This design comes from an exercise in tuning for small area and a short achievable clock period on the open sky130 flow, not from production work.
Where RTL was checked, it was by simulation tests only, not by an equivalence proof against the original.
The series may have gaps, and a smaller design here may also do less where the tests do not look.
Only the layout flow was run in runs 1 to 3, 5 and 14; the RTL was not checked for function there.
Power figures rest on the tool's default switching activity, not on a simulated workload.

==> run_1/layers.png <==
Only two layers are drawn.
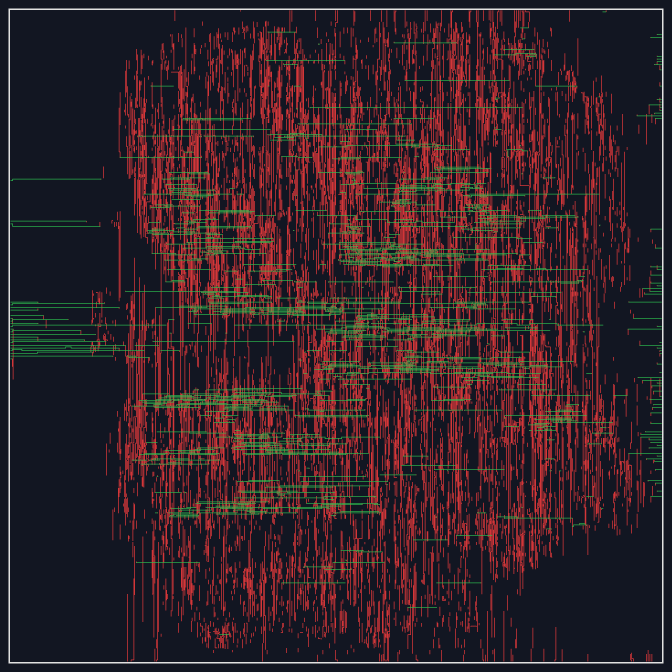
==> run_1/pinout.png <==
Pins as bars across the die edge, other pins in gray.
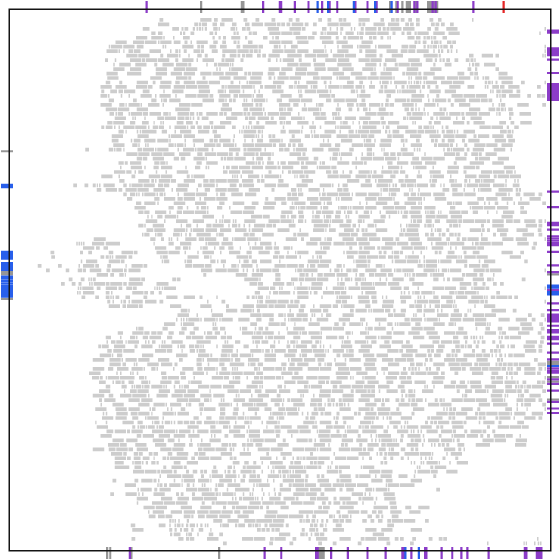
==> run_1/port_trees.png <==
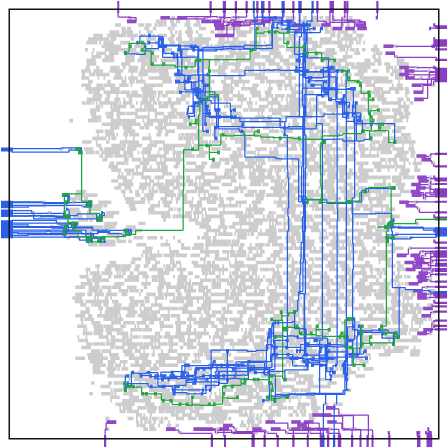
## flow/design.v in outline (module list and top-level ports)
// module TPU_optimized: 2828 lines
module TPU_optimized #(
    parameter DEPTH     = 4,
    parameter BIT_WIDTH = 8,
    parameter ACC_WIDTH = 24
)
(
    input clk,
    input control,
    input [(BIT_WIDTH*DEPTH)-1:0] data_arr,
    input [(BIT_WIDTH*DEPTH)-1:0] wt_arr,
    output [(ACC_WIDTH*DEPTH)-1:0] acc_out
);
  // ...
==> flow/flow/run.sh <==
#!/bin/bash
# Layout flow: the standard ORFS flow (standard.sh, unchanged synthesis), with
# the port buffers that placement inserts on every input and output made
# sky130_fd_sc_hd__buf_4 instead of the resizer's default delay-buffer choice.
# Each tool's full output stays in orfs/logs/; make's own output goes to
# flow_make.log in the work folder.
set -euo pipefail
export BUFFER_PORTS_ARGS="-buffer_cell sky130_fd_sc_hd__buf_4"
bash standard.sh > flow_make.log 2>&1
==> flow/standard.sh <==
#!/bin/bash
# synth_recipe.tcl (not shown) runs the flow's synth.tcl, then flattens the netlist and writes it again
# the make line also repeats each setting of config.mk as NAME=value (left out here)
make -C /OpenROAD-flow-scripts/flow DESIGN_CONFIG=/design/flow/config.mk WORK_HOME=/design/flow/orfs CLKGATE_MAP_FILE= SYNTH_SCRIPT=/design/flow/synth_recipe.tcl "${@:-finish}"
==> flow/config.mk <==
export PLATFORM = sky130hd
export DESIGN_NAME = TPU_optimized
export DESIGN_NICKNAME = TPU_optimized
export VERILOG_FILES = /design/flow/design.v
export SDC_FILE = /design/flow/constraint.sdc
export NUM_CORES = 4
export LEC_CHECK = 0
export CAP_MARGIN = 20
export CORE_MARGIN = 2
export CORE_UTILIZATION = 40
export CTS_CLUSTER_DIAMETER = 80
export CTS_CLUSTER_SIZE = 24
export SETUP_SLACK_MARGIN = 4.1
export SLEW_MARGIN = 20
==> flow/constraint.sdc <==
create_clock -name core_clock -period 7.5 [get_ports {clk}]
set_input_delay 1.5000 -clock core_clock [delete_from_list [all_inputs] [get_ports {clk}]]
set_output_delay 1.5000 -clock core_clock [all_outputs]
set_load 0.01 [all_outputs]
==> results.sh, run 1 <==
export IMPL_pre_cts_slack_ns=3.301
export IMPL_nFlopsAndLatches=680
export IMPL_grt_antenna_before_repair=8
export IMPL_multi_input_comb_cells=2148
export IMPL_ff2ff_path_depth=9
export IMPL_taps=1380
export IMPL_status="no timing/DRC/antenna violations"
export IMPL_area_delta_synth_final_pct=9.945
export IMPL_inv_count=833
export IMPL_num_fill_cells=9736
export IMPL_synth_top_family_by_area="adder cells"
export IMPL_num_rows=118
export IMPL_cp_buffers_inverters=0
export IMPL_yosysMostFrequentCell="inv_1"
export IMPL_cap_violations=0
export IMPL_routed_wirelength_um=116000
export IMPL_vias_per_cell=5.431
export IMPL_final_min_clock_period_ns=3.317
export IMPL_cts_tree="yes"
export IMPL_synth_edf_count=0
export IMPL_yosysTopAreaCellShare_pct=32.36
export IMPL_wl_per_cell_um=21.79
export IMPL_stdcell_count=5323
export IMPL_gp_congestion=0.8490
export IMPL_seq_share_pct=29.46
Back to the opening pictures, layers.png:
color	layer	wire length
red	M2	53.7 mm
green	M3	11200 µm

Back to the opening pictures, pinout.png:
color	port	pins	direction	edge
blue	data_arr	32	input	20 left, 5 right, 5 top, 2 bottom
red	clk	1	input	top
purple	acc_out	96	output	53 right, 25 bottom, 18 top
all pins by edge	64 right, 39 top, 35 bottom, 24 left

Back to the opening pictures, port_trees.png:
color	port	direction	edge	end cells	buffers	wire
purple	acc_out	output	53 right, 25 bottom, 18 top	96	72	1720 µm
blue	data_arr	input	20 left, 5 right, 5 top, 2 bottom	309	33	8280 µm
green	control	input	right	152	2	1820 µm

-- run 1: per-layer routing --
layer / part of all wire [%] / track usage [%] / wire, µm / up-vias
li1: - / - / - / 12710
met1: 41 / 29.42 / 47820 / 14580
met2: 46 / 34.70 / 53730 / 1420
met3: 9.7 / 4.101 / 11200 / 183
met4: 2.8 / 6.353 / 3203 / 10
met5: 0.050 / 0 / 58 / -
-- run 1: power by group --
part           internal [mW]  total [mW]  switching [mW]  leakage, nW
combinational           3.50        7.99            4.49         16.1
sequential              4.59        5.18           0.592         5.65
clock                   1.21        2.65            1.44        0.713
total                   9.30        15.8            6.52         22.4
-- run 1: layout by cell type (no fill, tap or decap), types with 13 or more instances in the layout --
master,n
buf_4,201
nand3_1,13
and2_1,192
a22o_1,28
a21oi_1,57
a21o_1,40
conb_1,24
dfxtp_1,668
xor2_1,25
fa_2,26
nor2b_1,125
inv_1,815
and3_1,37
clkbuf_16,43
nand2_1,124
inv_2,18
o21bai_1,14
ha_1,216
xnor2_1,60
fa_1,574
a22oi_1,20
and2_4,18
nor2_1,56
a222oi_1,336
o21ai_0,30
nor3_1,13
## Run 2: large edit since run 1, in outline
flow/design.v: 2829 -> 2361 lines; modules unchanged: 0
  TPU_optimized: edited, 2828 -> 2360 lines
==> flow/run.sh (new file) <==
#!/bin/bash
# synth_recipe.tcl (not shown) runs the flow's synth.tcl, then flattens the netlist and writes it again
# the make line also repeats each setting of config.mk as NAME=value (left out here)
make -C /OpenROAD-flow-scripts/flow DESIGN_CONFIG=/design/flow/config.mk WORK_HOME=/design/flow/orfs CLKGATE_MAP_FILE= SYNTH_SCRIPT=/design/flow/synth_recipe.tcl finish
--- a/flow/config.mk
+++ b/flow/config.mk
@@ -9,6 +9,3 @@
 export CORE_MARGIN = 2
 export CORE_UTILIZATION = 40
-export CTS_CLUSTER_DIAMETER = 80
-export CTS_CLUSTER_SIZE = 24
-export SETUP_SLACK_MARGIN = 4.1
 export SLEW_MARGIN = 20
removed: flow/flow/run.sh
removed: flow/standard.sh
==> run_2/class_map.png <==
Scale bar: 100 µm.
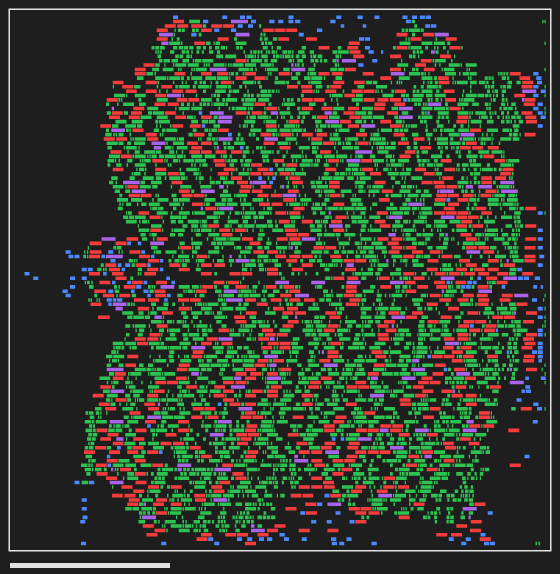
color	class	cells	share of their area
red	sequential cells	724	30%
blue	remaining buffers and delay cells	190	3.6%
purple	clock drivers and dummy loads	145	5.8%
green	remaining logic cells	3323	60%

==> run_2/placed.png <==
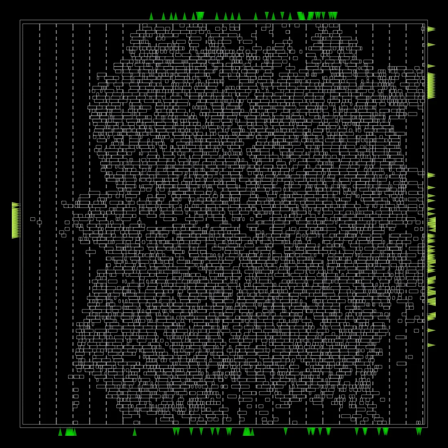
number of tapcells: 1488
Layout fillers: 10390
core box area: 110500 µm²

==> run 2 against run 1 <==
Still clean. Worst hold slack got worse by 0.0076 ns. Critical path depth increased by 3. Routed wire length increased by 0.55%. Design area increased by 7.8%. Global-route usage decreased by 0.76 points. Largest cell class unchanged.
==> results.sh, run 2 <==
export IMPL_cap_violations=0
export IMPL_final_common_cell="inv_1"
export IMPL_grt_antenna_before_repair=11
export IMPL_wl_met3_um=9734
export IMPL_yosysMostFrequentCell="inv_1"
export IMPL_top_layer="met5"
export IMPL_setup_viol=0
export IMPL_yosysTopAreaCellShare_pct=32.54
export IMPL_die_w_um=337.7
export IMPL_numCtsBuffers=81
export IMPL_use_met2_pct=35.08
export IMPL_power_leader="combinational cells"
export IMPL_p_seq_share_pct=30.3
export IMPL_vias_per_cell=5.180
export IMPL_swShare_pct=38.38
export IMPL_met3_usage_pct=3.849
export IMPL_multiInputGateArea_um2=24770
export IMPL_reg2reg_slack_ns=3.76
export IMPL_synth_top_family_by_area="adder cells"
export IMPL_p_seq_mw=5.29
export IMPL_gp_congestion=0.7902
export IMPL_p_int_mw=10.75
export IMPL_ff2ff_path_depth=12
export IMPL_power_density_nw_per_um2=350.0
export IMPL_synth_edf_count=0
export IMPL_met2WireLength_um=56120
export IMPL_p_comb_mw=7.98
export IMPL_drt_met1_wl_um=46950
export IMPL_grt_use_met1_pct=26.17
export IMPL_final_min_clock_period_ns=3.741
export IMPL_num_rows=122
export IMPL_mostFrequentLayoutCells="inv_1 (1113), dfxtp_1 (714), fa_1 (600)"
export IMPL_drt_iter0_markers=3606
export IMPL_status="no timing/DRC/antenna violations"
export IMPL_cts_tree="yes"
export IMPL_area_delta_synth_final_pct=11.92
export IMPL_grt_most_used_layer="met2"
==> run_2/pinout.png <==
Pins as bars across the die edge, other pins in gray.
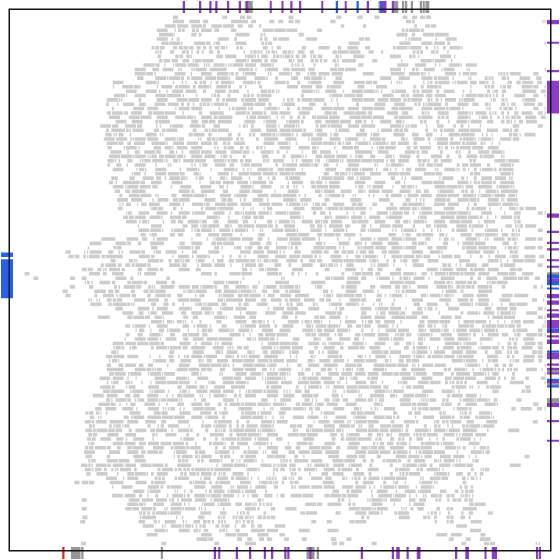
color	port	pins	direction	edge
blue	data_arr	32	input	20 left, 9 right, 3 top
purple	acc_out	96	output	53 right, 25 bottom, 18 top
red	clk	1	input	bottom
all pins by edge	67 right, 39 bottom, 36 top, 20 left

==> run_2/layers.png <==
Only two layers are drawn.
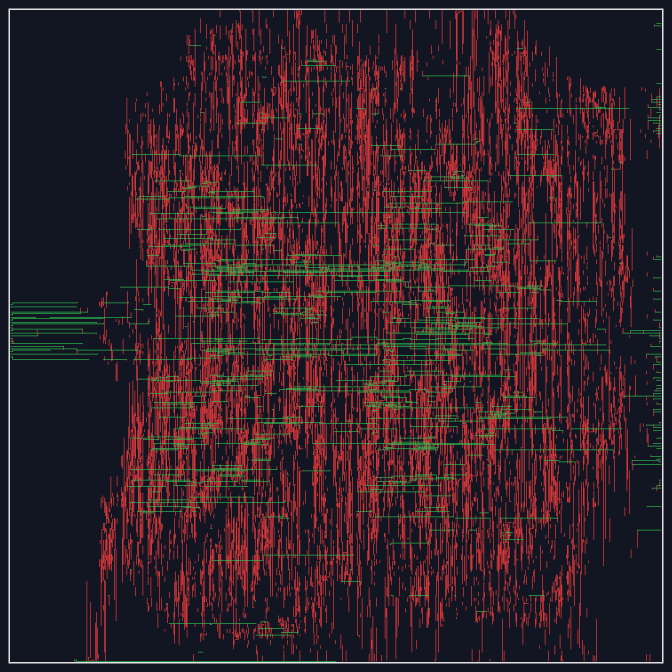
Routed WL: 116700 µm
WL/cell: 19.86 µm

## run 2: critical path, delay by kind of cell (launching register included)
kind	cells	cell delay [ns]
multiplexers	1	0.22
buffers and inverters	2	0.11
adder cells (fa/ha/maj)	4	1.82
flip-flops	1	0.30
AO/OA/AOI/OAI	5	1.18
## run 2: logic make-up (layout without fill, tap and decap cells)
| family | count (synthesis) | count (layout) |
|---|---|---|
| buf+inv | 1407 | 1448 |
| fa+ha+maj | 828 | 828 |
| flops | 724 | 724 |
| simple gates | 667 | 667 |
| compound gates | 612 | 612 |
| xor+xnor | 77 | 77 |
| mux | 2 | 2 |
| other cells | 1 | 27 |
## run 2: through the flow
stage	hold slack (ns)	cells	area (µm²)	power, mW	util, %
after floorplan	0.3096	4341	44630	11.09	-
after global placement	0.3122	5725	47060	13.33	42.58
after detailed placement	0.3136	5725	47060	13.45	42.58
after CTS	0.3273	5870	49850	17.69	45.11
after global routing	0.3315	5870	49850	18.97	45.11
final	0.3254	5873	49860	17.45	45.11
## run 2: layout make-up
class	count	share of cell area [%]
diodes	3	0.01506
clock buffers	116	4.798
clock inverters	29	0.8005
inverters	1113	8.379
multi-input cells	2210	49.67
flip-flops and latches	724	29.10
well taps	1488	3.734
repair buffers	190	3.503
==> run 3, diff against run 2 <==
--- a/flow/config.mk
+++ b/flow/config.mk
@@ -8,4 +8,5 @@
 export CAP_MARGIN = 20
 export CORE_MARGIN = 2
 export CORE_UTILIZATION = 40
+export SETUP_SLACK_MARGIN = 4.3
 export SLEW_MARGIN = 20
==> run_3/pinout.png <==
Pins as bars across the die edge, other pins in gray.
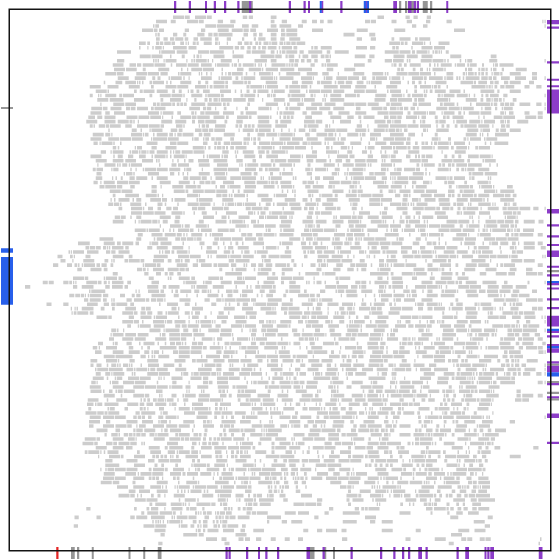
Die W: 337.7 µm
PortBufs: 137
Die Ht: 337.7 µm

==> run_3/port_trees.png <==
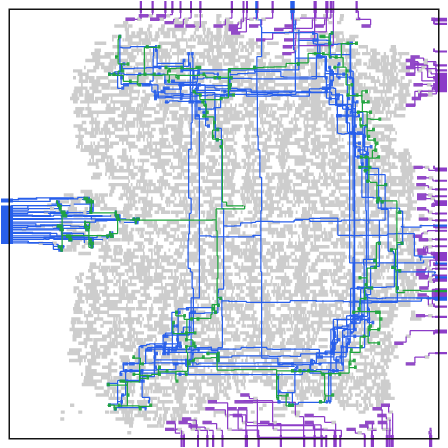
color	port	direction	edge	end cells	buffers	wire
blue	data_arr	input	24 left, 5 right, 3 top	306	38	9440 µm
purple	acc_out	output	50 right, 26 bottom, 20 top	96	72	1730 µm
green	control	input	right	196	2	2100 µm

==> run 3 against run 2 <==
Area after synthesis did not move. Maximum frequency rose by 9.4%. Core utilization rose by 1.7 points. Highest routed layer unchanged. Largest power group unchanged. Global-route usage rose by 0.47 points.
==> results.sh, run 3 <==
export IMPL_cp_num_cells=12
export IMPL_synth_xor_area_share_pct=1.514
export IMPL_routed_wirelength_um=119700
export IMPL_power_density_nw_per_um2=393.5
export IMPL_cp_buffers_inverters=2
export IMPL_synth_seq_area_share_pct=32.54
export IMPL_area_delta_synth_final_pct=16.25
export IMPL_grt_antenna_before_repair=15
export IMPL_synth_top_family_by_area="adder cells"
export IMPL_ff2ff_path_depth=12
export IMPL_reg2reg_slack_ns=4.08
export IMPL_wl_per_cell_um=20.15
export IMPL_yosysMostFrequentCell="inv_1"
export IMPL_coreArea_um2=110500
export IMPL_final_common_cell="inv_1"
export IMPL_status="no timing/DRC/antenna violations"
export IMPL_finalInstanceArea_um2=51790
export IMPL_cap_violations=0
export IMPL_power_mw=20.38
export IMPL_place_area_um2=47290
export IMPL_drt_iter0_markers=3732
export IMPL_critPathSlowestCell="fa_1"
export IMPL_synth_edf_count=0
export IMPL_yosysTopAreaCellShare_pct=32.54
export IMPL_setup_viol=0
export IMPL_gp_congestion=0.8003
export IMPL_mostFrequentLayoutCells="inv_1 (1085), dfxtp_1 (700), fa_1 (555)"
export IMPL_cts_tree="yes"
export IMPL_vias_per_cell=5.209
export IMPL_final_min_clock_period_ns=3.419
==> run_3/layers.png <==
Only two layers are drawn.
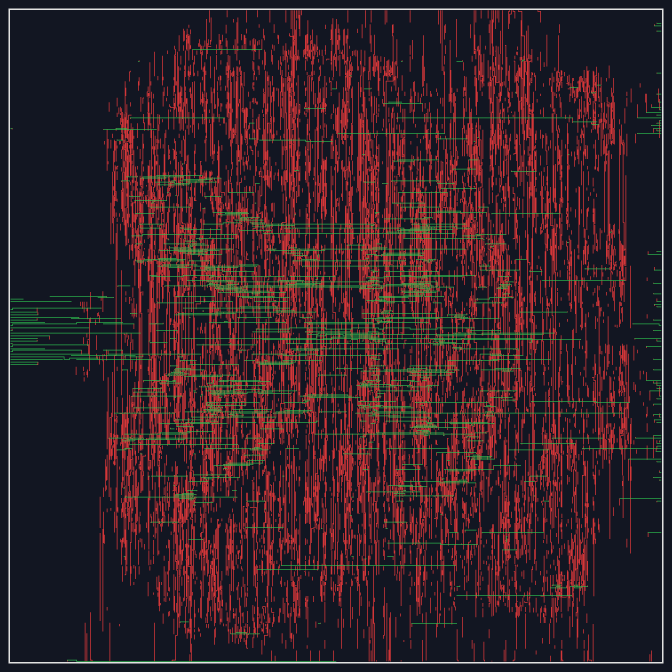
color	layer	wire length
green	M3	10200 µm
red	M2	58.2 mm

==> run_3/placed.png <==
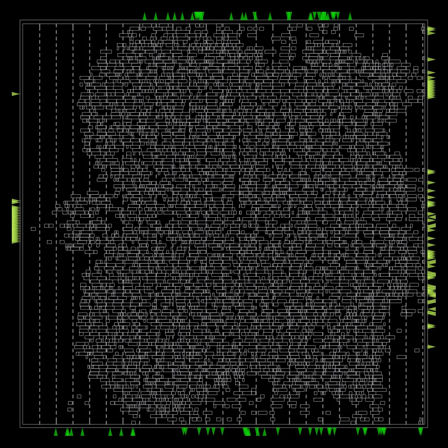
Rows: 122
Util after Layout: 46.86%
Seq cells: 724
Layout fillers: 10300
Seq/total area: 28.05%

## run 3: cell counts after synthesis
No cell type changed its count.
## run 3: final cells by class
class                           instances  area (µm²)
Tap cell                             1488        1862
Antenna cell                            9       22.52
Fill cell                           10300       58730
Clock inverter                         36       461.7
Multi-Input combinational cell       2210       26050
Sequential cell                       724       14520
Timing Repair Buffer                  245        2235
Clock buffer                          114        2456
Inverter                             1113        4178
## run 3: through the flow
step                worst slack (ns)  cells  hold slack (ns)
finish                         4.081   5939           0.3138
global route                   3.976   5932           0.3291
CTS                            4.048   5912           0.3193
detailed placement             2.807   5731           0.3121
global placement               2.853   5731           0.3108
floorplan                      4.227   4341           0.3096
## run 3: routing by layer
| metal | track usage (%) | part of all wire, % | vias to the layer above |
|---|---|---|---|
| li1 | - | - | 13870 |
| met1 | 26.15 | 39 | 15470 |
| met2 | 36.50 | 49 | 1307 |
| met3 | 4.170 | 8.5 | 265 |
| met4 | 8.274 | 3.4 | 20 |
| met5 | 0.1702 | 0.096 | - |
## run 3: report_power, final
part           internal, mW  switching, mW
sequential             4.81          0.475
combinational          5.16           5.61
clock                  2.63           1.69
==> run 4, diff against run 3 <==
--- a/flow/design.v
+++ b/flow/design.v
@@ -69,20 +69,20 @@
     wire [7:0] d2 = data_arr[23:16];
     wire [11:0] sel2_d = {control & d2[6] & d2[7], control & ~d2[6] & d2[7], control & d2[6] & ~d2[7], control & d2[4] & d2[5], control & ~d2[4] & d2[5], control & d2[4] & ~d2[5], control & d2[2] & d2[3], control & ~d2[2] & d2[3], control & d2[2] & ~d2[3], control & d2[0] & d2[1], control & ~d2[0] & d2[1], control & d2[0] & ~d2[1]};
     wire [7:0] w0 = wt_arr[7:0];
-    wire [9:0] w3_0 = {2'b00, w0} + {1'b0, w0, 1'b0};
     wire [7:0] wr0_d = w0;
+    wire [9:0] w3_0 = {2'b00, w0} + {1'b0, w0, 1'b0};
     wire [9:0] w3r0_d = w3_0;
     wire [7:0] w1 = wt_arr[15:8];
-    wire [9:0] w3_1 = {2'b00, w1} + {1'b0, w1, 1'b0};
     wire [7:0] wr1_d = w1;
+    wire [9:0] w3_1 = {2'b00, w1} + {1'b0, w1, 1'b0};
     wire [9:0] w3r1_d = w3_1;
     wire [7:0] w2 = wt_arr[23:16];
-    wire [9:0] w3_2 = {2'b00, w2} + {1'b0, w2, 1'b0};
     wire [7:0] wr2_d = w2;
+    wire [9:0] w3_2 = {2'b00, w2} + {1'b0, w2, 1'b0};
     wire [9:0] w3r2_d = w3_2;
     wire [7:0] w3 = wt_arr[31:24];
-    wire [9:0] w3_3 = {2'b00, w3} + {1'b0, w3, 1'b0};
     wire [7:0] wr3_d = w3;
+    wire [9:0] w3_3 = {2'b00, w3} + {1'b0, w3, 1'b0};
     wire [9:0] w3r3_d = w3_3;
     wire [7:0] d3g = data_arr[31:24];
     wire pp1 = d3g[0] & w0[0];
==> run_4/class_map.png <==
Scale bar: 100 µm.
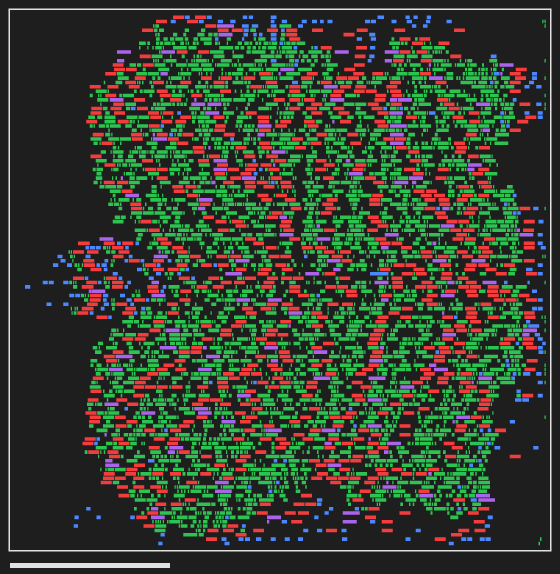
color	class	cells	share of their area
green	remaining logic cells	3323	61%
purple	clock drivers and dummy loads	150	5.8%
blue	remaining buffers and delay cells	245	4.5%
red	sequential cells	724	29%

==> run 4 against run 3 <==
Clock power about the same. Critical path type unchanged. Area after synthesis unchanged. Sequential cell count unchanged. Combinational power about the same. Register-to-register slack about the same. Highest routed layer unchanged.
==> results.sh, run 4 <==
export IMPL_status="no timing/DRC/antenna violations"
export IMPL_final_hold_viol_count=0
export IMPL_pre_cts_slack_ns=2.807
export IMPL_grt_antenna_before_repair=15
export IMPL_cp_num_cells=12
export IMPL_routed_wirelength_um=119700
export IMPL_num_fill_cells=10300
export IMPL_p_clk_share_pct=21.2
export IMPL_yosysMostFrequentCell="inv_1"
export IMPL_cts_tree="yes"
export IMPL_comb_power_share_pct=52.8
export IMPL_dp_cells=5731
export IMPL_io_buffer_count=137
export IMPL_die_h_um=337.7
export IMPL_drt_iter0_markers=3732
export IMPL_multiInputGateArea_um2=26050
export IMPL_vias_per_cell=5.209
export IMPL_cap_violations=0
export IMPL_slew_headroom_pct=23.22
export IMPL_fin_util_pct=46.86
export IMPL_hpwl_um=74680
export IMPL_switchingPower_mw=7.776
export IMPL_p_seq_share_pct=25.9
export IMPL_gp_congestion=0.8003
export IMPL_power_density_nw_per_um2=393.5
export IMPL_ff2ff_path_depth=12
export IMPL_crit_chain="inv_2 -> fa_2 -> fa_1 -> inv_2 -> fa_1 -> ha_4 -> a211oi_4 -> o211ai_2 -> a311oi_4 -> o31ai_4 -> or4b_1 -> nand3_1"
export IMPL_power_leader="combinational cells"
export IMPL_num_rows=122
export IMPL_synth_edf_count=0
export IMPL_p_int_mw=12.60
export IMPL_yosysTopAreaCellShare_pct=32.54
export IMPL_critPathSlowestCell="fa_1"
export IMPL_swShare_pct=38.16
export IMPL_final_common_cell="inv_1"
export IMPL_final_min_clock_period_ns=3.419
export IMPL_powerClk_mw=4.33
export IMPL_stdcell_count=5939
export IMPL_ys_top_cells_by_count="inv_1 (1113), dfxtp_1 (724), fa_1 (600), a222oi_1 (336), and2_1 (291)"
export IMPL_reg2reg_slack_ns=4.08
export IMPL_p_comb_mw=10.8
export IMPL_synth_seq_area_share_pct=32.54
export IMPL_grt_pass1_wl_um=188100
export IMPL_setup_viol=0
export IMPL_wl_per_cell_um=20.15
export IMPL_setup_slack_ns=4.081
export IMPL_synth_top_family_by_area="adder cells"
export IMPL_muxShareOfSynthArea_pct=0.04494
export IMPL_area_delta_synth_final_pct=16.25
export IMPL_min_period_over_period_pct=45.59
export IMPL_p_seq_mw=5.28
export IMPL_die_w_um=337.7
export IMPL_cp_buffers_inverters=2
export IMPL_seqCellArea_um2=14520
export IMPL_coreArea_um2=110500
export IMPL_cts_sinks=724
export IMPL_synth_xor_area_share_pct=1.514
-- run 4: cell counts after synthesis --
No cell type changed its count.
-- run 4: cell type report --
cell class                 count  area share (%)
antenna                        9         0.04349
clock buffer                 114           4.743
clock inverter                36          0.8915
inverter                    1113           8.067
multi-input combinational   2210           50.30
sequential                   724           28.05
tap                         1488           3.595
timing repair buffer         245           4.315
-- run 4: per-layer routing --
layer / vias up / global-route usage [%] / part of all wire [%]
li1: 13870 / - / -
met5: - / 0.1702 / 0.096
met4: 20 / 8.274 / 3.4
met2: 1307 / 36.50 / 49
met3: 265 / 4.170 / 8.5
met1: 15470 / 26.15 / 39
-- run 4: through the flow --
| step | instance area (µm²) | total power [mW] | hold WS [ns] |
|---|---|---|---|
| after floorplan | 44910 | 11.29 | 0.3096 |
| after global placement | 47290 | 13.54 | 0.3108 |
| after detailed placement | 47290 | 13.66 | 0.3121 |
| after CTS | 51100 | 19.44 | 0.3193 |
| after global routing | 51770 | 22.01 | 0.3291 |
| final | 51790 | 20.38 | 0.3138 |
-- run 4: what timing repair did --
item                                    4_1_cts  5_1_grt
endpoints found under the setup margin       99       55
buffers inserted                             30       18
gates cloned                                  1        0
pin swaps                                    65      100
resized for setup                           163      146
==> run 5, diff against run 4 <==
--- a/flow/design.v
+++ b/flow/design.v
@@ -69,20 +69,20 @@
     wire [7:0] d2 = data_arr[23:16];
     wire [11:0] sel2_d = {control & d2[6] & d2[7], control & ~d2[6] & d2[7], control & d2[6] & ~d2[7], control & d2[4] & d2[5], control & ~d2[4] & d2[5], control & d2[4] & ~d2[5], control & d2[2] & d2[3], control & ~d2[2] & d2[3], control & d2[2] & ~d2[3], control & d2[0] & d2[1], control & ~d2[0] & d2[1], control & d2[0] & ~d2[1]};
     wire [7:0] w0 = wt_arr[7:0];
-    wire [7:0] wr0_d = w0;
     wire [9:0] w3_0 = {2'b00, w0} + {1'b0, w0, 1'b0};
+    wire [7:0] wr0_d = w0;
     wire [9:0] w3r0_d = w3_0;
     wire [7:0] w1 = wt_arr[15:8];
-    wire [7:0] wr1_d = w1;
     wire [9:0] w3_1 = {2'b00, w1} + {1'b0, w1, 1'b0};
+    wire [7:0] wr1_d = w1;
     wire [9:0] w3r1_d = w3_1;
     wire [7:0] w2 = wt_arr[23:16];
-    wire [7:0] wr2_d = w2;
     wire [9:0] w3_2 = {2'b00, w2} + {1'b0, w2, 1'b0};
+    wire [7:0] wr2_d = w2;
     wire [9:0] w3r2_d = w3_2;
     wire [7:0] w3 = wt_arr[31:24];
-    wire [7:0] wr3_d = w3;
     wire [9:0] w3_3 = {2'b00, w3} + {1'b0, w3, 1'b0};
+    wire [7:0] wr3_d = w3;
     wire [9:0] w3r3_d = w3_3;
     wire [7:0] d3g = data_arr[31:24];
     wire pp1 = d3g[0] & w0[0];
--- a/flow/config.mk
+++ b/flow/config.mk
@@ -8,5 +8,6 @@
 export CAP_MARGIN = 20
 export CORE_MARGIN = 2
 export CORE_UTILIZATION = 40
-export SETUP_SLACK_MARGIN = 4.3
+export CTS_BUF_LIST = sky130_fd_sc_hd__clkbuf_4 sky130_fd_sc_hd__clkbuf_8
+export SETUP_SLACK_MARGIN = 3.9
 export SLEW_MARGIN = 20
==> run_5/pinout.png <==
Pins as bars across the die edge, other pins in gray.
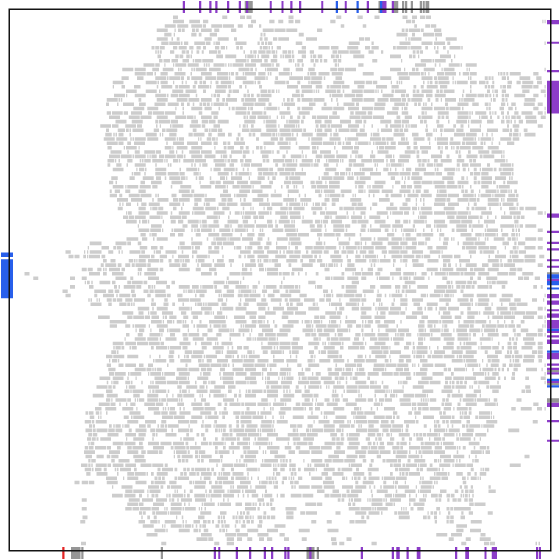
color	port	pins	direction	edge
blue	data_arr	32	input	20 left, 9 right, 3 top
purple	acc_out	96	output	53 right, 25 bottom, 18 top
red	clk	1	input	bottom

==> run_5/class_map.png <==
Scale bar: 100 µm.
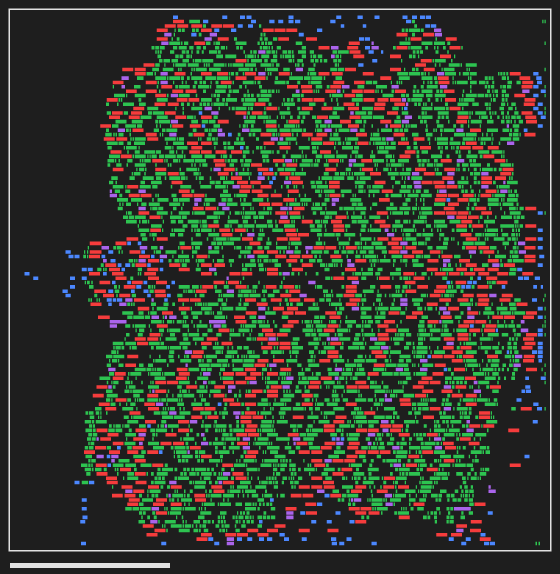
color	class	cells	share of their area
red	sequential cells	724	30%
purple	clock drivers and dummy loads	221	5.6%
green	remaining logic cells	3323	61%
blue	remaining buffers and delay cells	193	3.7%

==> run 5 against run 4 <==
Synthesized cell count did not move. Core utilization decreased by 1.7 points. Clock power fell by 12%. Clock skew fell by 0.0017 ns. First-iteration DRC count rose by 0.99%. Sequential power about the same. Largest cell class unchanged. Largest power group unchanged.
==> results.sh, run 5 <==
export IMPL_status="no timing/DRC/antenna violations"
export IMPL_p_clk_share_pct=21.9
export IMPL_power_mw=17.44
export IMPL_synth_xor_area_share_pct=1.514
export IMPL_ff2ff_path_depth=12
export IMPL_cp_buffers_inverters=2
export IMPL_cts_tree="yes"
export IMPL_num_rows=122
export IMPL_grt_antenna_before_repair=14
export IMPL_synth_seq_area_share_pct=32.54
export IMPL_met2WireLength_um=56920
export IMPL_vias_per_cell=5.176
export IMPL_power_leader="combinational cells"
export IMPL_p_int_mw=10.56
export IMPL_power_density_nw_per_um2=349.2
export IMPL_muxShareOfSynthArea_pct=0.04494
export IMPL_p_seq_mw=5.29
export IMPL_switchingPower_mw=6.875
export IMPL_synth_edf_count=0
export IMPL_reg2reg_slack_ns=3.96
export IMPL_wl_met3_um=9988
export IMPL_comb_power_share_pct=47.8
export IMPL_io_buffer_count=137
export IMPL_setup_viol=0
export IMPL_yosysTopAreaCellShare_pct=32.54
export IMPL_place_area_um2=47060
export IMPL_min_period_over_period_pct=47.16
export IMPL_grt_pass1_wl_um=185100
export IMPL_drt_iter0_markers=3769
export IMPL_drt_met1_wl_um=47140
export IMPL_fin_util_pct=45.18
export IMPL_crit_chain="inv_1 -> fa_1 -> fa_1 -> inv_1 -> fa_1 -> ha_2 -> o21a_1 -> o21ai_0 -> a2bb2oi_2 -> a31o_2 -> a211oi_1 -> xnor2_1"
export IMPL_critPathSlowestCell="fa_1"
export IMPL_cp_num_cells=12
==> run_5/port_trees.png <==
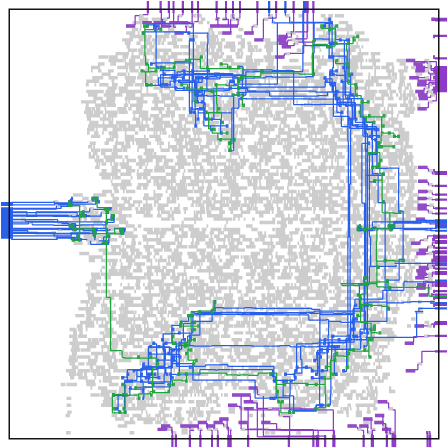
color	port	direction	edge	end cells	buffers	wire
purple	acc_out	output	53 right, 25 bottom, 18 top	96	72	1570 µm
blue	data_arr	input	20 left, 9 right, 3 top	306	37	9000 µm
green	control	input	right	196	2	2110 µm

==> run_5/layers.png <==
Only two layers are drawn.
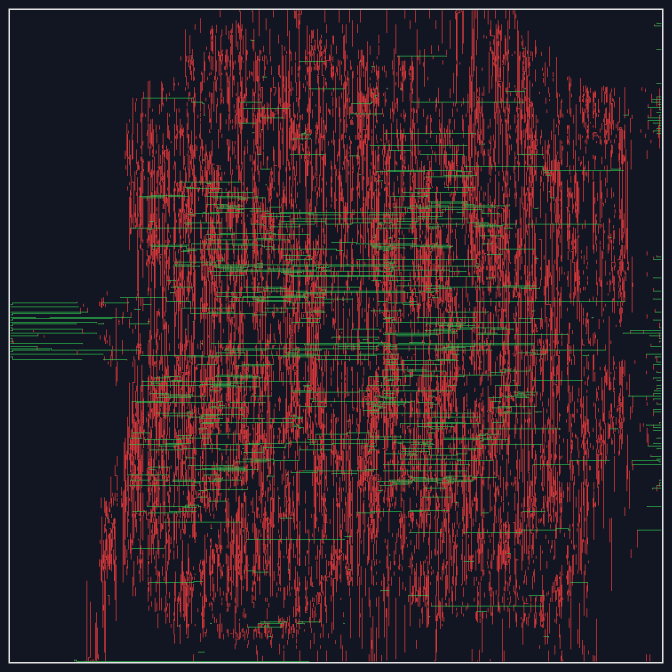
color	layer	wire length
green	M3	9990 µm
red	M2	56.9 mm

-- run 5: cell counts after synthesis --
No cell type changed its count.
-- run 5: layer usage --
layer | track usage (%) | up-vias
met5 | 0 | -
met4 | 8.019 | 14
li1 | - | 13860
met3 | 4.187 | 248
met1 | 26.21 | 15410
met2 | 35.27 | 1286
-- run 5: logic make-up after synthesis --
family | after synthesis
other cells | 1
compound gates | 612
buf+inv | 1407
fa+ha+maj | 828
flops | 724
simple gates | 667
xor+xnor | 77
mux | 2
-- run 5: cell type report --
| cell class | instances | area [µm²] |
|---|---|---|
| Antenna cell | 6 | 15.01 |
| Clock inverter | 32 | 254.0 |
| Clock buffer | 189 | 2414 |
| Sequential cell | 724 | 14510 |
| Multi-Input combinational cell | 2210 | 24930 |
| Inverter | 1113 | 4178 |
| Tap cell | 1488 | 1862 |
| Fill cell | 10450 | 60580 |
| Timing Repair Buffer | 193 | 1769 |
-- run 5: timing repair --
| action | in CTS | in global routing |
|---|---|---|
| setup buffers | 0 | 3 |
| pin swaps | 2 | 10 |
| setup endpoints to repair | 7 | 13 |
| gates resized for setup | 10 | 27 |
--- run 6: outline of the changes from run 5 ---
flow/design.v: 2361 -> 2792 lines; modules unchanged: 0
  TPU_optimized: edited, 2360 -> 2791 lines
==> run_6/layers.png <==
Only two layers are drawn.
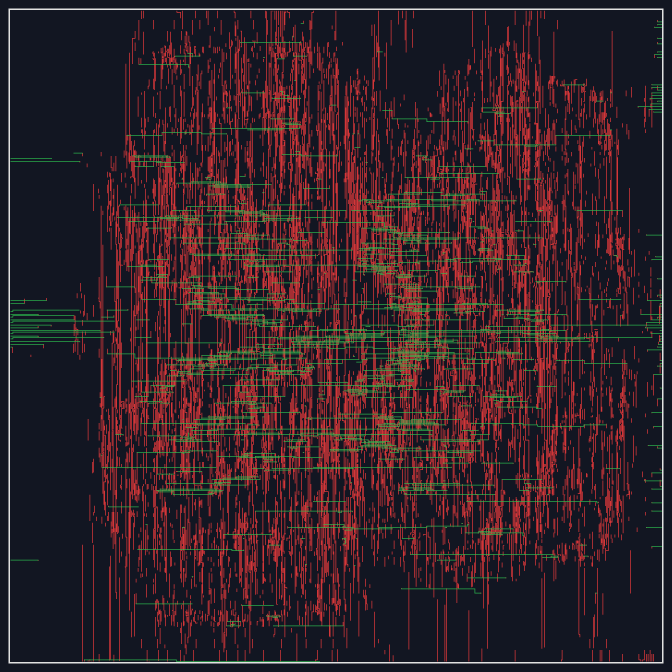
color	layer	wire length
green	M3	10300 µm
red	M2	52.3 mm

==> run_6/class_map.png <==
Scale bar: 100 µm.
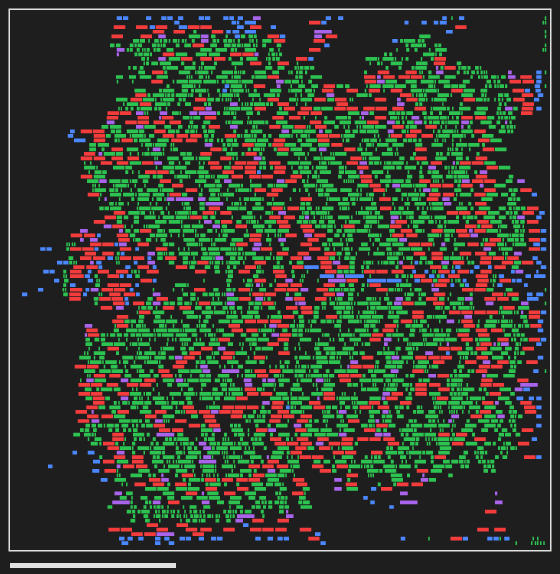
color	class	cells	share of their area
red	sequential cells	644	29%
purple	clock drivers and dummy loads	211	6.1%
green	remaining logic cells	2950	61%
blue	remaining buffers and delay cells	181	4.2%

==> run 6 against run 5 <==
Still clean. Maximum frequency fell by 0.28%. Cell count fell by 10%. Via count fell by 5.9%. Global-route usage barely moved. Register-to-register slack improved by 0.06 ns. Die area fell by 7.7%. Non-clock buffer count fell by 12. Highest routed layer unchanged.
==> results.sh, run 6 <==
export IMPL_use_met2_pct=33.55
export IMPL_cts_tree="yes"
export IMPL_setup_viol=0
export IMPL_stdcell_count=5362
export IMPL_synth_edf_count=0
export IMPL_holdPathStages=0
export IMPL_wl_met3_um=10280
export IMPL_met3_usage_pct=4.360
export IMPL_drt_met1_wl_um=45810
export IMPL_critPathSlowestCell="clkdlybuf4s50_1"
export IMPL_num_fill_cells=9618
export IMPL_met2WireLength_um=52290
export IMPL_grt_pass1_wl_um=173300
export IMPL_p_leak_nw=22.50
export IMPL_vias_per_cell=5.407
export IMPL_grt_most_used_layer="met2"
export IMPL_status="no timing/DRC/antenna violations"
export IMPL_yosysTopAreaCellShare_pct=31.38
export IMPL_grt_antenna_before_repair=10
export IMPL_place_area_um2=43490
export IMPL_synth_seq_area_share_pct=31.38
export IMPL_min_period_over_period_pct=47.29
export IMPL_crit_chain="clkdlybuf4s50_1 -> nand2_1 -> fa_1 -> inv_1 -> fa_1 -> inv_1 -> fa_1 -> nor2b_1"
export IMPL_cp_num_cells=8
export IMPL_power_mw=16.02
export IMPL_grt_use_met1_pct=27.33
export IMPL_cp_buffers_inverters=3
export IMPL_reg2reg_slack_ns=4.02
==> run_6/placed.png <==
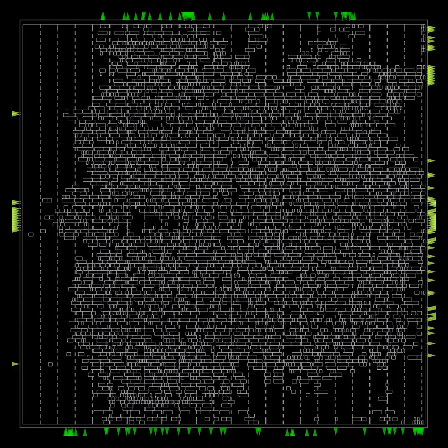
Seq cells: 644
Util after Layout: 45.63%
Rows: 117
Seq/total area: 27.76%

==> run_6/port_trees.png <==
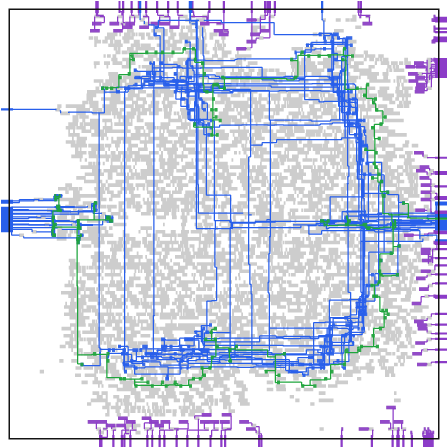
color	port	direction	edge	end cells	buffers	wire
green	control	input	right	152	2	1530 µm
blue	data_arr	input	17 left, 11 right, 4 top	307	43	11400 µm
purple	acc_out	output	44 right, 32 bottom, 20 top	96	72	1170 µm

-- run 6: changes by cell type in the layout (fill, tap and decap cells not counted), moves of 14 or more --
cell             change
dlygate4sd2_1       +14
nor2b_1             +24
inv_1              -312
buf_4               -22
nand2_1             +60
clkdlybuf4s50_1     -30
and3_1              -25
and2_1             -101
dfxtp_1             -79
-- run 6: power breakdown --
group / switching (mW) / internal (mW)
registers: 0.640 / 4.36
clock network: 1.57 / 2.32
logic: 3.93 / 3.21
-- run 6: kinds of logic after synthesis --
logic type,share of synthesized area [%]
AOI/OAI and AO/OA,12.63
xor gates and xnor gates,1.727
DFF,31.38
and+or+nand+nor,8.380
adders and majority gates,35.57
muxes,0.07613
buffers and inverters,10.23
other,0.009126
-- run 6: what timing repair did --
action | 4_1_cts | 5_1_grt
pin swaps | 0 | 1
endpoints found under the setup margin | 34 | 30
gates cloned | 2 | 3
buffers inserted | 0 | 0
gates resized for setup | 35 | 30
-- run 6: area by class of cell --
cell class	instances	area, µm²	area share, %
multi-input combinational	2141	24200	52.05
sequential	644	12910	27.76
inverter	809	3037	6.532
clock buffer	170	2190	4.710
timing repair buffer	181	1872	4.026
tap	1368	1712	3.682
clock inverter	41	554.3	1.192
antenna	8	20.02	0.04306
==> run 7, diff against run 6 <==
==> flow/flow/run.sh (new file) <==
#!/bin/bash
# Layout flow: the standard ORFS flow (standard.sh, unchanged synthesis), with
# the port buffers that placement inserts on every input and output made
# sky130_fd_sc_hd__buf_4 instead of the resizer's default delay-buffer choice.
# Each tool's full output stays in orfs/logs/; make's own output goes to
# flow_make.log in the work folder.
set -euo pipefail
export BUFFER_PORTS_ARGS="-buffer_cell sky130_fd_sc_hd__buf_4"
bash standard.sh > flow_make.log 2>&1
==> flow/standard.sh (new file) <==
#!/bin/bash
# synth_recipe.tcl (not shown) runs the flow's synth.tcl, then flattens the netlist and writes it again
# the make line also repeats each setting of config.mk as NAME=value (left out here)
make -C /OpenROAD-flow-scripts/flow DESIGN_CONFIG=/design/flow/config.mk WORK_HOME=/design/flow/orfs CLKGATE_MAP_FILE= SYNTH_SCRIPT=/design/flow/synth_recipe.tcl "${@:-finish}"
--- a/flow/config.mk
+++ b/flow/config.mk
@@ -8,6 +8,7 @@
 export CAP_MARGIN = 20
 export CORE_MARGIN = 2
 export CORE_UTILIZATION = 40
-export CTS_BUF_LIST = sky130_fd_sc_hd__clkbuf_4 sky130_fd_sc_hd__clkbuf_8
-export SETUP_SLACK_MARGIN = 3.9
+export CTS_CLUSTER_DIAMETER = 100
+export CTS_CLUSTER_SIZE = 30
+export SETUP_SLACK_MARGIN = 4.1
 export SLEW_MARGIN = 20
removed: flow/run.sh
==> run_7/class_map.png <==
Scale bar: 100 µm.
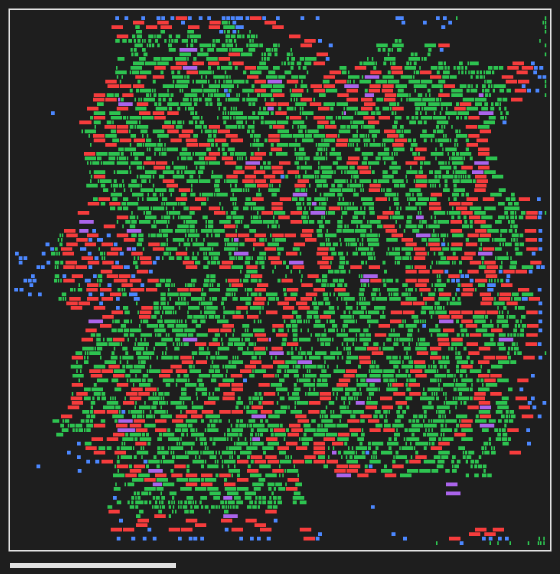
color	class	cells	share of their area
red	sequential cells	644	30%
blue	remaining buffers and delay cells	176	3.2%
purple	clock drivers and dummy loads	53	2.5%
green	remaining logic cells	2950	64%

==> run_7/placed.png <==
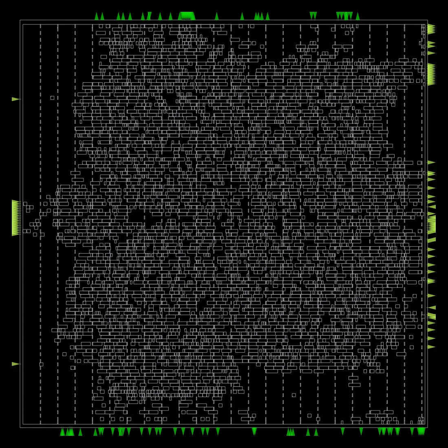
Util after Layout: 43.69%
core box area: 101900 µm²
Seq/total area: 29.03%

==> run 7 against run 6 <==
Still clean. Core utilization is 1.9 points lower. Combinational power barely moved. Sequential power about the same. Cell count fell by 3.1%. Die area stayed put. Synthesized cell count is the same. Worst setup slack gained 0.22 ns. Clock power fell by 44%. Sequential cell count unchanged. Largest power group unchanged. Highest routed layer unchanged.
==> results.sh, run 7 <==
export IMPL_grt_pass1_wl_um=169800
export IMPL_drive_above_1_share_pct=8.763
export IMPL_p_clk_share_pct=15.2
export IMPL_clock_buffers=36
export IMPL_fmax_mhz=300.3
export IMPL_cts_setup_buffers=1
export IMPL_path_max_fanout=32
export IMPL_cp_buffers_inverters=3
export IMPL_mostFrequentLayoutCells="inv_1 (791), dfxtp_1 (626), fa_1 (575)"
export IMPL_cts_resized=6
export IMPL_diodes=4
export IMPL_ff2ff_path_depth=8
export IMPL_yosysTopAreaCellShare_pct=31.38
export IMPL_comb_power_share_pct=50.0
export IMPL_power_mw=14.30
export IMPL_cp_num_cells=9
export IMPL_gp_congestion=0.8444
export IMPL_p_comb_mw=7.16
export IMPL_multi_input_comb_cells=2141
export IMPL_min_period_over_period_pct=44.40
export IMPL_cts_hold_buf=0
export IMPL_reg2reg_slack_ns=4.18
export IMPL_synth_compound_area_share_pct=12.63
export IMPL_multiInputGateArea_um2=24360
export IMPL_inv_count=809
export IMPL_p_seq_mw=4.98
export IMPL_num_fill_cells=9792
export IMPL_cts_tree="yes"
export IMPL_num_rows=117
export IMPL_muxShareOfSynthArea_pct=0.07613
export IMPL_synth_edf_count=0
export IMPL_synth_top_family_by_area="adder cells"
export IMPL_seqCellArea_um2=12920
export IMPL_holdPathStages=0
export IMPL_largestClassByArea="multi-input gates"
export IMPL_p_int_mw=8.423
export IMPL_status="no timing/DRC/antenna violations"
export IMPL_taps=1368
export IMPL_synth_seq_cells=644
export IMPL_crit_chain="buf_8 -> nand2_1 -> fa_1 -> inv_1 -> fa_2 -> inv_2 -> fa_2 -> fa_2 -> nor2b_1"
export IMPL_setup_viol=0
export IMPL_p_leak_nw=21.50
export IMPL_powerClk_mw=2.17
export IMPL_synth_fa_ha_area_share_pct=35.57
export IMPL_yosys_area_share_simple_pct=8.380
export IMPL_ios=162
export IMPL_critPathSlowestCell="fa_2"
export IMPL_cp_start_kind="input pin"
export IMPL_synth_xor_area_share_pct=1.727
export IMPL_n_all_buffers=176
export IMPL_power_leader="combinational cells"
export IMPL_stdcell_count=5195
==> run_7/pinout.png <==
Pins as bars across the die edge, other pins in gray.
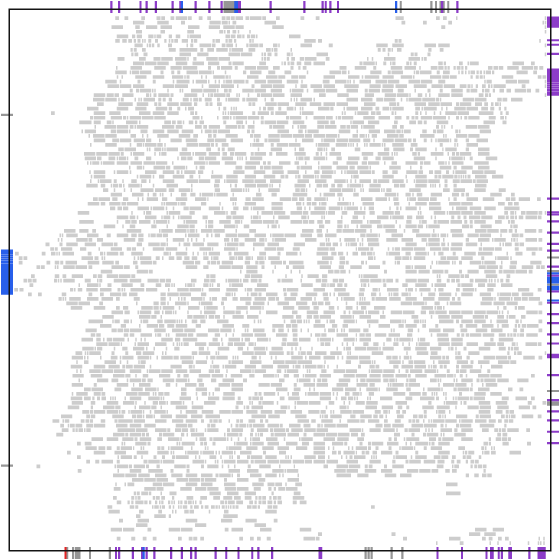
Die Ht: 324.5 µm
Die W: 324.5 µm

==> run_7/layers.png <==
Only two layers are drawn.
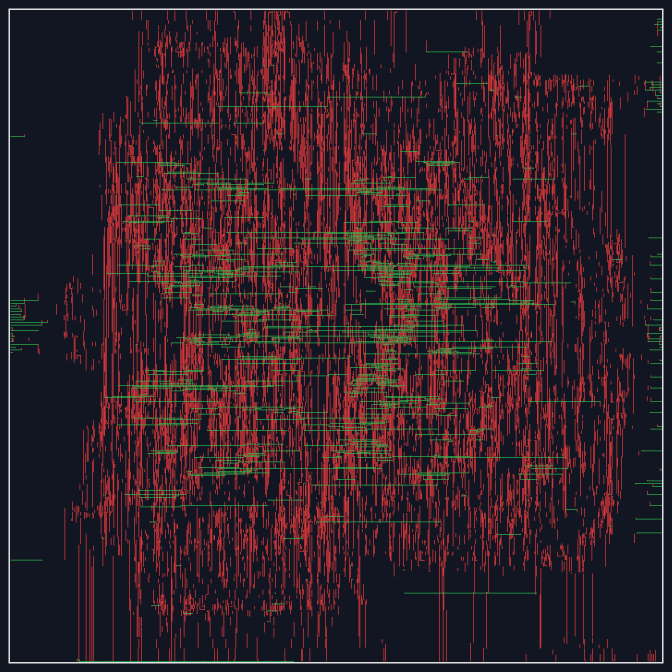
Routed WL: 107600 µm
GRT Util Overall: 20.28%
WL/cell: 20.71 µm
vias: 28010

-- run 7: cell types whose count changed in the layout (fill, tap and decap cells not counted), moves of 11 or more --
cell,delta
clkbuf_8,-143
buf_4,+129
clkdlybuf4s50_1,-102
clkbuf_16,+28
clkbuf_4,-25
clkinv_2,-23
dlygate4sd2_1,-14
dlymetal6s2s_1,-13
fa_1,-13
fa_2,+13
bufinv_16,-11
-- run 7: stage by stage --
stage,util (%),area (µm²)
floorplan,-,41630
global placement,42.45,43250
detailed placement,42.45,43250
CTS,43.55,44370
global route,43.68,44500
finish,43.69,44510
-- run 7: kinds of logic after synthesis --
group | Yosys count
muxes | 3
AOI/OAI and AO/OA | 598
DFF | 644
adders and majority gates | 808
and+or+nand+nor | 627
buffers and inverters | 1096
other | 1
xor gates and xnor gates | 81
-- run 7: layer usage --
| layer | share of wire (%) | vias to the layer above | routed length, µm | global-route usage [%] |
|---|---|---|---|---|
| met5 | 0.023 | - | 25 | 0 |
| met2 | 48 | 1207 | 51300 | 33.70 |
| met1 | 42 | 14220 | 44740 | 27.12 |
| met4 | 2.7 | 4 | 2921 | 6.250 |
| li1 | - | 12450 | - | - |
| met3 | 8.0 | 133 | 8617 | 3.304 |
==> run 8, diff against run 7 <==
--- a/flow/config.mk
+++ b/flow/config.mk
@@ -8,7 +8,5 @@
 export CAP_MARGIN = 20
 export CORE_MARGIN = 2
 export CORE_UTILIZATION = 40
-export CTS_CLUSTER_DIAMETER = 100
-export CTS_CLUSTER_SIZE = 30
 export SETUP_SLACK_MARGIN = 4.1
 export SLEW_MARGIN = 20
==> run_8/port_trees.png <==
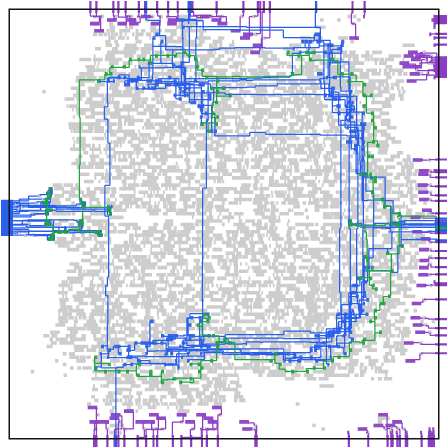
color	port	direction	edge	end cells	buffers	wire
green	control	input	right	152	2	1540 µm
purple	acc_out	output	43 right, 33 bottom, 20 top	96	72	1270 µm
blue	data_arr	input	20 left, 7 right, 4 top, 1 bottom	307	32	7580 µm

==> run_8/pinout.png <==
Pins as bars across the die edge, other pins in gray.
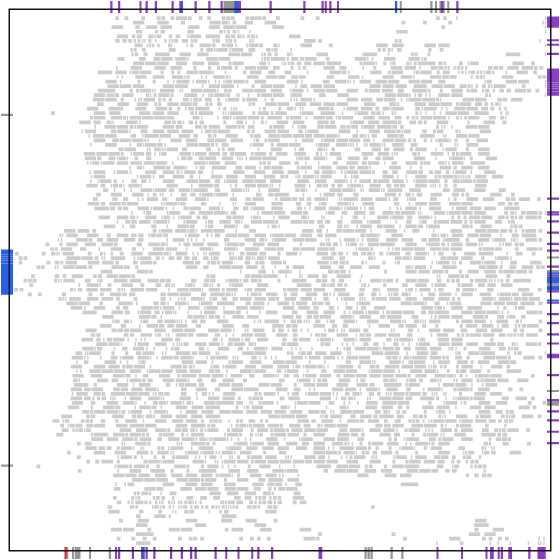
color	port	pins	direction	edge
purple	acc_out	96	output	43 right, 33 bottom, 20 top
blue	data_arr	32	input	20 left, 7 right, 4 top, 1 bottom
red	clk	1	input	bottom
all pins by edge	56 right, 47 bottom, 37 top, 22 left

==> run 8 against run 7 <==
Worst setup slack got worse by 0.0063 ns. Area after synthesis did not move. Synthesized cell count unchanged. Sequential power about the same. Clock power rose by 78%. Critical path depth is 3 lower. Count of clock-buffer cells in the layout up 61.
==> results.sh, run 8 <==
export IMPL_status="no timing/DRC/antenna violations"
export IMPL_ff2ff_path_depth=6
export IMPL_htreeDepth=3
export IMPL_met2WireLength_um=51870
export IMPL_cts_sinks=644
export IMPL_setup_viol=0
export IMPL_num_rows=117
export IMPL_coreArea_um2=101900
export IMPL_power_mw=16.02
export IMPL_place_area_um2=43250
export IMPL_critPathSlowestCell="dfxtp_1"
export IMPL_gr_usage_all_layers_pct=20.73
export IMPL_cts_root_buffer_cell="clkbuf_16"
export IMPL_finalInstanceArea_um2=46050
export IMPL_ios=162
export IMPL_holdPathStages=0
export IMPL_reg2reg_slack_ns=4.16
export IMPL_p_int_mw=9.856
export IMPL_cts_tree="yes"
export IMPL_gp_congestion=0.8444
export IMPL_synth_area_um2=41090
export IMPL_firstDrtPassIters=17
export IMPL_wl_per_cell_um=20.63
export IMPL_grt_pass1_wl_um=172200
export IMPL_power_density_nw_per_um2=347.9
export IMPL_crit_chain="a222oi_1 -> fa_1 -> fa_1 -> fa_1 -> inv_1 -> fa_1"
export IMPL_drt_met1_wl_um=44970
export IMPL_use_met2_pct=33.97
export IMPL_synth_edf_count=0
export IMPL_routed_wirelength_um=108900
export IMPL_wl_met3_um=9262
export IMPL_min_period_over_period_pct=44.48
export IMPL_vias_per_cell=5.371
export IMPL_async_reset_ff_share_pct=0
export IMPL_grt_most_used_layer="met2"
export IMPL_path_max_fanout=17
export IMPL_top_layer="met5"
export IMPL_cts_hold_buf=0
export IMPL_vias=28360
export IMPL_met3_usage_pct=3.957
export IMPL_cp_start_kind="flop"
export IMPL_mostFrequentLayoutCells="inv_1 (791), dfxtp_1 (630), fa_1 (576)"
export IMPL_cp_num_cells=6
export IMPL_grt_use_met1_pct=27.34
export IMPL_seqCellArea_um2=12910
export IMPL_synth_seq_cells=644
export IMPL_p_leak_nw=22.25
export IMPL_comb_power_share_pct=44.7
export IMPL_yosysTopAreaCellShare_pct=31.38
export IMPL_p_clk_share_pct=24.2
export IMPL_fmax_mhz=299.7
export IMPL_cp_buffers_inverters=1
export IMPL_multiInputGateArea_um2=24370
export IMPL_ys_types=68
export IMPL_cp_common_cell="fa_1"
export IMPL_die_h_um=324.5
export IMPL_die_w_um=324.5
==> run_8/layers.png <==
Only two layers are drawn.
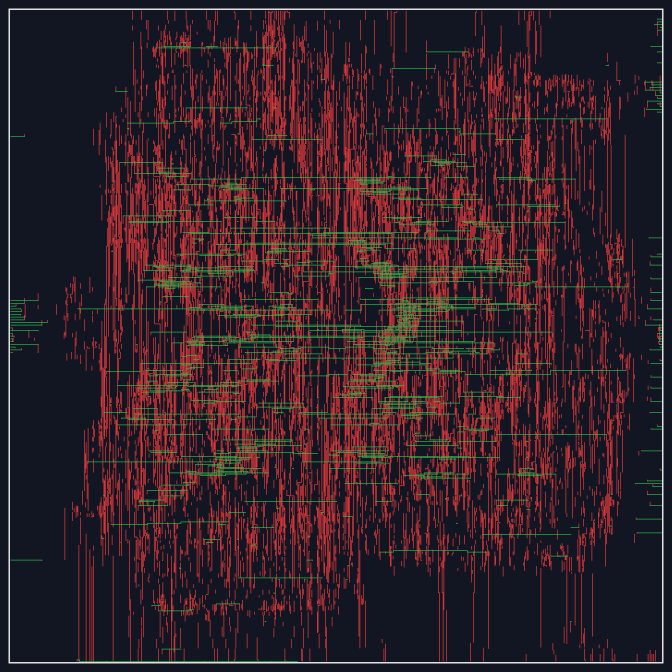
color	layer	wire length
green	M3	9260 µm
red	M2	51.9 mm

==> run_8/placed.png <==
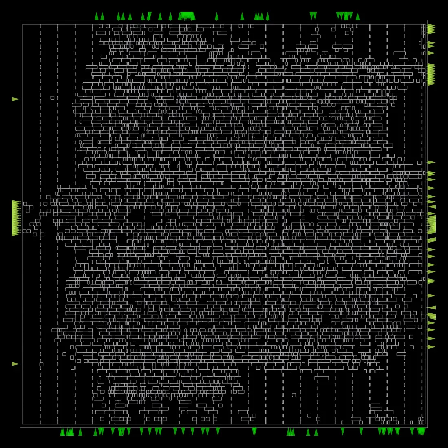
Non-Filler Instances: 5280
Seq/total area: 28.04%
Layout fillers: 9652
Util after Layout: 45.20%

run 8: logic make-up (layout without fill, tap and decap cells):
family	Yosys count	count (layout)	synth area share, %
AO/OA/AOI/OAI	598	598	12.63
XOR/XNOR	81	81	1.727
adder cells (fa/ha/maj)	808	808	35.57
buffers and inverters	1096	1123	10.23
flip-flops	644	644	31.38
multiplexers	3	3	0.07613
other	1	28	0.009126
AND/OR/NAND/NOR	627	627	8.380
run 8: final cells by class:
cell class	instances	share of cell area (%)
diodes	4	0.02174
flip-flops and latches	644	28.04
inverters	809	6.594
well taps	1368	3.717
repair buffers	176	3.013
multi-input cells	2141	52.91
clock inverters	41	1.081
clock buffers	97	4.616
run 8: power groups by stage:
stage	clock network (mW)	logic [mW]	registers (mW)
finish	3.87	7.16	4.98
global route	4.11	8.22	5.07
CTS	3.98	7.17	4.99
detailed placement	0	7.11	5.07
global placement	0	7.02	5.07
floorplan	0	5.23	4.82
run 8: repair_timing:
| action | 4_1_cts | 5_1_grt |
|---|---|---|
| buffers inserted | 1 | 0 |
| setup endpoints to repair | 34 | 45 |
| pin swaps | 1 | 7 |
| resized for setup | 7 | 40 |
==> run 9, diff against run 8 <==
--- a/flow/config.mk
+++ b/flow/config.mk
@@ -8,5 +8,5 @@
 export CAP_MARGIN = 20
 export CORE_MARGIN = 2
 export CORE_UTILIZATION = 40
-export SETUP_SLACK_MARGIN = 4.1
+export SETUP_SLACK_MARGIN = 4.4
 export SLEW_MARGIN = 20
==> run_9/class_map.png <==
Scale bar: 100 µm.
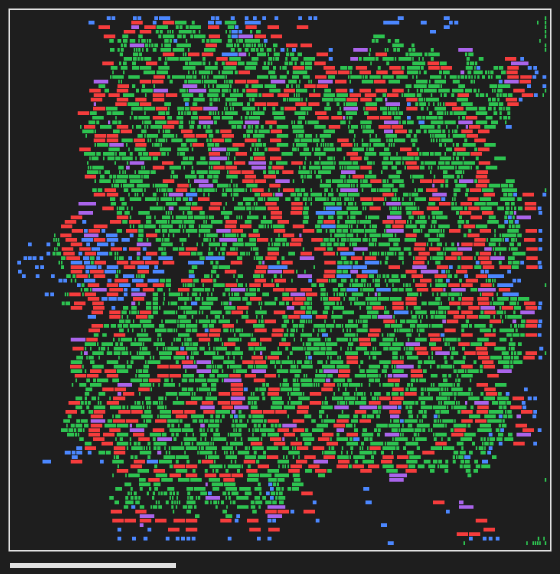
Seq/total area: 26.91%
Util after Layout: 47.30%
cell area after layout: 48200 µm²

==> run_9/pinout.png <==
Pins as bars across the die edge, other pins in gray.
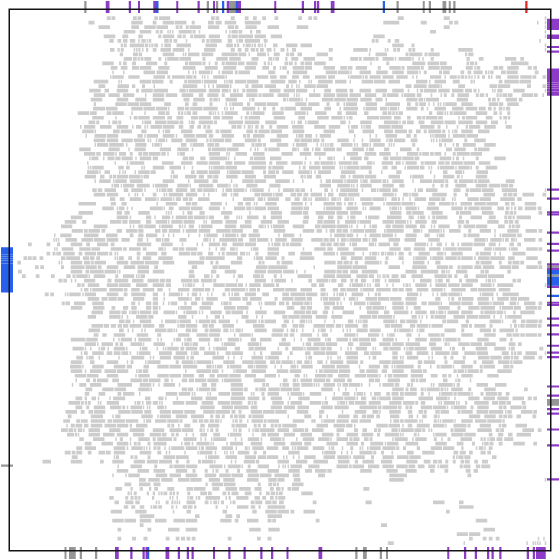
color	port	pins	direction	edge
purple	acc_out	96	output	46 right, 32 bottom, 18 top
blue	data_arr	32	input	20 left, 7 right, 4 top, 1 bottom
red	clk	1	input	top
all pins by edge	58 right, 45 bottom, 38 top, 21 left

==> run 9 against run 8 <==
Worst setup slack improved by 0.092 ns. Still clean on timing, DRC and antenna. Critical path depth increased by 4. Largest cell class unchanged. Via count increased by 3.1%. First-iteration DRC count increased by 1.8%. Sequential cell count unchanged. Combinational power increased by 13%. Count of clock-buffer cells in the layout decreased by 3.
==> results.sh, run 9 <==
export IMPL_min_period_over_period_pct=43.26
export IMPL_p_int_mw=10.60
export IMPL_cts_sinks=644
export IMPL_status="no timing/DRC/antenna violations"
export IMPL_die_h_um=324.5
export IMPL_yosysTopAreaCellShare_pct=31.38
export IMPL_crit_chain="buf_16 -> and2_4 -> fa_2 -> inv_2 -> fa_2 -> inv_2 -> fa_1 -> inv_2 -> fa_2 -> nor2b_1"
export IMPL_p_leak_nw=22.96
export IMPL_fmax_mhz=308.2
export IMPL_async_reset_ff_share_pct=0
export IMPL_multiInputGateArea_um2=24950
export IMPL_vias=29250
export IMPL_ff2ff_path_depth=11
export IMPL_vias_per_cell=5.461
export IMPL_cp_num_cells=10
export IMPL_cts_root_buffer_cell="clkbuf_16"
export IMPL_wl_per_cell_um=22.26
export IMPL_gp_congestion=0.8436
export IMPL_synth_compound_area_share_pct=12.63
export IMPL_synth_seq_cells=644
export IMPL_cp_buffers_inverters=4
export IMPL_synth_edf_count=0
export IMPL_reg2reg_slack_ns=4.33
export IMPL_critPathSlowestCell="fa_2"
export IMPL_cts_tree="yes"
export IMPL_holdPathStages=0
export IMPL_coreArea_um2=101900
export IMPL_synth_xor_area_share_pct=1.727
export IMPL_place_area_um2=43370
export IMPL_seqCellArea_um2=12970
export IMPL_firstDrtPassIters=15
export IMPL_path_max_fanout=8
export IMPL_muxShareOfSynthArea_pct=0.07613
export IMPL_comb_power_share_pct=47.0
export IMPL_cts_setup_buffers=40
export IMPL_synth_area_um2=41090
export IMPL_grt_pass1_wl_um=178800
export IMPL_yosys_area_share_simple_pct=8.380
export IMPL_cp_start_kind="input pin"
==> run_9/placed.png <==
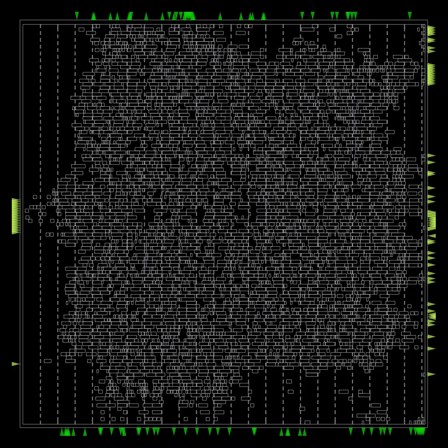
Non-Filler Instances: 5356
Layout fillers: 9364
number of tapcells: 1368

==> run_9/layers.png <==
Only two layers are drawn.
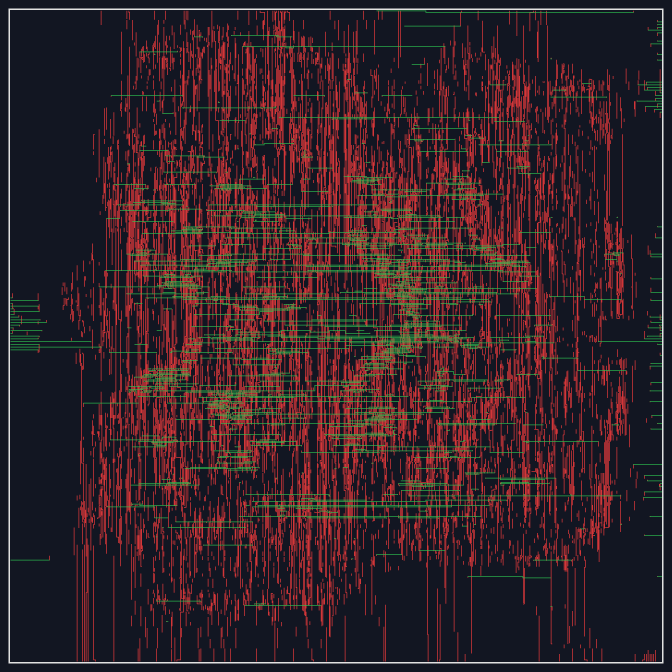
color	layer	wire length
red	M2	54.5 mm
green	M3	11600 µm

run 9: power by group through the flow:
stage / registers [mW] / logic, mW / clock network (mW)
floorplan: 4.82 / 5.25 / 0
global placement: 5.07 / 7.05 / 0
detailed placement: 5.07 / 7.16 / 0
CTS: 4.99 / 7.61 / 4.20
global route: 5.07 / 9.11 / 4.34
finish: 4.99 / 8.07 / 4.11
run 9: final cells by class:
class | instances | area share, %
multi-input combinational | 2141 | 51.77
sequential | 644 | 26.91
inverter | 809 | 6.301
timing repair buffer | 251 | 5.654
clock buffer | 94 | 4.385
tap | 1368 | 3.551
clock inverter | 47 | 1.417
antenna | 2 | 0.01038
run 9: kinds of logic (layout without fill, tap and decap cells):
logic type,after synthesis,after routing
buffers and inverters,1096,1201
XOR/XNOR,81,81
AND/OR/NAND/NOR,627,627
other,1,26
adder cells (fa/ha/maj),808,808
multiplexers,3,3
flip-flops,644,644
AO/OA/AOI/OAI,598,598
run 9: routing by layer:
layer / share of wire, % / up-vias / global-route usage, %
met5: 0.013 / - / 0
met4: 4.7 / 2 / 9.450
met3: 9.7 / 243 / 4.885
met2: 46 / 1479 / 34.74
met1: 40 / 14770 / 28.37
li1: - / 12760 / -
==> run 10, diff against run 9 <==
--- a/flow/config.mk
+++ b/flow/config.mk
@@ -8,5 +8,8 @@
 export CAP_MARGIN = 20
 export CORE_MARGIN = 2
 export CORE_UTILIZATION = 40
-export SETUP_SLACK_MARGIN = 4.4
+export CTS_CLUSTER_DIAMETER = 80
+export CTS_CLUSTER_SIZE = 24
+export PLACE_DENSITY = 0.72
+export SETUP_SLACK_MARGIN = 4.1
 export SLEW_MARGIN = 20
==> run_10/placed.png <==
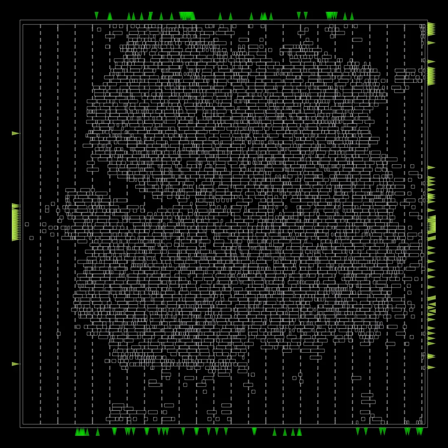
Util after Layout: 44.06%
Seq/total area: 28.81%

==> run_10/layers.png <==
Only two layers are drawn.
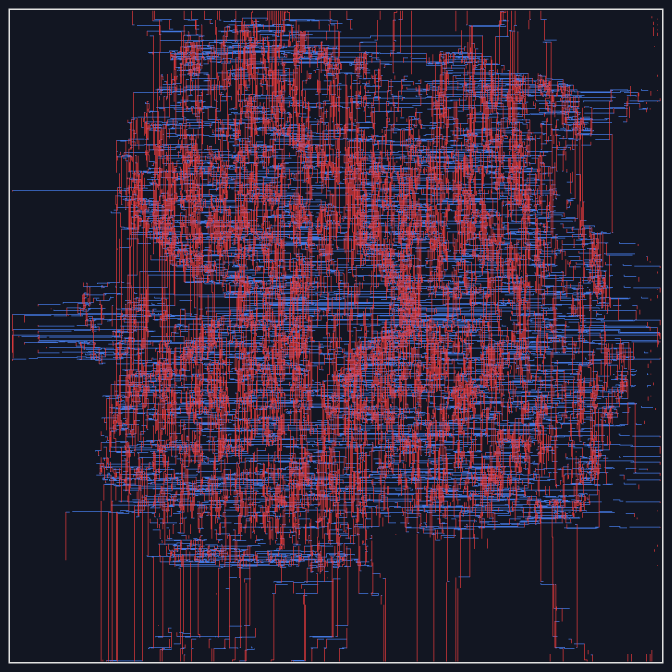
color	layer	wire length
red	M2	50.6 mm
blue	M1	41.2 mm

==> run 10 against run 9 <==
Still clean on timing, DRC and antenna. Critical path type is now reg -> reg. Combinational power is about 10% lower. Core utilization is 3.2 points lower. Maximum frequency is 3.8% lower.
==> results.sh, run 10 <==
export IMPL_finalInstanceArea_um2=44890
export IMPL_cts_tree="yes"
export IMPL_p_int_mw=8.741
export IMPL_vias_per_cell=5.513
export IMPL_crit_chain="a222oi_1 -> fa_1 -> fa_1 -> fa_1 -> inv_1 -> fa_1"
export IMPL_comb_power_share_pct=49.0
export IMPL_synth_edf_count=0
export IMPL_place_area_um2=43220
export IMPL_ff2ff_path_depth=6
export IMPL_setup_viol=0
export IMPL_num_rows=117
export IMPL_p_comb_mw=7.25
export IMPL_status="no timing/DRC/antenna violations"
export IMPL_yosysTopAreaCellShare_pct=31.38
export IMPL_drt_iter0_markers=4948
export IMPL_gp_congestion=0.8592
export IMPL_cts_root_buffer_cell="clkbuf_16"
export IMPL_holdPathStages=0
export IMPL_p_seq_mw=4.97
export IMPL_min_period_over_period_pct=44.97
export IMPL_path_max_fanout=17
export IMPL_synth_area_um2=41090
export IMPL_coreArea_um2=101900
export IMPL_drc=0
export IMPL_grt_pass1_wl_um=169900
export IMPL_cts_sinks=644
export IMPL_yosysTopAreaCell="dfxtp_1"
export IMPL_critPathSlowestCell="dfxtp_1"
export IMPL_fmax_mhz=296.5
export IMPL_firstDrtPassIters=14
export IMPL_p_leak_nw=21.65
export IMPL_synth_seq_cells=644
export IMPL_cp_start_kind="flop"
export IMPL_reg2reg_slack_ns=4.13
export IMPL_cp_num_cells=6
export IMPL_power_leader="combinational cells"
export IMPL_vias=28720
export IMPL_async_reset_ff_share_pct=0
export IMPL_cts_setup_buffers=1
==> run_10/port_trees.png <==
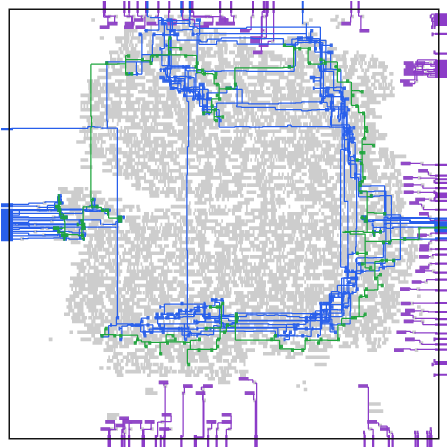
color	port	direction	edge	end cells	buffers	wire
purple	acc_out	output	49 right, 27 bottom, 20 top	96	72	1550 µm
blue	data_arr	input	21 left, 7 right, 4 top	307	32	7440 µm
green	control	input	right	152	2	1500 µm

==> run_10/pinout.png <==
Pins as bars across the die edge, other pins in gray.
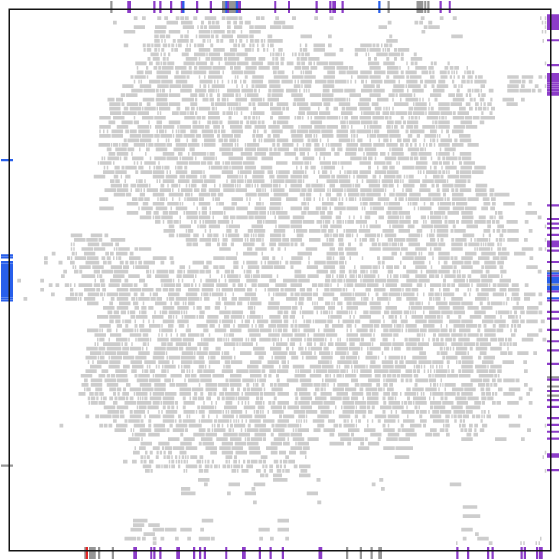

==> run 10: cell counts after synthesis <==
Identical to the previous run, type by type.
==> run 10: logic make-up (layout without fill, tap and decap cells) <==
group	count (synthesis)	in the layout	share of synthesized area, %
xor+xnor	81	81	1.727
mux	3	3	0.07613
compound gates	598	598	12.63
other cells	1	26	0.009126
buf+inv	1096	1054	10.23
simple gates	627	627	8.380
flops	644	644	31.38
fa+ha+maj	808	808	35.57
==> run 10: routing by layer <==
layer | vias to the layer above | wire length, µm | global-route usage [%]
li1 | 12480 | - | -
met1 | 14410 | 41220 | 26.29
met2 | 1594 | 50600 | 33.64
met3 | 231 | 10760 | 3.804
met4 | 0 | 3533 | 6.834
met5 | - | 0 | 0
==> run 10: stage by stage <==
stage                     util [%]  std cells
after floorplan                  -       3881
after global placement       42.42       5133
after detailed placement     42.42       5133
after CTS                    43.93       5207
after global routing         44.05       5207
final                        44.06       5209
==> run 10: cell type report <==
class                      count  area [µm²]
fill                        9561       57000
multi-input combinational   2141       24370
sequential                   644       12930
inverter                     809        3037
tap                         1368        1712
timing repair buffer         172        1354
clock buffer                  47        1110
clock inverter                26       365.4
antenna                        2       5.005
==> run 11, diff against run 10 <==
--- a/flow/config.mk
+++ b/flow/config.mk
@@ -10,6 +10,5 @@
 export CORE_UTILIZATION = 40
 export CTS_CLUSTER_DIAMETER = 80
 export CTS_CLUSTER_SIZE = 24
-export PLACE_DENSITY = 0.72
-export SETUP_SLACK_MARGIN = 4.1
+export SETUP_SLACK_MARGIN = 3.95
 export SLEW_MARGIN = 20
==> run_11/layers.png <==
Only two layers are drawn.
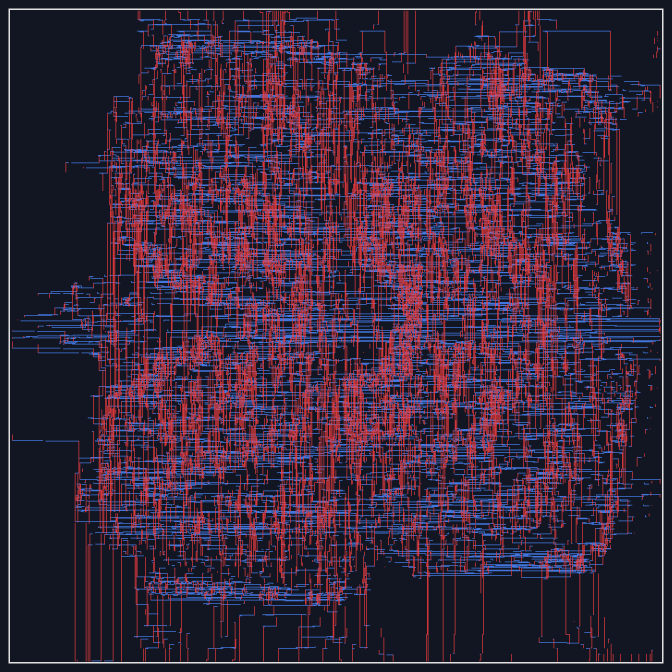
vias: 28210
GRT Util Overall: 20.37%
Routed WL: 107100 µm
WL/cell: 20.57 µm

==> run_11/pinout.png <==
Pins as bars across the die edge, other pins in gray.
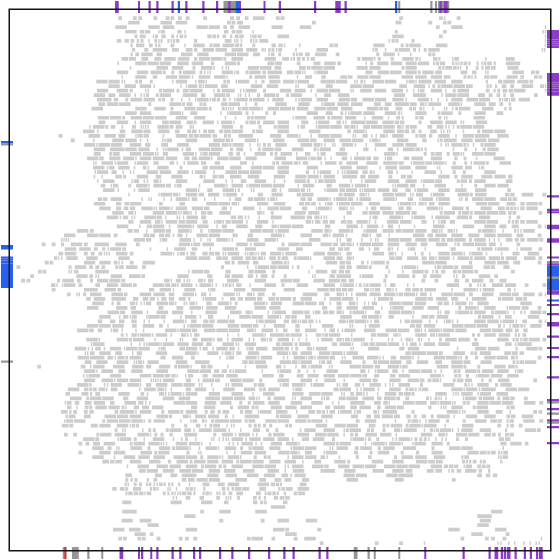

==> run 11 against run 10 <==
Design area fell by 0.66%. Sequential cell count did not move. Worst setup slack got worse by 0.076 ns. Largest power group unchanged. Still clean on timing, DRC and antenna. Critical path type is now in -> reg.
==> results.sh, run 11 <==
export IMPL_final_min_clock_period_ns=3.449
export IMPL_drt_iter0_markers=4515
export IMPL_firstDrtPassIters=20
export IMPL_synth_area_um2=41090
export IMPL_setup_viol=0
export IMPL_path_max_fanout=32
export IMPL_finalInstanceArea_um2=44590
export IMPL_coreArea_um2=101900
export IMPL_fmax_mhz=289.9
export IMPL_cts_sinks=644
export IMPL_cp_required_ns=8.02
export IMPL_gp_congestion=0.8468
export IMPL_fin_util_pct=43.76
export IMPL_cts_root_buffer_cell="clkbuf_16"
export IMPL_async_reset_ff_share_pct=0
export IMPL_synth_edf_count=0
export IMPL_yosysTopAreaCell="dfxtp_1"
export IMPL_dieArea_um2=105300
export IMPL_place_area_um2=43120
export IMPL_cts_tree="yes"
export IMPL_num_rows=117
export IMPL_crit_chain="buf_4 -> and2_1 -> fa_1 -> fa_2 -> fa_1 -> inv_1 -> fa_1 -> nor2b_1"
export IMPL_cp_buffers_inverters=2
export IMPL_stdcell_count=5207
export IMPL_grt_pass1_wl_um=170000
export IMPL_yosysTopAreaCellShare_pct=31.38
export IMPL_critPathKind="in -> reg"
export IMPL_pre_cts_slack_ns=3.302
export IMPL_ys_types=68
export IMPL_hold_path_class="reg -> reg"
export IMPL_drc=0
export IMPL_holdPathStages=0
export IMPL_setup_tns_ns=0
export IMPL_slew_violations=0
export IMPL_hpwl_um=71570
export IMPL_reg2reg_slack_ns=4.06
export IMPL_p_leak_nw=21.60
export IMPL_critPathSlowestCell="fa_1"
export IMPL_final_setup_skew_ns=0.04003
export IMPL_min_period_over_period_pct=45.99
export IMPL_die_h_um=324.5
export IMPL_mostFrequentLayoutCells="inv_1 (797), dfxtp_1 (636), fa_1 (582)"
export IMPL_dp_cells=5130
export IMPL_grt_max_degree=95
export IMPL_worst_slew_pin_slew_ns=0.9665
export IMPL_ff2ff_path_depth=6
export IMPL_grt_overflow=0
export IMPL_cp_start_kind="input pin"
export IMPL_synth_seq_cells=644
export IMPL_final_hold_viol_count=0
export IMPL_status="no timing/DRC/antenna violations"
export IMPL_slew_headroom_pct=35.57
export IMPL_die_w_um=324.5
export IMPL_vias_per_cell=5.417
export IMPL_setup_slack_ns=4.051
export IMPL_cp_num_cells=8
export IMPL_numCtsBuffers=42
export IMPL_cts_hold_buf=0
export IMPL_ant_nets=0
export IMPL_cap_violations=0
==> run_11/class_map.png <==
Scale bar: 100 µm.
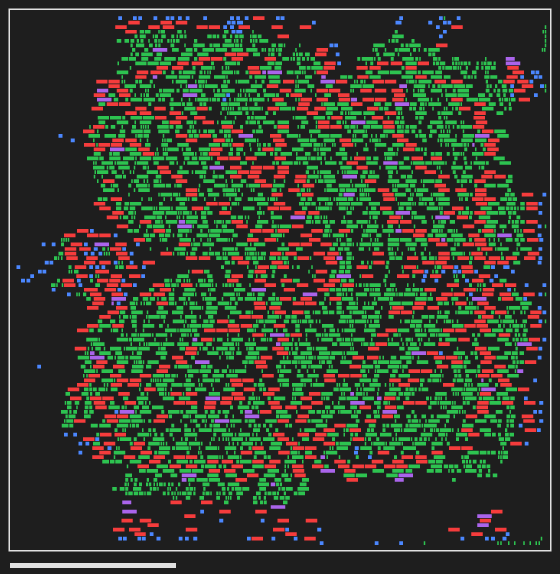
color	class	cells	share of their area
green	remaining logic cells	2950	64%
purple	clock drivers and dummy loads	72	3.3%
red	sequential cells	644	30%
blue	remaining buffers and delay cells	170	3.0%

==> run_11/port_trees.png <==
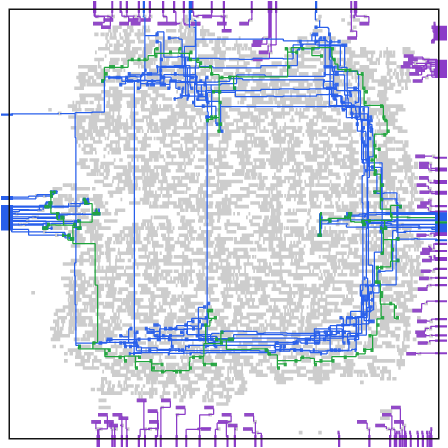
color	port	direction	edge	end cells	buffers	wire
blue	data_arr	input	17 left, 11 right, 4 top	307	32	7690 µm
green	control	input	right	152	2	1520 µm
purple	acc_out	output	42 right, 33 bottom, 21 top	96	72	1310 µm

-- run 11: where the power goes --
part / internal (mW) / switching (mW)
Sequential: 4.35 / 0.630
Clock: 1.14 / 1.39
Combinational: 3.15 / 3.96
Total: 8.65 / 5.98
-- run 11: what timing repair did --
item / in CTS / in global routing
gates resized for setup: 1 / 10
endpoints found under the setup margin: 2 / 38
buffers inserted: 0 / 2
pin swaps: 0 / 2
-- run 11: cell type report --
class	count	area [µm²]
clock buffers	46	1107
repair buffers	170	1291
multi-input cells	2141	24230
clock inverters	26	292.8
fillers	9729	57300
inverters	809	3037
flip-flops and latches	644	12910
diodes	3	7.507
well taps	1368	1712
-- run 11: routing by layer --
layer  share of wire [%]  up-vias  track usage, %  wire, µm
li1                    -    12470               -         -
met2                  47     1359           33.12     50420
met1                  41    14250           27.53     43970
met3                 9.3      130           3.902      9997
met4                 2.5        0           6.220      2719
met5                   0        -               0         0
-- run 11: cells by family after synthesis --
family,Yosys count,share of synthesized area (%)
flip-flops,644,31.38
AO/OA/AOI/OAI,598,12.63
AND/OR/NAND/NOR,627,8.380
other,1,0.009126
multiplexers,3,0.07613
XOR/XNOR,81,1.727
buffers and inverters,1096,10.23
adder cells (fa/ha/maj),808,35.57
==> run 12, diff against run 11 <==
--- a/flow/config.mk
+++ b/flow/config.mk
@@ -10,5 +10,6 @@
 export CORE_UTILIZATION = 40
 export CTS_CLUSTER_DIAMETER = 80
 export CTS_CLUSTER_SIZE = 24
-export SETUP_SLACK_MARGIN = 3.95
+export SETUP_SLACK_MARGIN = 4.1
 export SLEW_MARGIN = 20
+export TNS_END_PERCENT = 5
==> run_12/layers.png <==
Only two layers are drawn.
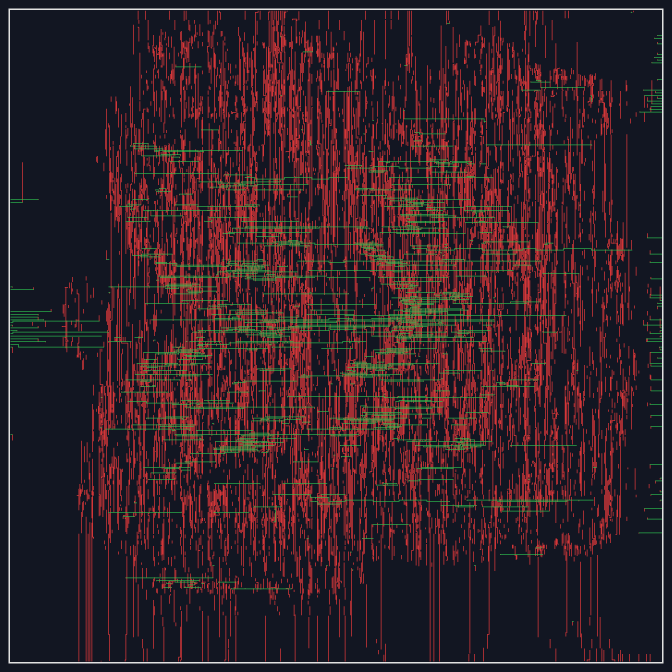
color	layer	wire length
red	M2	51.6 mm
green	M3	8980 µm

==> run_12/port_trees.png <==
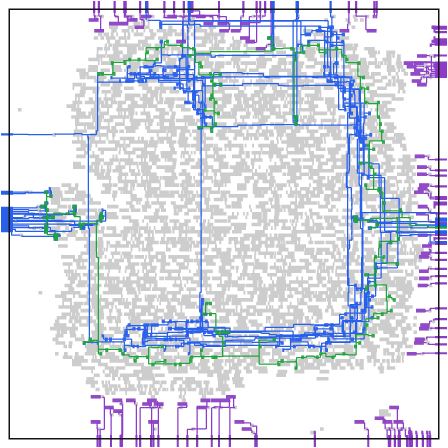
color	port	direction	edge	end cells	buffers	wire
purple	acc_out	output	41 right, 33 bottom, 22 top	96	72	1420 µm
green	control	input	right	152	2	1580 µm
blue	data_arr	input	17 left, 8 top, 7 right	307	32	7580 µm

==> run 12 against run 11 <==
Still clean. Die area stayed put. Synthesized cell count stayed put. Global-route usage is 0.18 points higher. Register-to-register slack better by 0.02 ns. Clock skew is 0.0022 ns higher. Non-clock buffer count is 2 higher. Maximum frequency is 0.17% higher. Sequential power hardly changed. Critical endpoint unchanged.
==> results.sh, run 12 <==
export IMPL_hpwl_um=72620
export IMPL_ant_nets=0
export IMPL_drt_iter0_markers=4395
export IMPL_coreArea_um2=101900
export IMPL_yosys_area_share_simple_pct=8.380
export IMPL_p_seq_mw=4.97
export IMPL_status="no timing/DRC/antenna violations"
export IMPL_place_area_um2=43080
export IMPL_holdPathStages=0
export IMPL_dp_cells=5133
export IMPL_p_int_mw=8.713
export IMPL_critPathKind="in -> reg"
export IMPL_dieArea_um2=105300
export IMPL_min_period_over_period_pct=45.91
export IMPL_hold_path_class="reg -> reg"
export IMPL_slew_headroom_pct=34.26
export IMPL_slew_violations=0
export IMPL_synth_edf_count=0
export IMPL_drc=0
export IMPL_async_reset_ff_share_pct=0
export IMPL_synth_xor_area_share_pct=1.727
export IMPL_synth_seq_cells=644
export IMPL_gr_usage_all_layers_pct=20.55
export IMPL_stdcell_count=5213
export IMPL_setup_slack_ns=4.057
export IMPL_crit_chain="buf_4 -> and2_1 -> fa_1 -> fa_2 -> fa_1 -> inv_1 -> fa_1 -> nor2b_1"
export IMPL_cts_tree="yes"
export IMPL_num_rows=117
export IMPL_die_h_um=324.5
export IMPL_cp_required_ns=8.02
export IMPL_pre_cts_slack_ns=3.299
==> run_12/class_map.png <==
Scale bar: 100 µm.
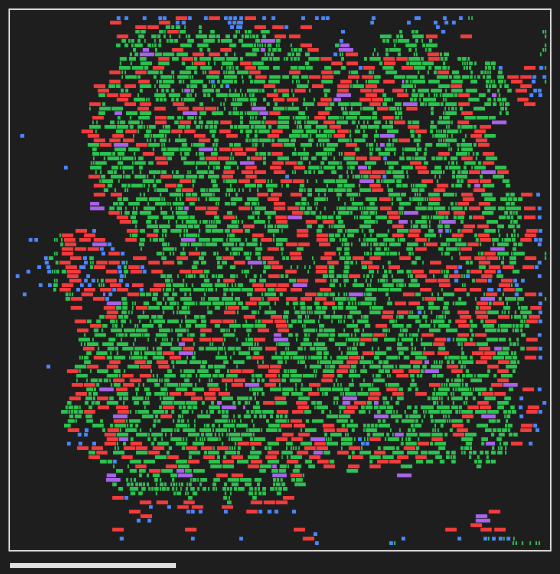
color	class	cells	share of their area
purple	clock drivers and dummy loads	76	3.4%
green	remaining logic cells	2950	63%
blue	remaining buffers and delay cells	172	3.1%
red	sequential cells	644	30%

==> run_12/pinout.png <==
Pins as bars across the die edge, other pins in gray.
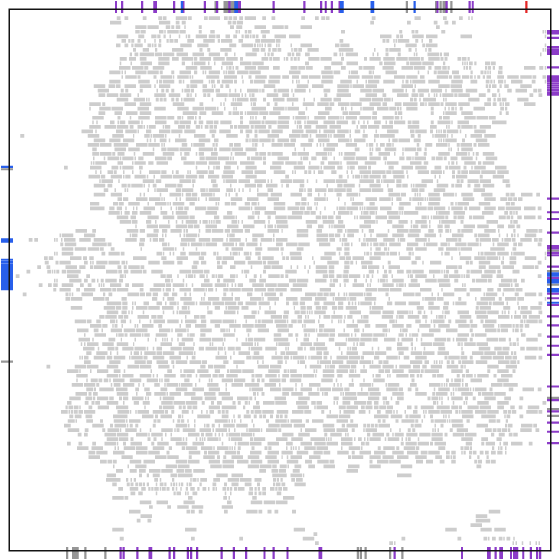
color	port	pins	direction	edge
blue	data_arr	32	input	17 left, 8 top, 7 right
purple	acc_out	96	output	41 right, 33 bottom, 22 top
red	clk	1	input	top
all pins by edge	54 right, 45 bottom, 44 top, 19 left

## run 12: changes by cell type in the layout (fill, tap and decap cells not counted), moves of 5 or more
cell,previous run,this run
nand2_4,7,0
fa_1,582,588
fa_2,18,12
dfxtp_1,636,631
## run 12: logic make-up (layout without fill, tap and decap cells)
| logic type | count (synthesis) | count (layout) |
|---|---|---|
| adders and majority gates | 808 | 808 |
| xor gates and xnor gates | 81 | 81 |
| DFF | 644 | 644 |
| AOI/OAI and AO/OA | 598 | 598 |
| muxes | 3 | 3 |
| other | 1 | 27 |
| buffers and inverters | 1096 | 1057 |
| and+or+nand+nor | 627 | 627 |
## run 12: layer usage
layer | wire [µm] | share of wire, % | global-route usage [%]
met1 | 44260 | 41 | 27.12
met3 | 8976 | 8.3 | 3.731
met2 | 51580 | 48 | 33.83
met5 | 48 | 0.044 | 0
met4 | 3342 | 3.1 | 7.347
## run 12: layout make-up
type	instances	area [µm²]	share of cell area [%]
clock inverter	26	316.6	0.7091
tap	1368	1712	3.834
sequential	644	12920	28.93
timing repair buffer	172	1310	2.934
multi-input combinational	2141	24180	54.17
clock buffer	50	1162	2.604
antenna	3	7.507	0.01682
inverter	809	3037	6.802
==> run 13, diff against run 12 <==
--- a/flow/config.mk
+++ b/flow/config.mk
@@ -12,4 +12,3 @@
 export CTS_CLUSTER_SIZE = 24
 export SETUP_SLACK_MARGIN = 4.1
 export SLEW_MARGIN = 20
-export TNS_END_PERCENT = 5
==> run_13/port_trees.png <==
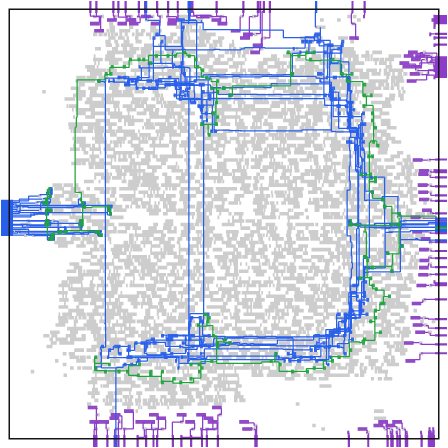
color	port	direction	edge	end cells	buffers	wire
blue	data_arr	input	20 left, 7 right, 4 top, 1 bottom	307	32	7530 µm
purple	acc_out	output	43 right, 33 bottom, 20 top	96	72	1270 µm
green	control	input	right	152	2	1530 µm

==> run_13/class_map.png <==
Scale bar: 100 µm.
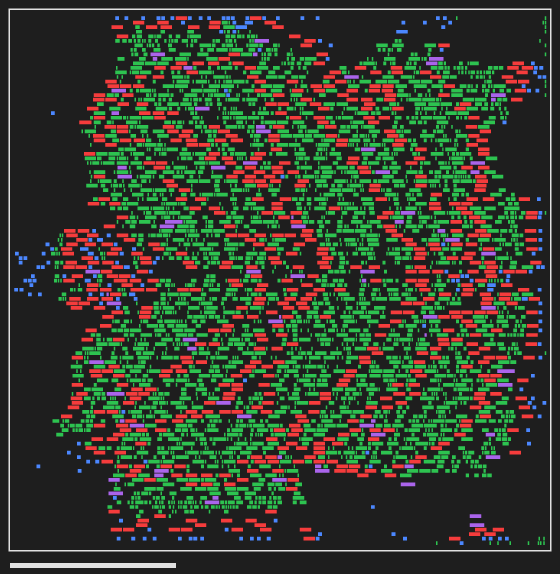
color	class	cells	share of their area
blue	remaining buffers and delay cells	177	3.2%
green	remaining logic cells	2950	63%
red	sequential cells	644	30%
purple	clock drivers and dummy loads	73	3.5%

==> run 13 against run 12 <==
Clock skew down 0.0064 ns. Sequential cell count stayed put. Combinational power hardly changed. Maximum frequency rose by 3.5%. Via count decreased by 0.61%. Design area grew 0.68%. Sequential power barely moved. Sequential share of layout area decreased by 0.19 points. Core utilization rose by 0.30 points. Critical path depth increased by 1. Critical endpoint is now p3_3_1[10]$_DFF_P_. Highest routed layer unchanged. Area after synthesis unchanged. Clock power up 2%.
==> results.sh, run 13 <==
export IMPL_critPathKind="in -> reg"
export IMPL_synth_seq_cells=644
export IMPL_num_rows=117
export IMPL_p_int_mw=8.767
export IMPL_hpwl_um=71860
export IMPL_drc=0
export IMPL_hold_path_class="reg -> reg"
export IMPL_cts_tree="yes"
export IMPL_cp_required_ns=8.00
export IMPL_synth_xor_area_share_pct=1.727
export IMPL_numCtsBuffers=43
export IMPL_drt_met1_wl_um=44160
export IMPL_dieArea_um2=105300
export IMPL_slew_violations=0
export IMPL_dp_cells=5137
export IMPL_gr_usage_all_layers_pct=20.50
export IMPL_drt_iter0_markers=4306
export IMPL_async_reset_ff_share_pct=0
export IMPL_coreArea_um2=101900
export IMPL_yosys_area_share_simple_pct=8.380
export IMPL_slew_headroom_pct=37.32
export IMPL_synth_edf_count=0
export IMPL_cts_root_buffer_cell="clkbuf_16"
export IMPL_stdcell_count=5218
export IMPL_status="no timing/DRC/antenna violations"
export IMPL_crit_chain="buf_8 -> nand2_4 -> fa_1 -> inv_1 -> fa_2 -> inv_2 -> fa_1 -> fa_2 -> nor2b_1"
export IMPL_wl_met3_um=9544
export IMPL_die_h_um=324.5
export IMPL_holdPathStages=0
export IMPL_grt_most_used_layer="met2"
export IMPL_met2WireLength_um=51010
export IMPL_met3_usage_pct=3.737
export IMPL_top_layer="met5"
export IMPL_use_met2_pct=33.78
export IMPL_min_period_over_period_pct=44.35
==> run_13/placed.png <==
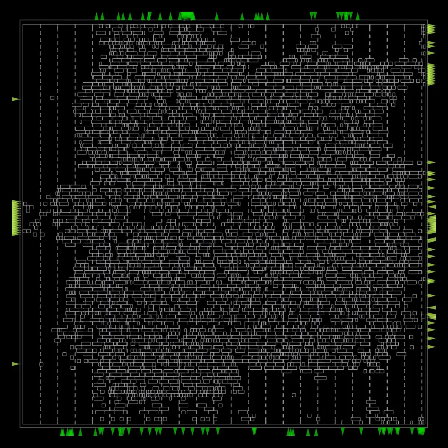
Layout fillers: 9738
Seq/total area: 28.74%

==> run_13/layers.png <==
Only two layers are drawn.
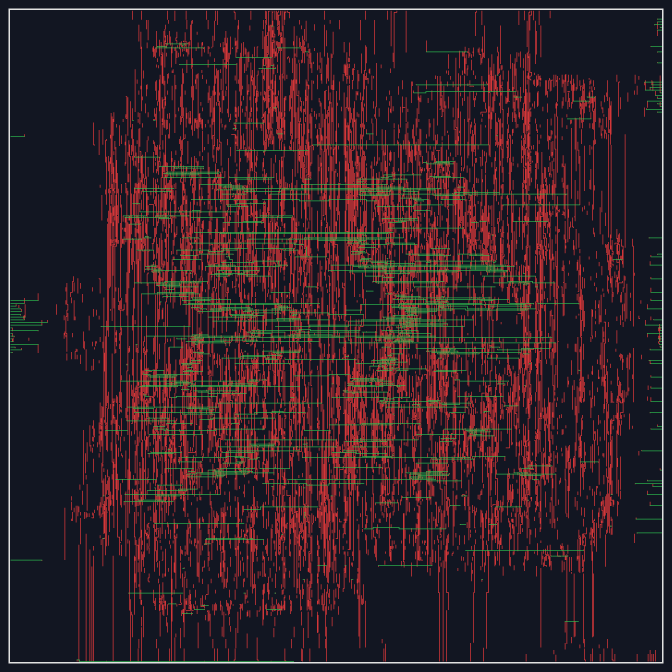
color	layer	wire length
green	M3	9540 µm
red	M2	51.0 mm

run 13: cell types whose count changed in the layout (fill, tap and decap cells not counted), sizes merged:
cell,before,now
clkinv,5,10
bufinv,0,3
inv,830,823
clkbuf,50,46
diode,3,6
buf,172,177
run 13: cell type report:
cell class                 instances  area (µm²)  share of cell area (%)
multi-input combinational       2141       24360                   54.19
sequential                       644       12920                   28.74
inverter                         809        3037                   6.756
tap                             1368        1712                   3.808
timing repair buffer             177        1403                   3.120
clock buffer                      46        1107                   2.464
clock inverter                    27       395.4                  0.8796
antenna                            6       15.01                 0.03340
run 13: per-stage QoR:
step	hold slack (ns)	worst slack (ns)	utilization (%)	total power [mW]
after floorplan	0.3096	3.755	-	10.06
after global routing	0.3402	4.024	44.10	16.15
after global placement	0.3121	3.332	42.45	12.08
after CTS	0.3333	4.103	43.96	14.90
final	0.3324	4.174	44.12	14.79
after detailed placement	0.3121	3.301	42.45	12.18
run 13: power groups by stage:
stage	Sequential (mW)	Clock, mW	Combinational [mW]
6_report	4.98	2.66	7.15
5_1_grt	5.06	2.86	8.23
4_1_cts	4.99	2.75	7.17
3_5_place_dp	5.07	0	7.11
3_3_place_gp	5.07	0	7.02
2_1_floorplan	4.82	0	5.23
## Run 14: large edit since run 13, in outline
flow/design.v: 2792 -> 2792 lines; modules unchanged: 0
  TPU_optimized: edited, 2791 -> 2791 lines
==> run_14/port_trees.png <==
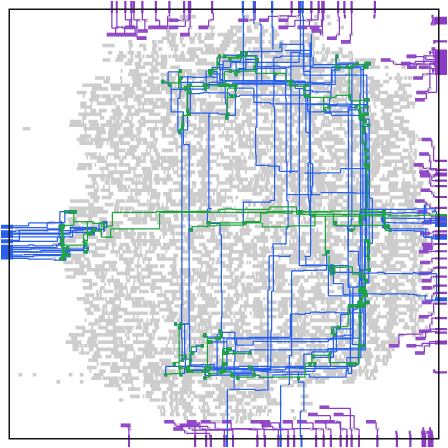
total I/O pin count: 162

==> run_14/placed.png <==
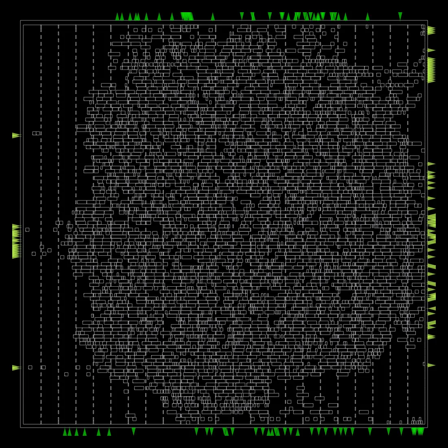
core box area: 100100 µm²
number of tapcells: 1298
Rows: 116
Layout fillers: 9275
Seq/total area: 28.72%

==> run 14 against run 13 <==
Clock skew increased by 0.0038 ns. Worst setup slack got worse by 0.17 ns. Sequential power decreased by 0.8%. Area after synthesis decreased by 1.7%. Combinational power increased by 8.4%. First-iteration DRC count increased by 17%. Maximum frequency decreased by 4.8%. Worst hold slack got worse by 0.0021 ns. Die area decreased by 1.6%. Critical path type unchanged. Highest routed layer unchanged.
==> results.sh, run 14 <==
export IMPL_status="no timing/DRC/antenna violations"
export IMPL_n_all_buffers=225
export IMPL_hpwl_um=76990
export IMPL_ff2ff_path_depth=9
export IMPL_power_leader="combinational cells"
export IMPL_critPathKind="in -> reg"
export IMPL_numCtsBuffers=42
export IMPL_largestClassByArea="multi-input gates"
export IMPL_multi_input_area_share_pct=52.82
export IMPL_p_int_mw=8.973
export IMPL_buffer_area_share_pct=4.781
export IMPL_cp_required_ns=8.04
export IMPL_synth_seq_cells=644
export IMPL_cts_root_buffer_cell="clkbuf_16"
export IMPL_setup_slack_ns=4.007
export IMPL_drc=0
export IMPL_diodes=3
export IMPL_clk_pin_slew_ns=0.09
export IMPL_powerClk_mw=2.55
export IMPL_hold_ws_ns=0.3303
export IMPL_stdcell_count=5097
export IMPL_slew_headroom_pct=33.21
export IMPL_hold_path_class="reg -> reg"
export IMPL_seqCellArea_um2=12920
export IMPL_die_h_um=321.8
export IMPL_dp_cells=4978
export IMPL_drt_iter0_markers=5047
export IMPL_slew_violations=0
export IMPL_power_mw=15.25
export IMPL_met3_usage_pct=4.150
export IMPL_grt_most_used_layer="met2"
export IMPL_synth_edf_count=0
export IMPL_multi_input_comb_cells=2030
export IMPL_p_comb_mw=7.75
export IMPL_use_met2_pct=36.26
export IMPL_min_period_over_period_pct=46.57
export IMPL_p_leak_nw=22.39
export IMPL_nFlopsAndLatches=644
export IMPL_final_hold_viol_count=0
export IMPL_dieArea_um2=103600
export IMPL_clock_buffers=44
export IMPL_synthTopCellsByArea="dfxtp_1 (32%), fa_1 (30%), a222oi_1 (8.3%)"
export IMPL_cts_resized=77
export IMPL_gr_usage_all_layers_pct=22.59
export IMPL_async_reset_ff_share_pct=0
export IMPL_holdPathStages=0
export IMPL_final_clk_cell_share_pct=3.176
export IMPL_inv_count=824
==> run_14/class_map.png <==
Scale bar: 100 µm.
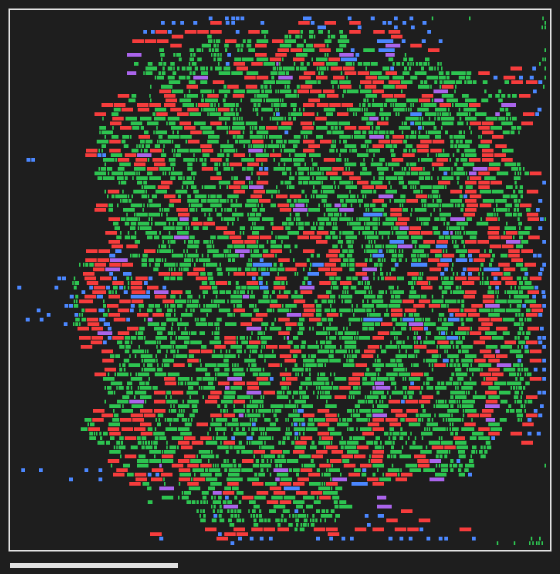
color	class	cells	share of their area
red	sequential cells	644	30%
purple	clock drivers and dummy loads	73	3.3%
blue	remaining buffers and delay cells	225	5.0%
green	remaining logic cells	2854	62%

==> run_14/pinout.png <==
Pins as bars across the die edge, other pins in gray.
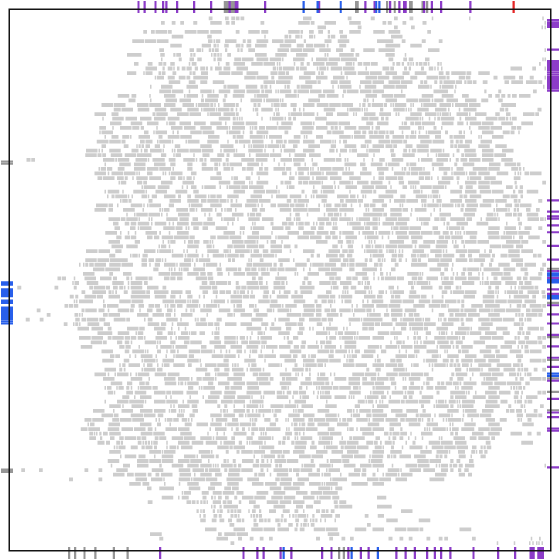
color	port	pins	direction	edge
red	clk	1	input	top
blue	data_arr	32	input	16 left, 8 right, 5 top, 3 bottom
purple	acc_out	96	output	45 right, 28 bottom, 23 top
all pins by edge	60 right, 43 top, 39 bottom, 20 left

run 14: changes by cell type in the layout (fill, tap and decap cells not counted), sizes merged, moves of 4 or more:
cell	delta
a21oi	+5
and2	-167
and3	+137
buf	+43
bufbuf	+4
clkinv	+4
inv	+14
nand2	+21
nand2b	-4
nor2b	-94
nor3	-4
or2	+4
xor2	+6
run 14: layer usage:
| metal | vias to the layer above | share of wire [%] |
|---|---|---|
| met2 | 1555 | 46 |
| li1 | 12400 | - |
| met3 | 218 | 9.8 |
| met5 | - | 0.014 |
| met4 | 2 | 4.2 |
| met1 | 14360 | 40 |
run 14: cell families (layout without fill, tap and decap cells):
group,after synthesis,count (layout),synth area share [%]
AO/OA/AOI/OAI,596,596,12.78
adder cells (fa/ha/maj),808,808,36.17
XOR/XNOR,86,86,1.864
buffers and inverters,1118,1122,10.61
AND/OR/NAND/NOR,516,516,6.655
other,1,27,0.009281
flip-flops,644,644,31.91
run 14: worst max-delay path, cell delays in order:
cell     delay [ns]
buf_16         0.12
and2_4         0.18
buf_12         0.13
nand2_1        0.08
fa_1           0.50
fa_2           0.36
fa_1           0.54
inv_1          0.06
fa_2           0.54

re-timing with driven ports:
Ports are ideal in the flow. The routed layouts listed here were re-timed in OpenROAD.
Step 1 (the two cells are an assumption about what drives the block):
set clk [get_ports {clk}]
set_driving_cell -lib_cell sky130_fd_sc_hd__clkbuf_16 $clk
set_driving_cell -lib_cell sky130_fd_sc_hd__buf_2 [delete_from_list [all_inputs] $clk]
Step 2 adds t to the input delays and takes it off the output delays; t is the mean of the earliest and latest rising clock arrival at the registers after step 1. Input paths then give back, and output paths get back, about the clock's delay inside the block.
Slacks: ideal / step 1 / step 2; pairs: ideal / step 1.
| run | shift t [ns] | slack for setup (ns) | worst setup path at the end | slew at the worst register clock pin (ns) | worst data-port slew with drivers (ns) |
|---|---|---|---|---|---|
| run 1 | 0.681 | 4.183 / 4.114 / 3.432 | input to register | 0.10 / 0.10 | 0.20 |
| run 2 | 0.708 | 3.759 / 3.759 / 3.219 | input to register | 0.06 / 0.06 | 0.11 |
| run 3 | 0.705 | 4.081 / 4.081 / 3.684 | input to register | 0.07 / 0.07 | 0.08 |
| run 4 | 0.705 | 4.081 / 4.081 / 3.684 | input to register | 0.07 / 0.07 | 0.08 |
| run 5 | 0.834 | 3.963 / 3.963 / 3.238 | input to register | 0.07 / 0.07 | 0.12 |
| run 6 | 0.811 | 3.953 / 3.981 / 3.169 | input to register | 0.07 / 0.07 | 0.10 |
| run 7 | 0.715 | 4.170 / 4.181 / 3.467 | input to register | 0.12 / 0.12 | 0.09 |
| run 8 | 0.694 | 4.164 / 4.164 / 3.472 | input to register | 0.06 / 0.06 | 0.09 |
| run 9 | 0.688 | 4.256 / 4.030 / 3.342 | input to register | 0.07 / 0.07 | 0.32 |
| run 10 | 0.685 | 4.127 / 4.127 / 3.473 | input to register | 0.10 / 0.10 | 0.11 |
| run 11 | 0.679 | 4.051 / 4.058 / 3.401 | input to register | 0.10 / 0.10 | 0.10 |
| run 12 | 0.702 | 4.057 / 4.076 / 3.374 | input to register | 0.10 / 0.10 | 0.08 |
| run 13 | 0.680 | 4.174 / 4.159 / 3.479 | input to register | 0.10 / 0.10 | 0.09 |
| run 14 | 0.680 | 4.007 / 3.727 / 3.046 | input to register | 0.10 / 0.10 | 0.40 |
After both steps every run listed still meets setup and hold. For run 14, which loses most, drivers alone change the setup slack by -0.280 ns; drivers and shift together by -0.961 ns.
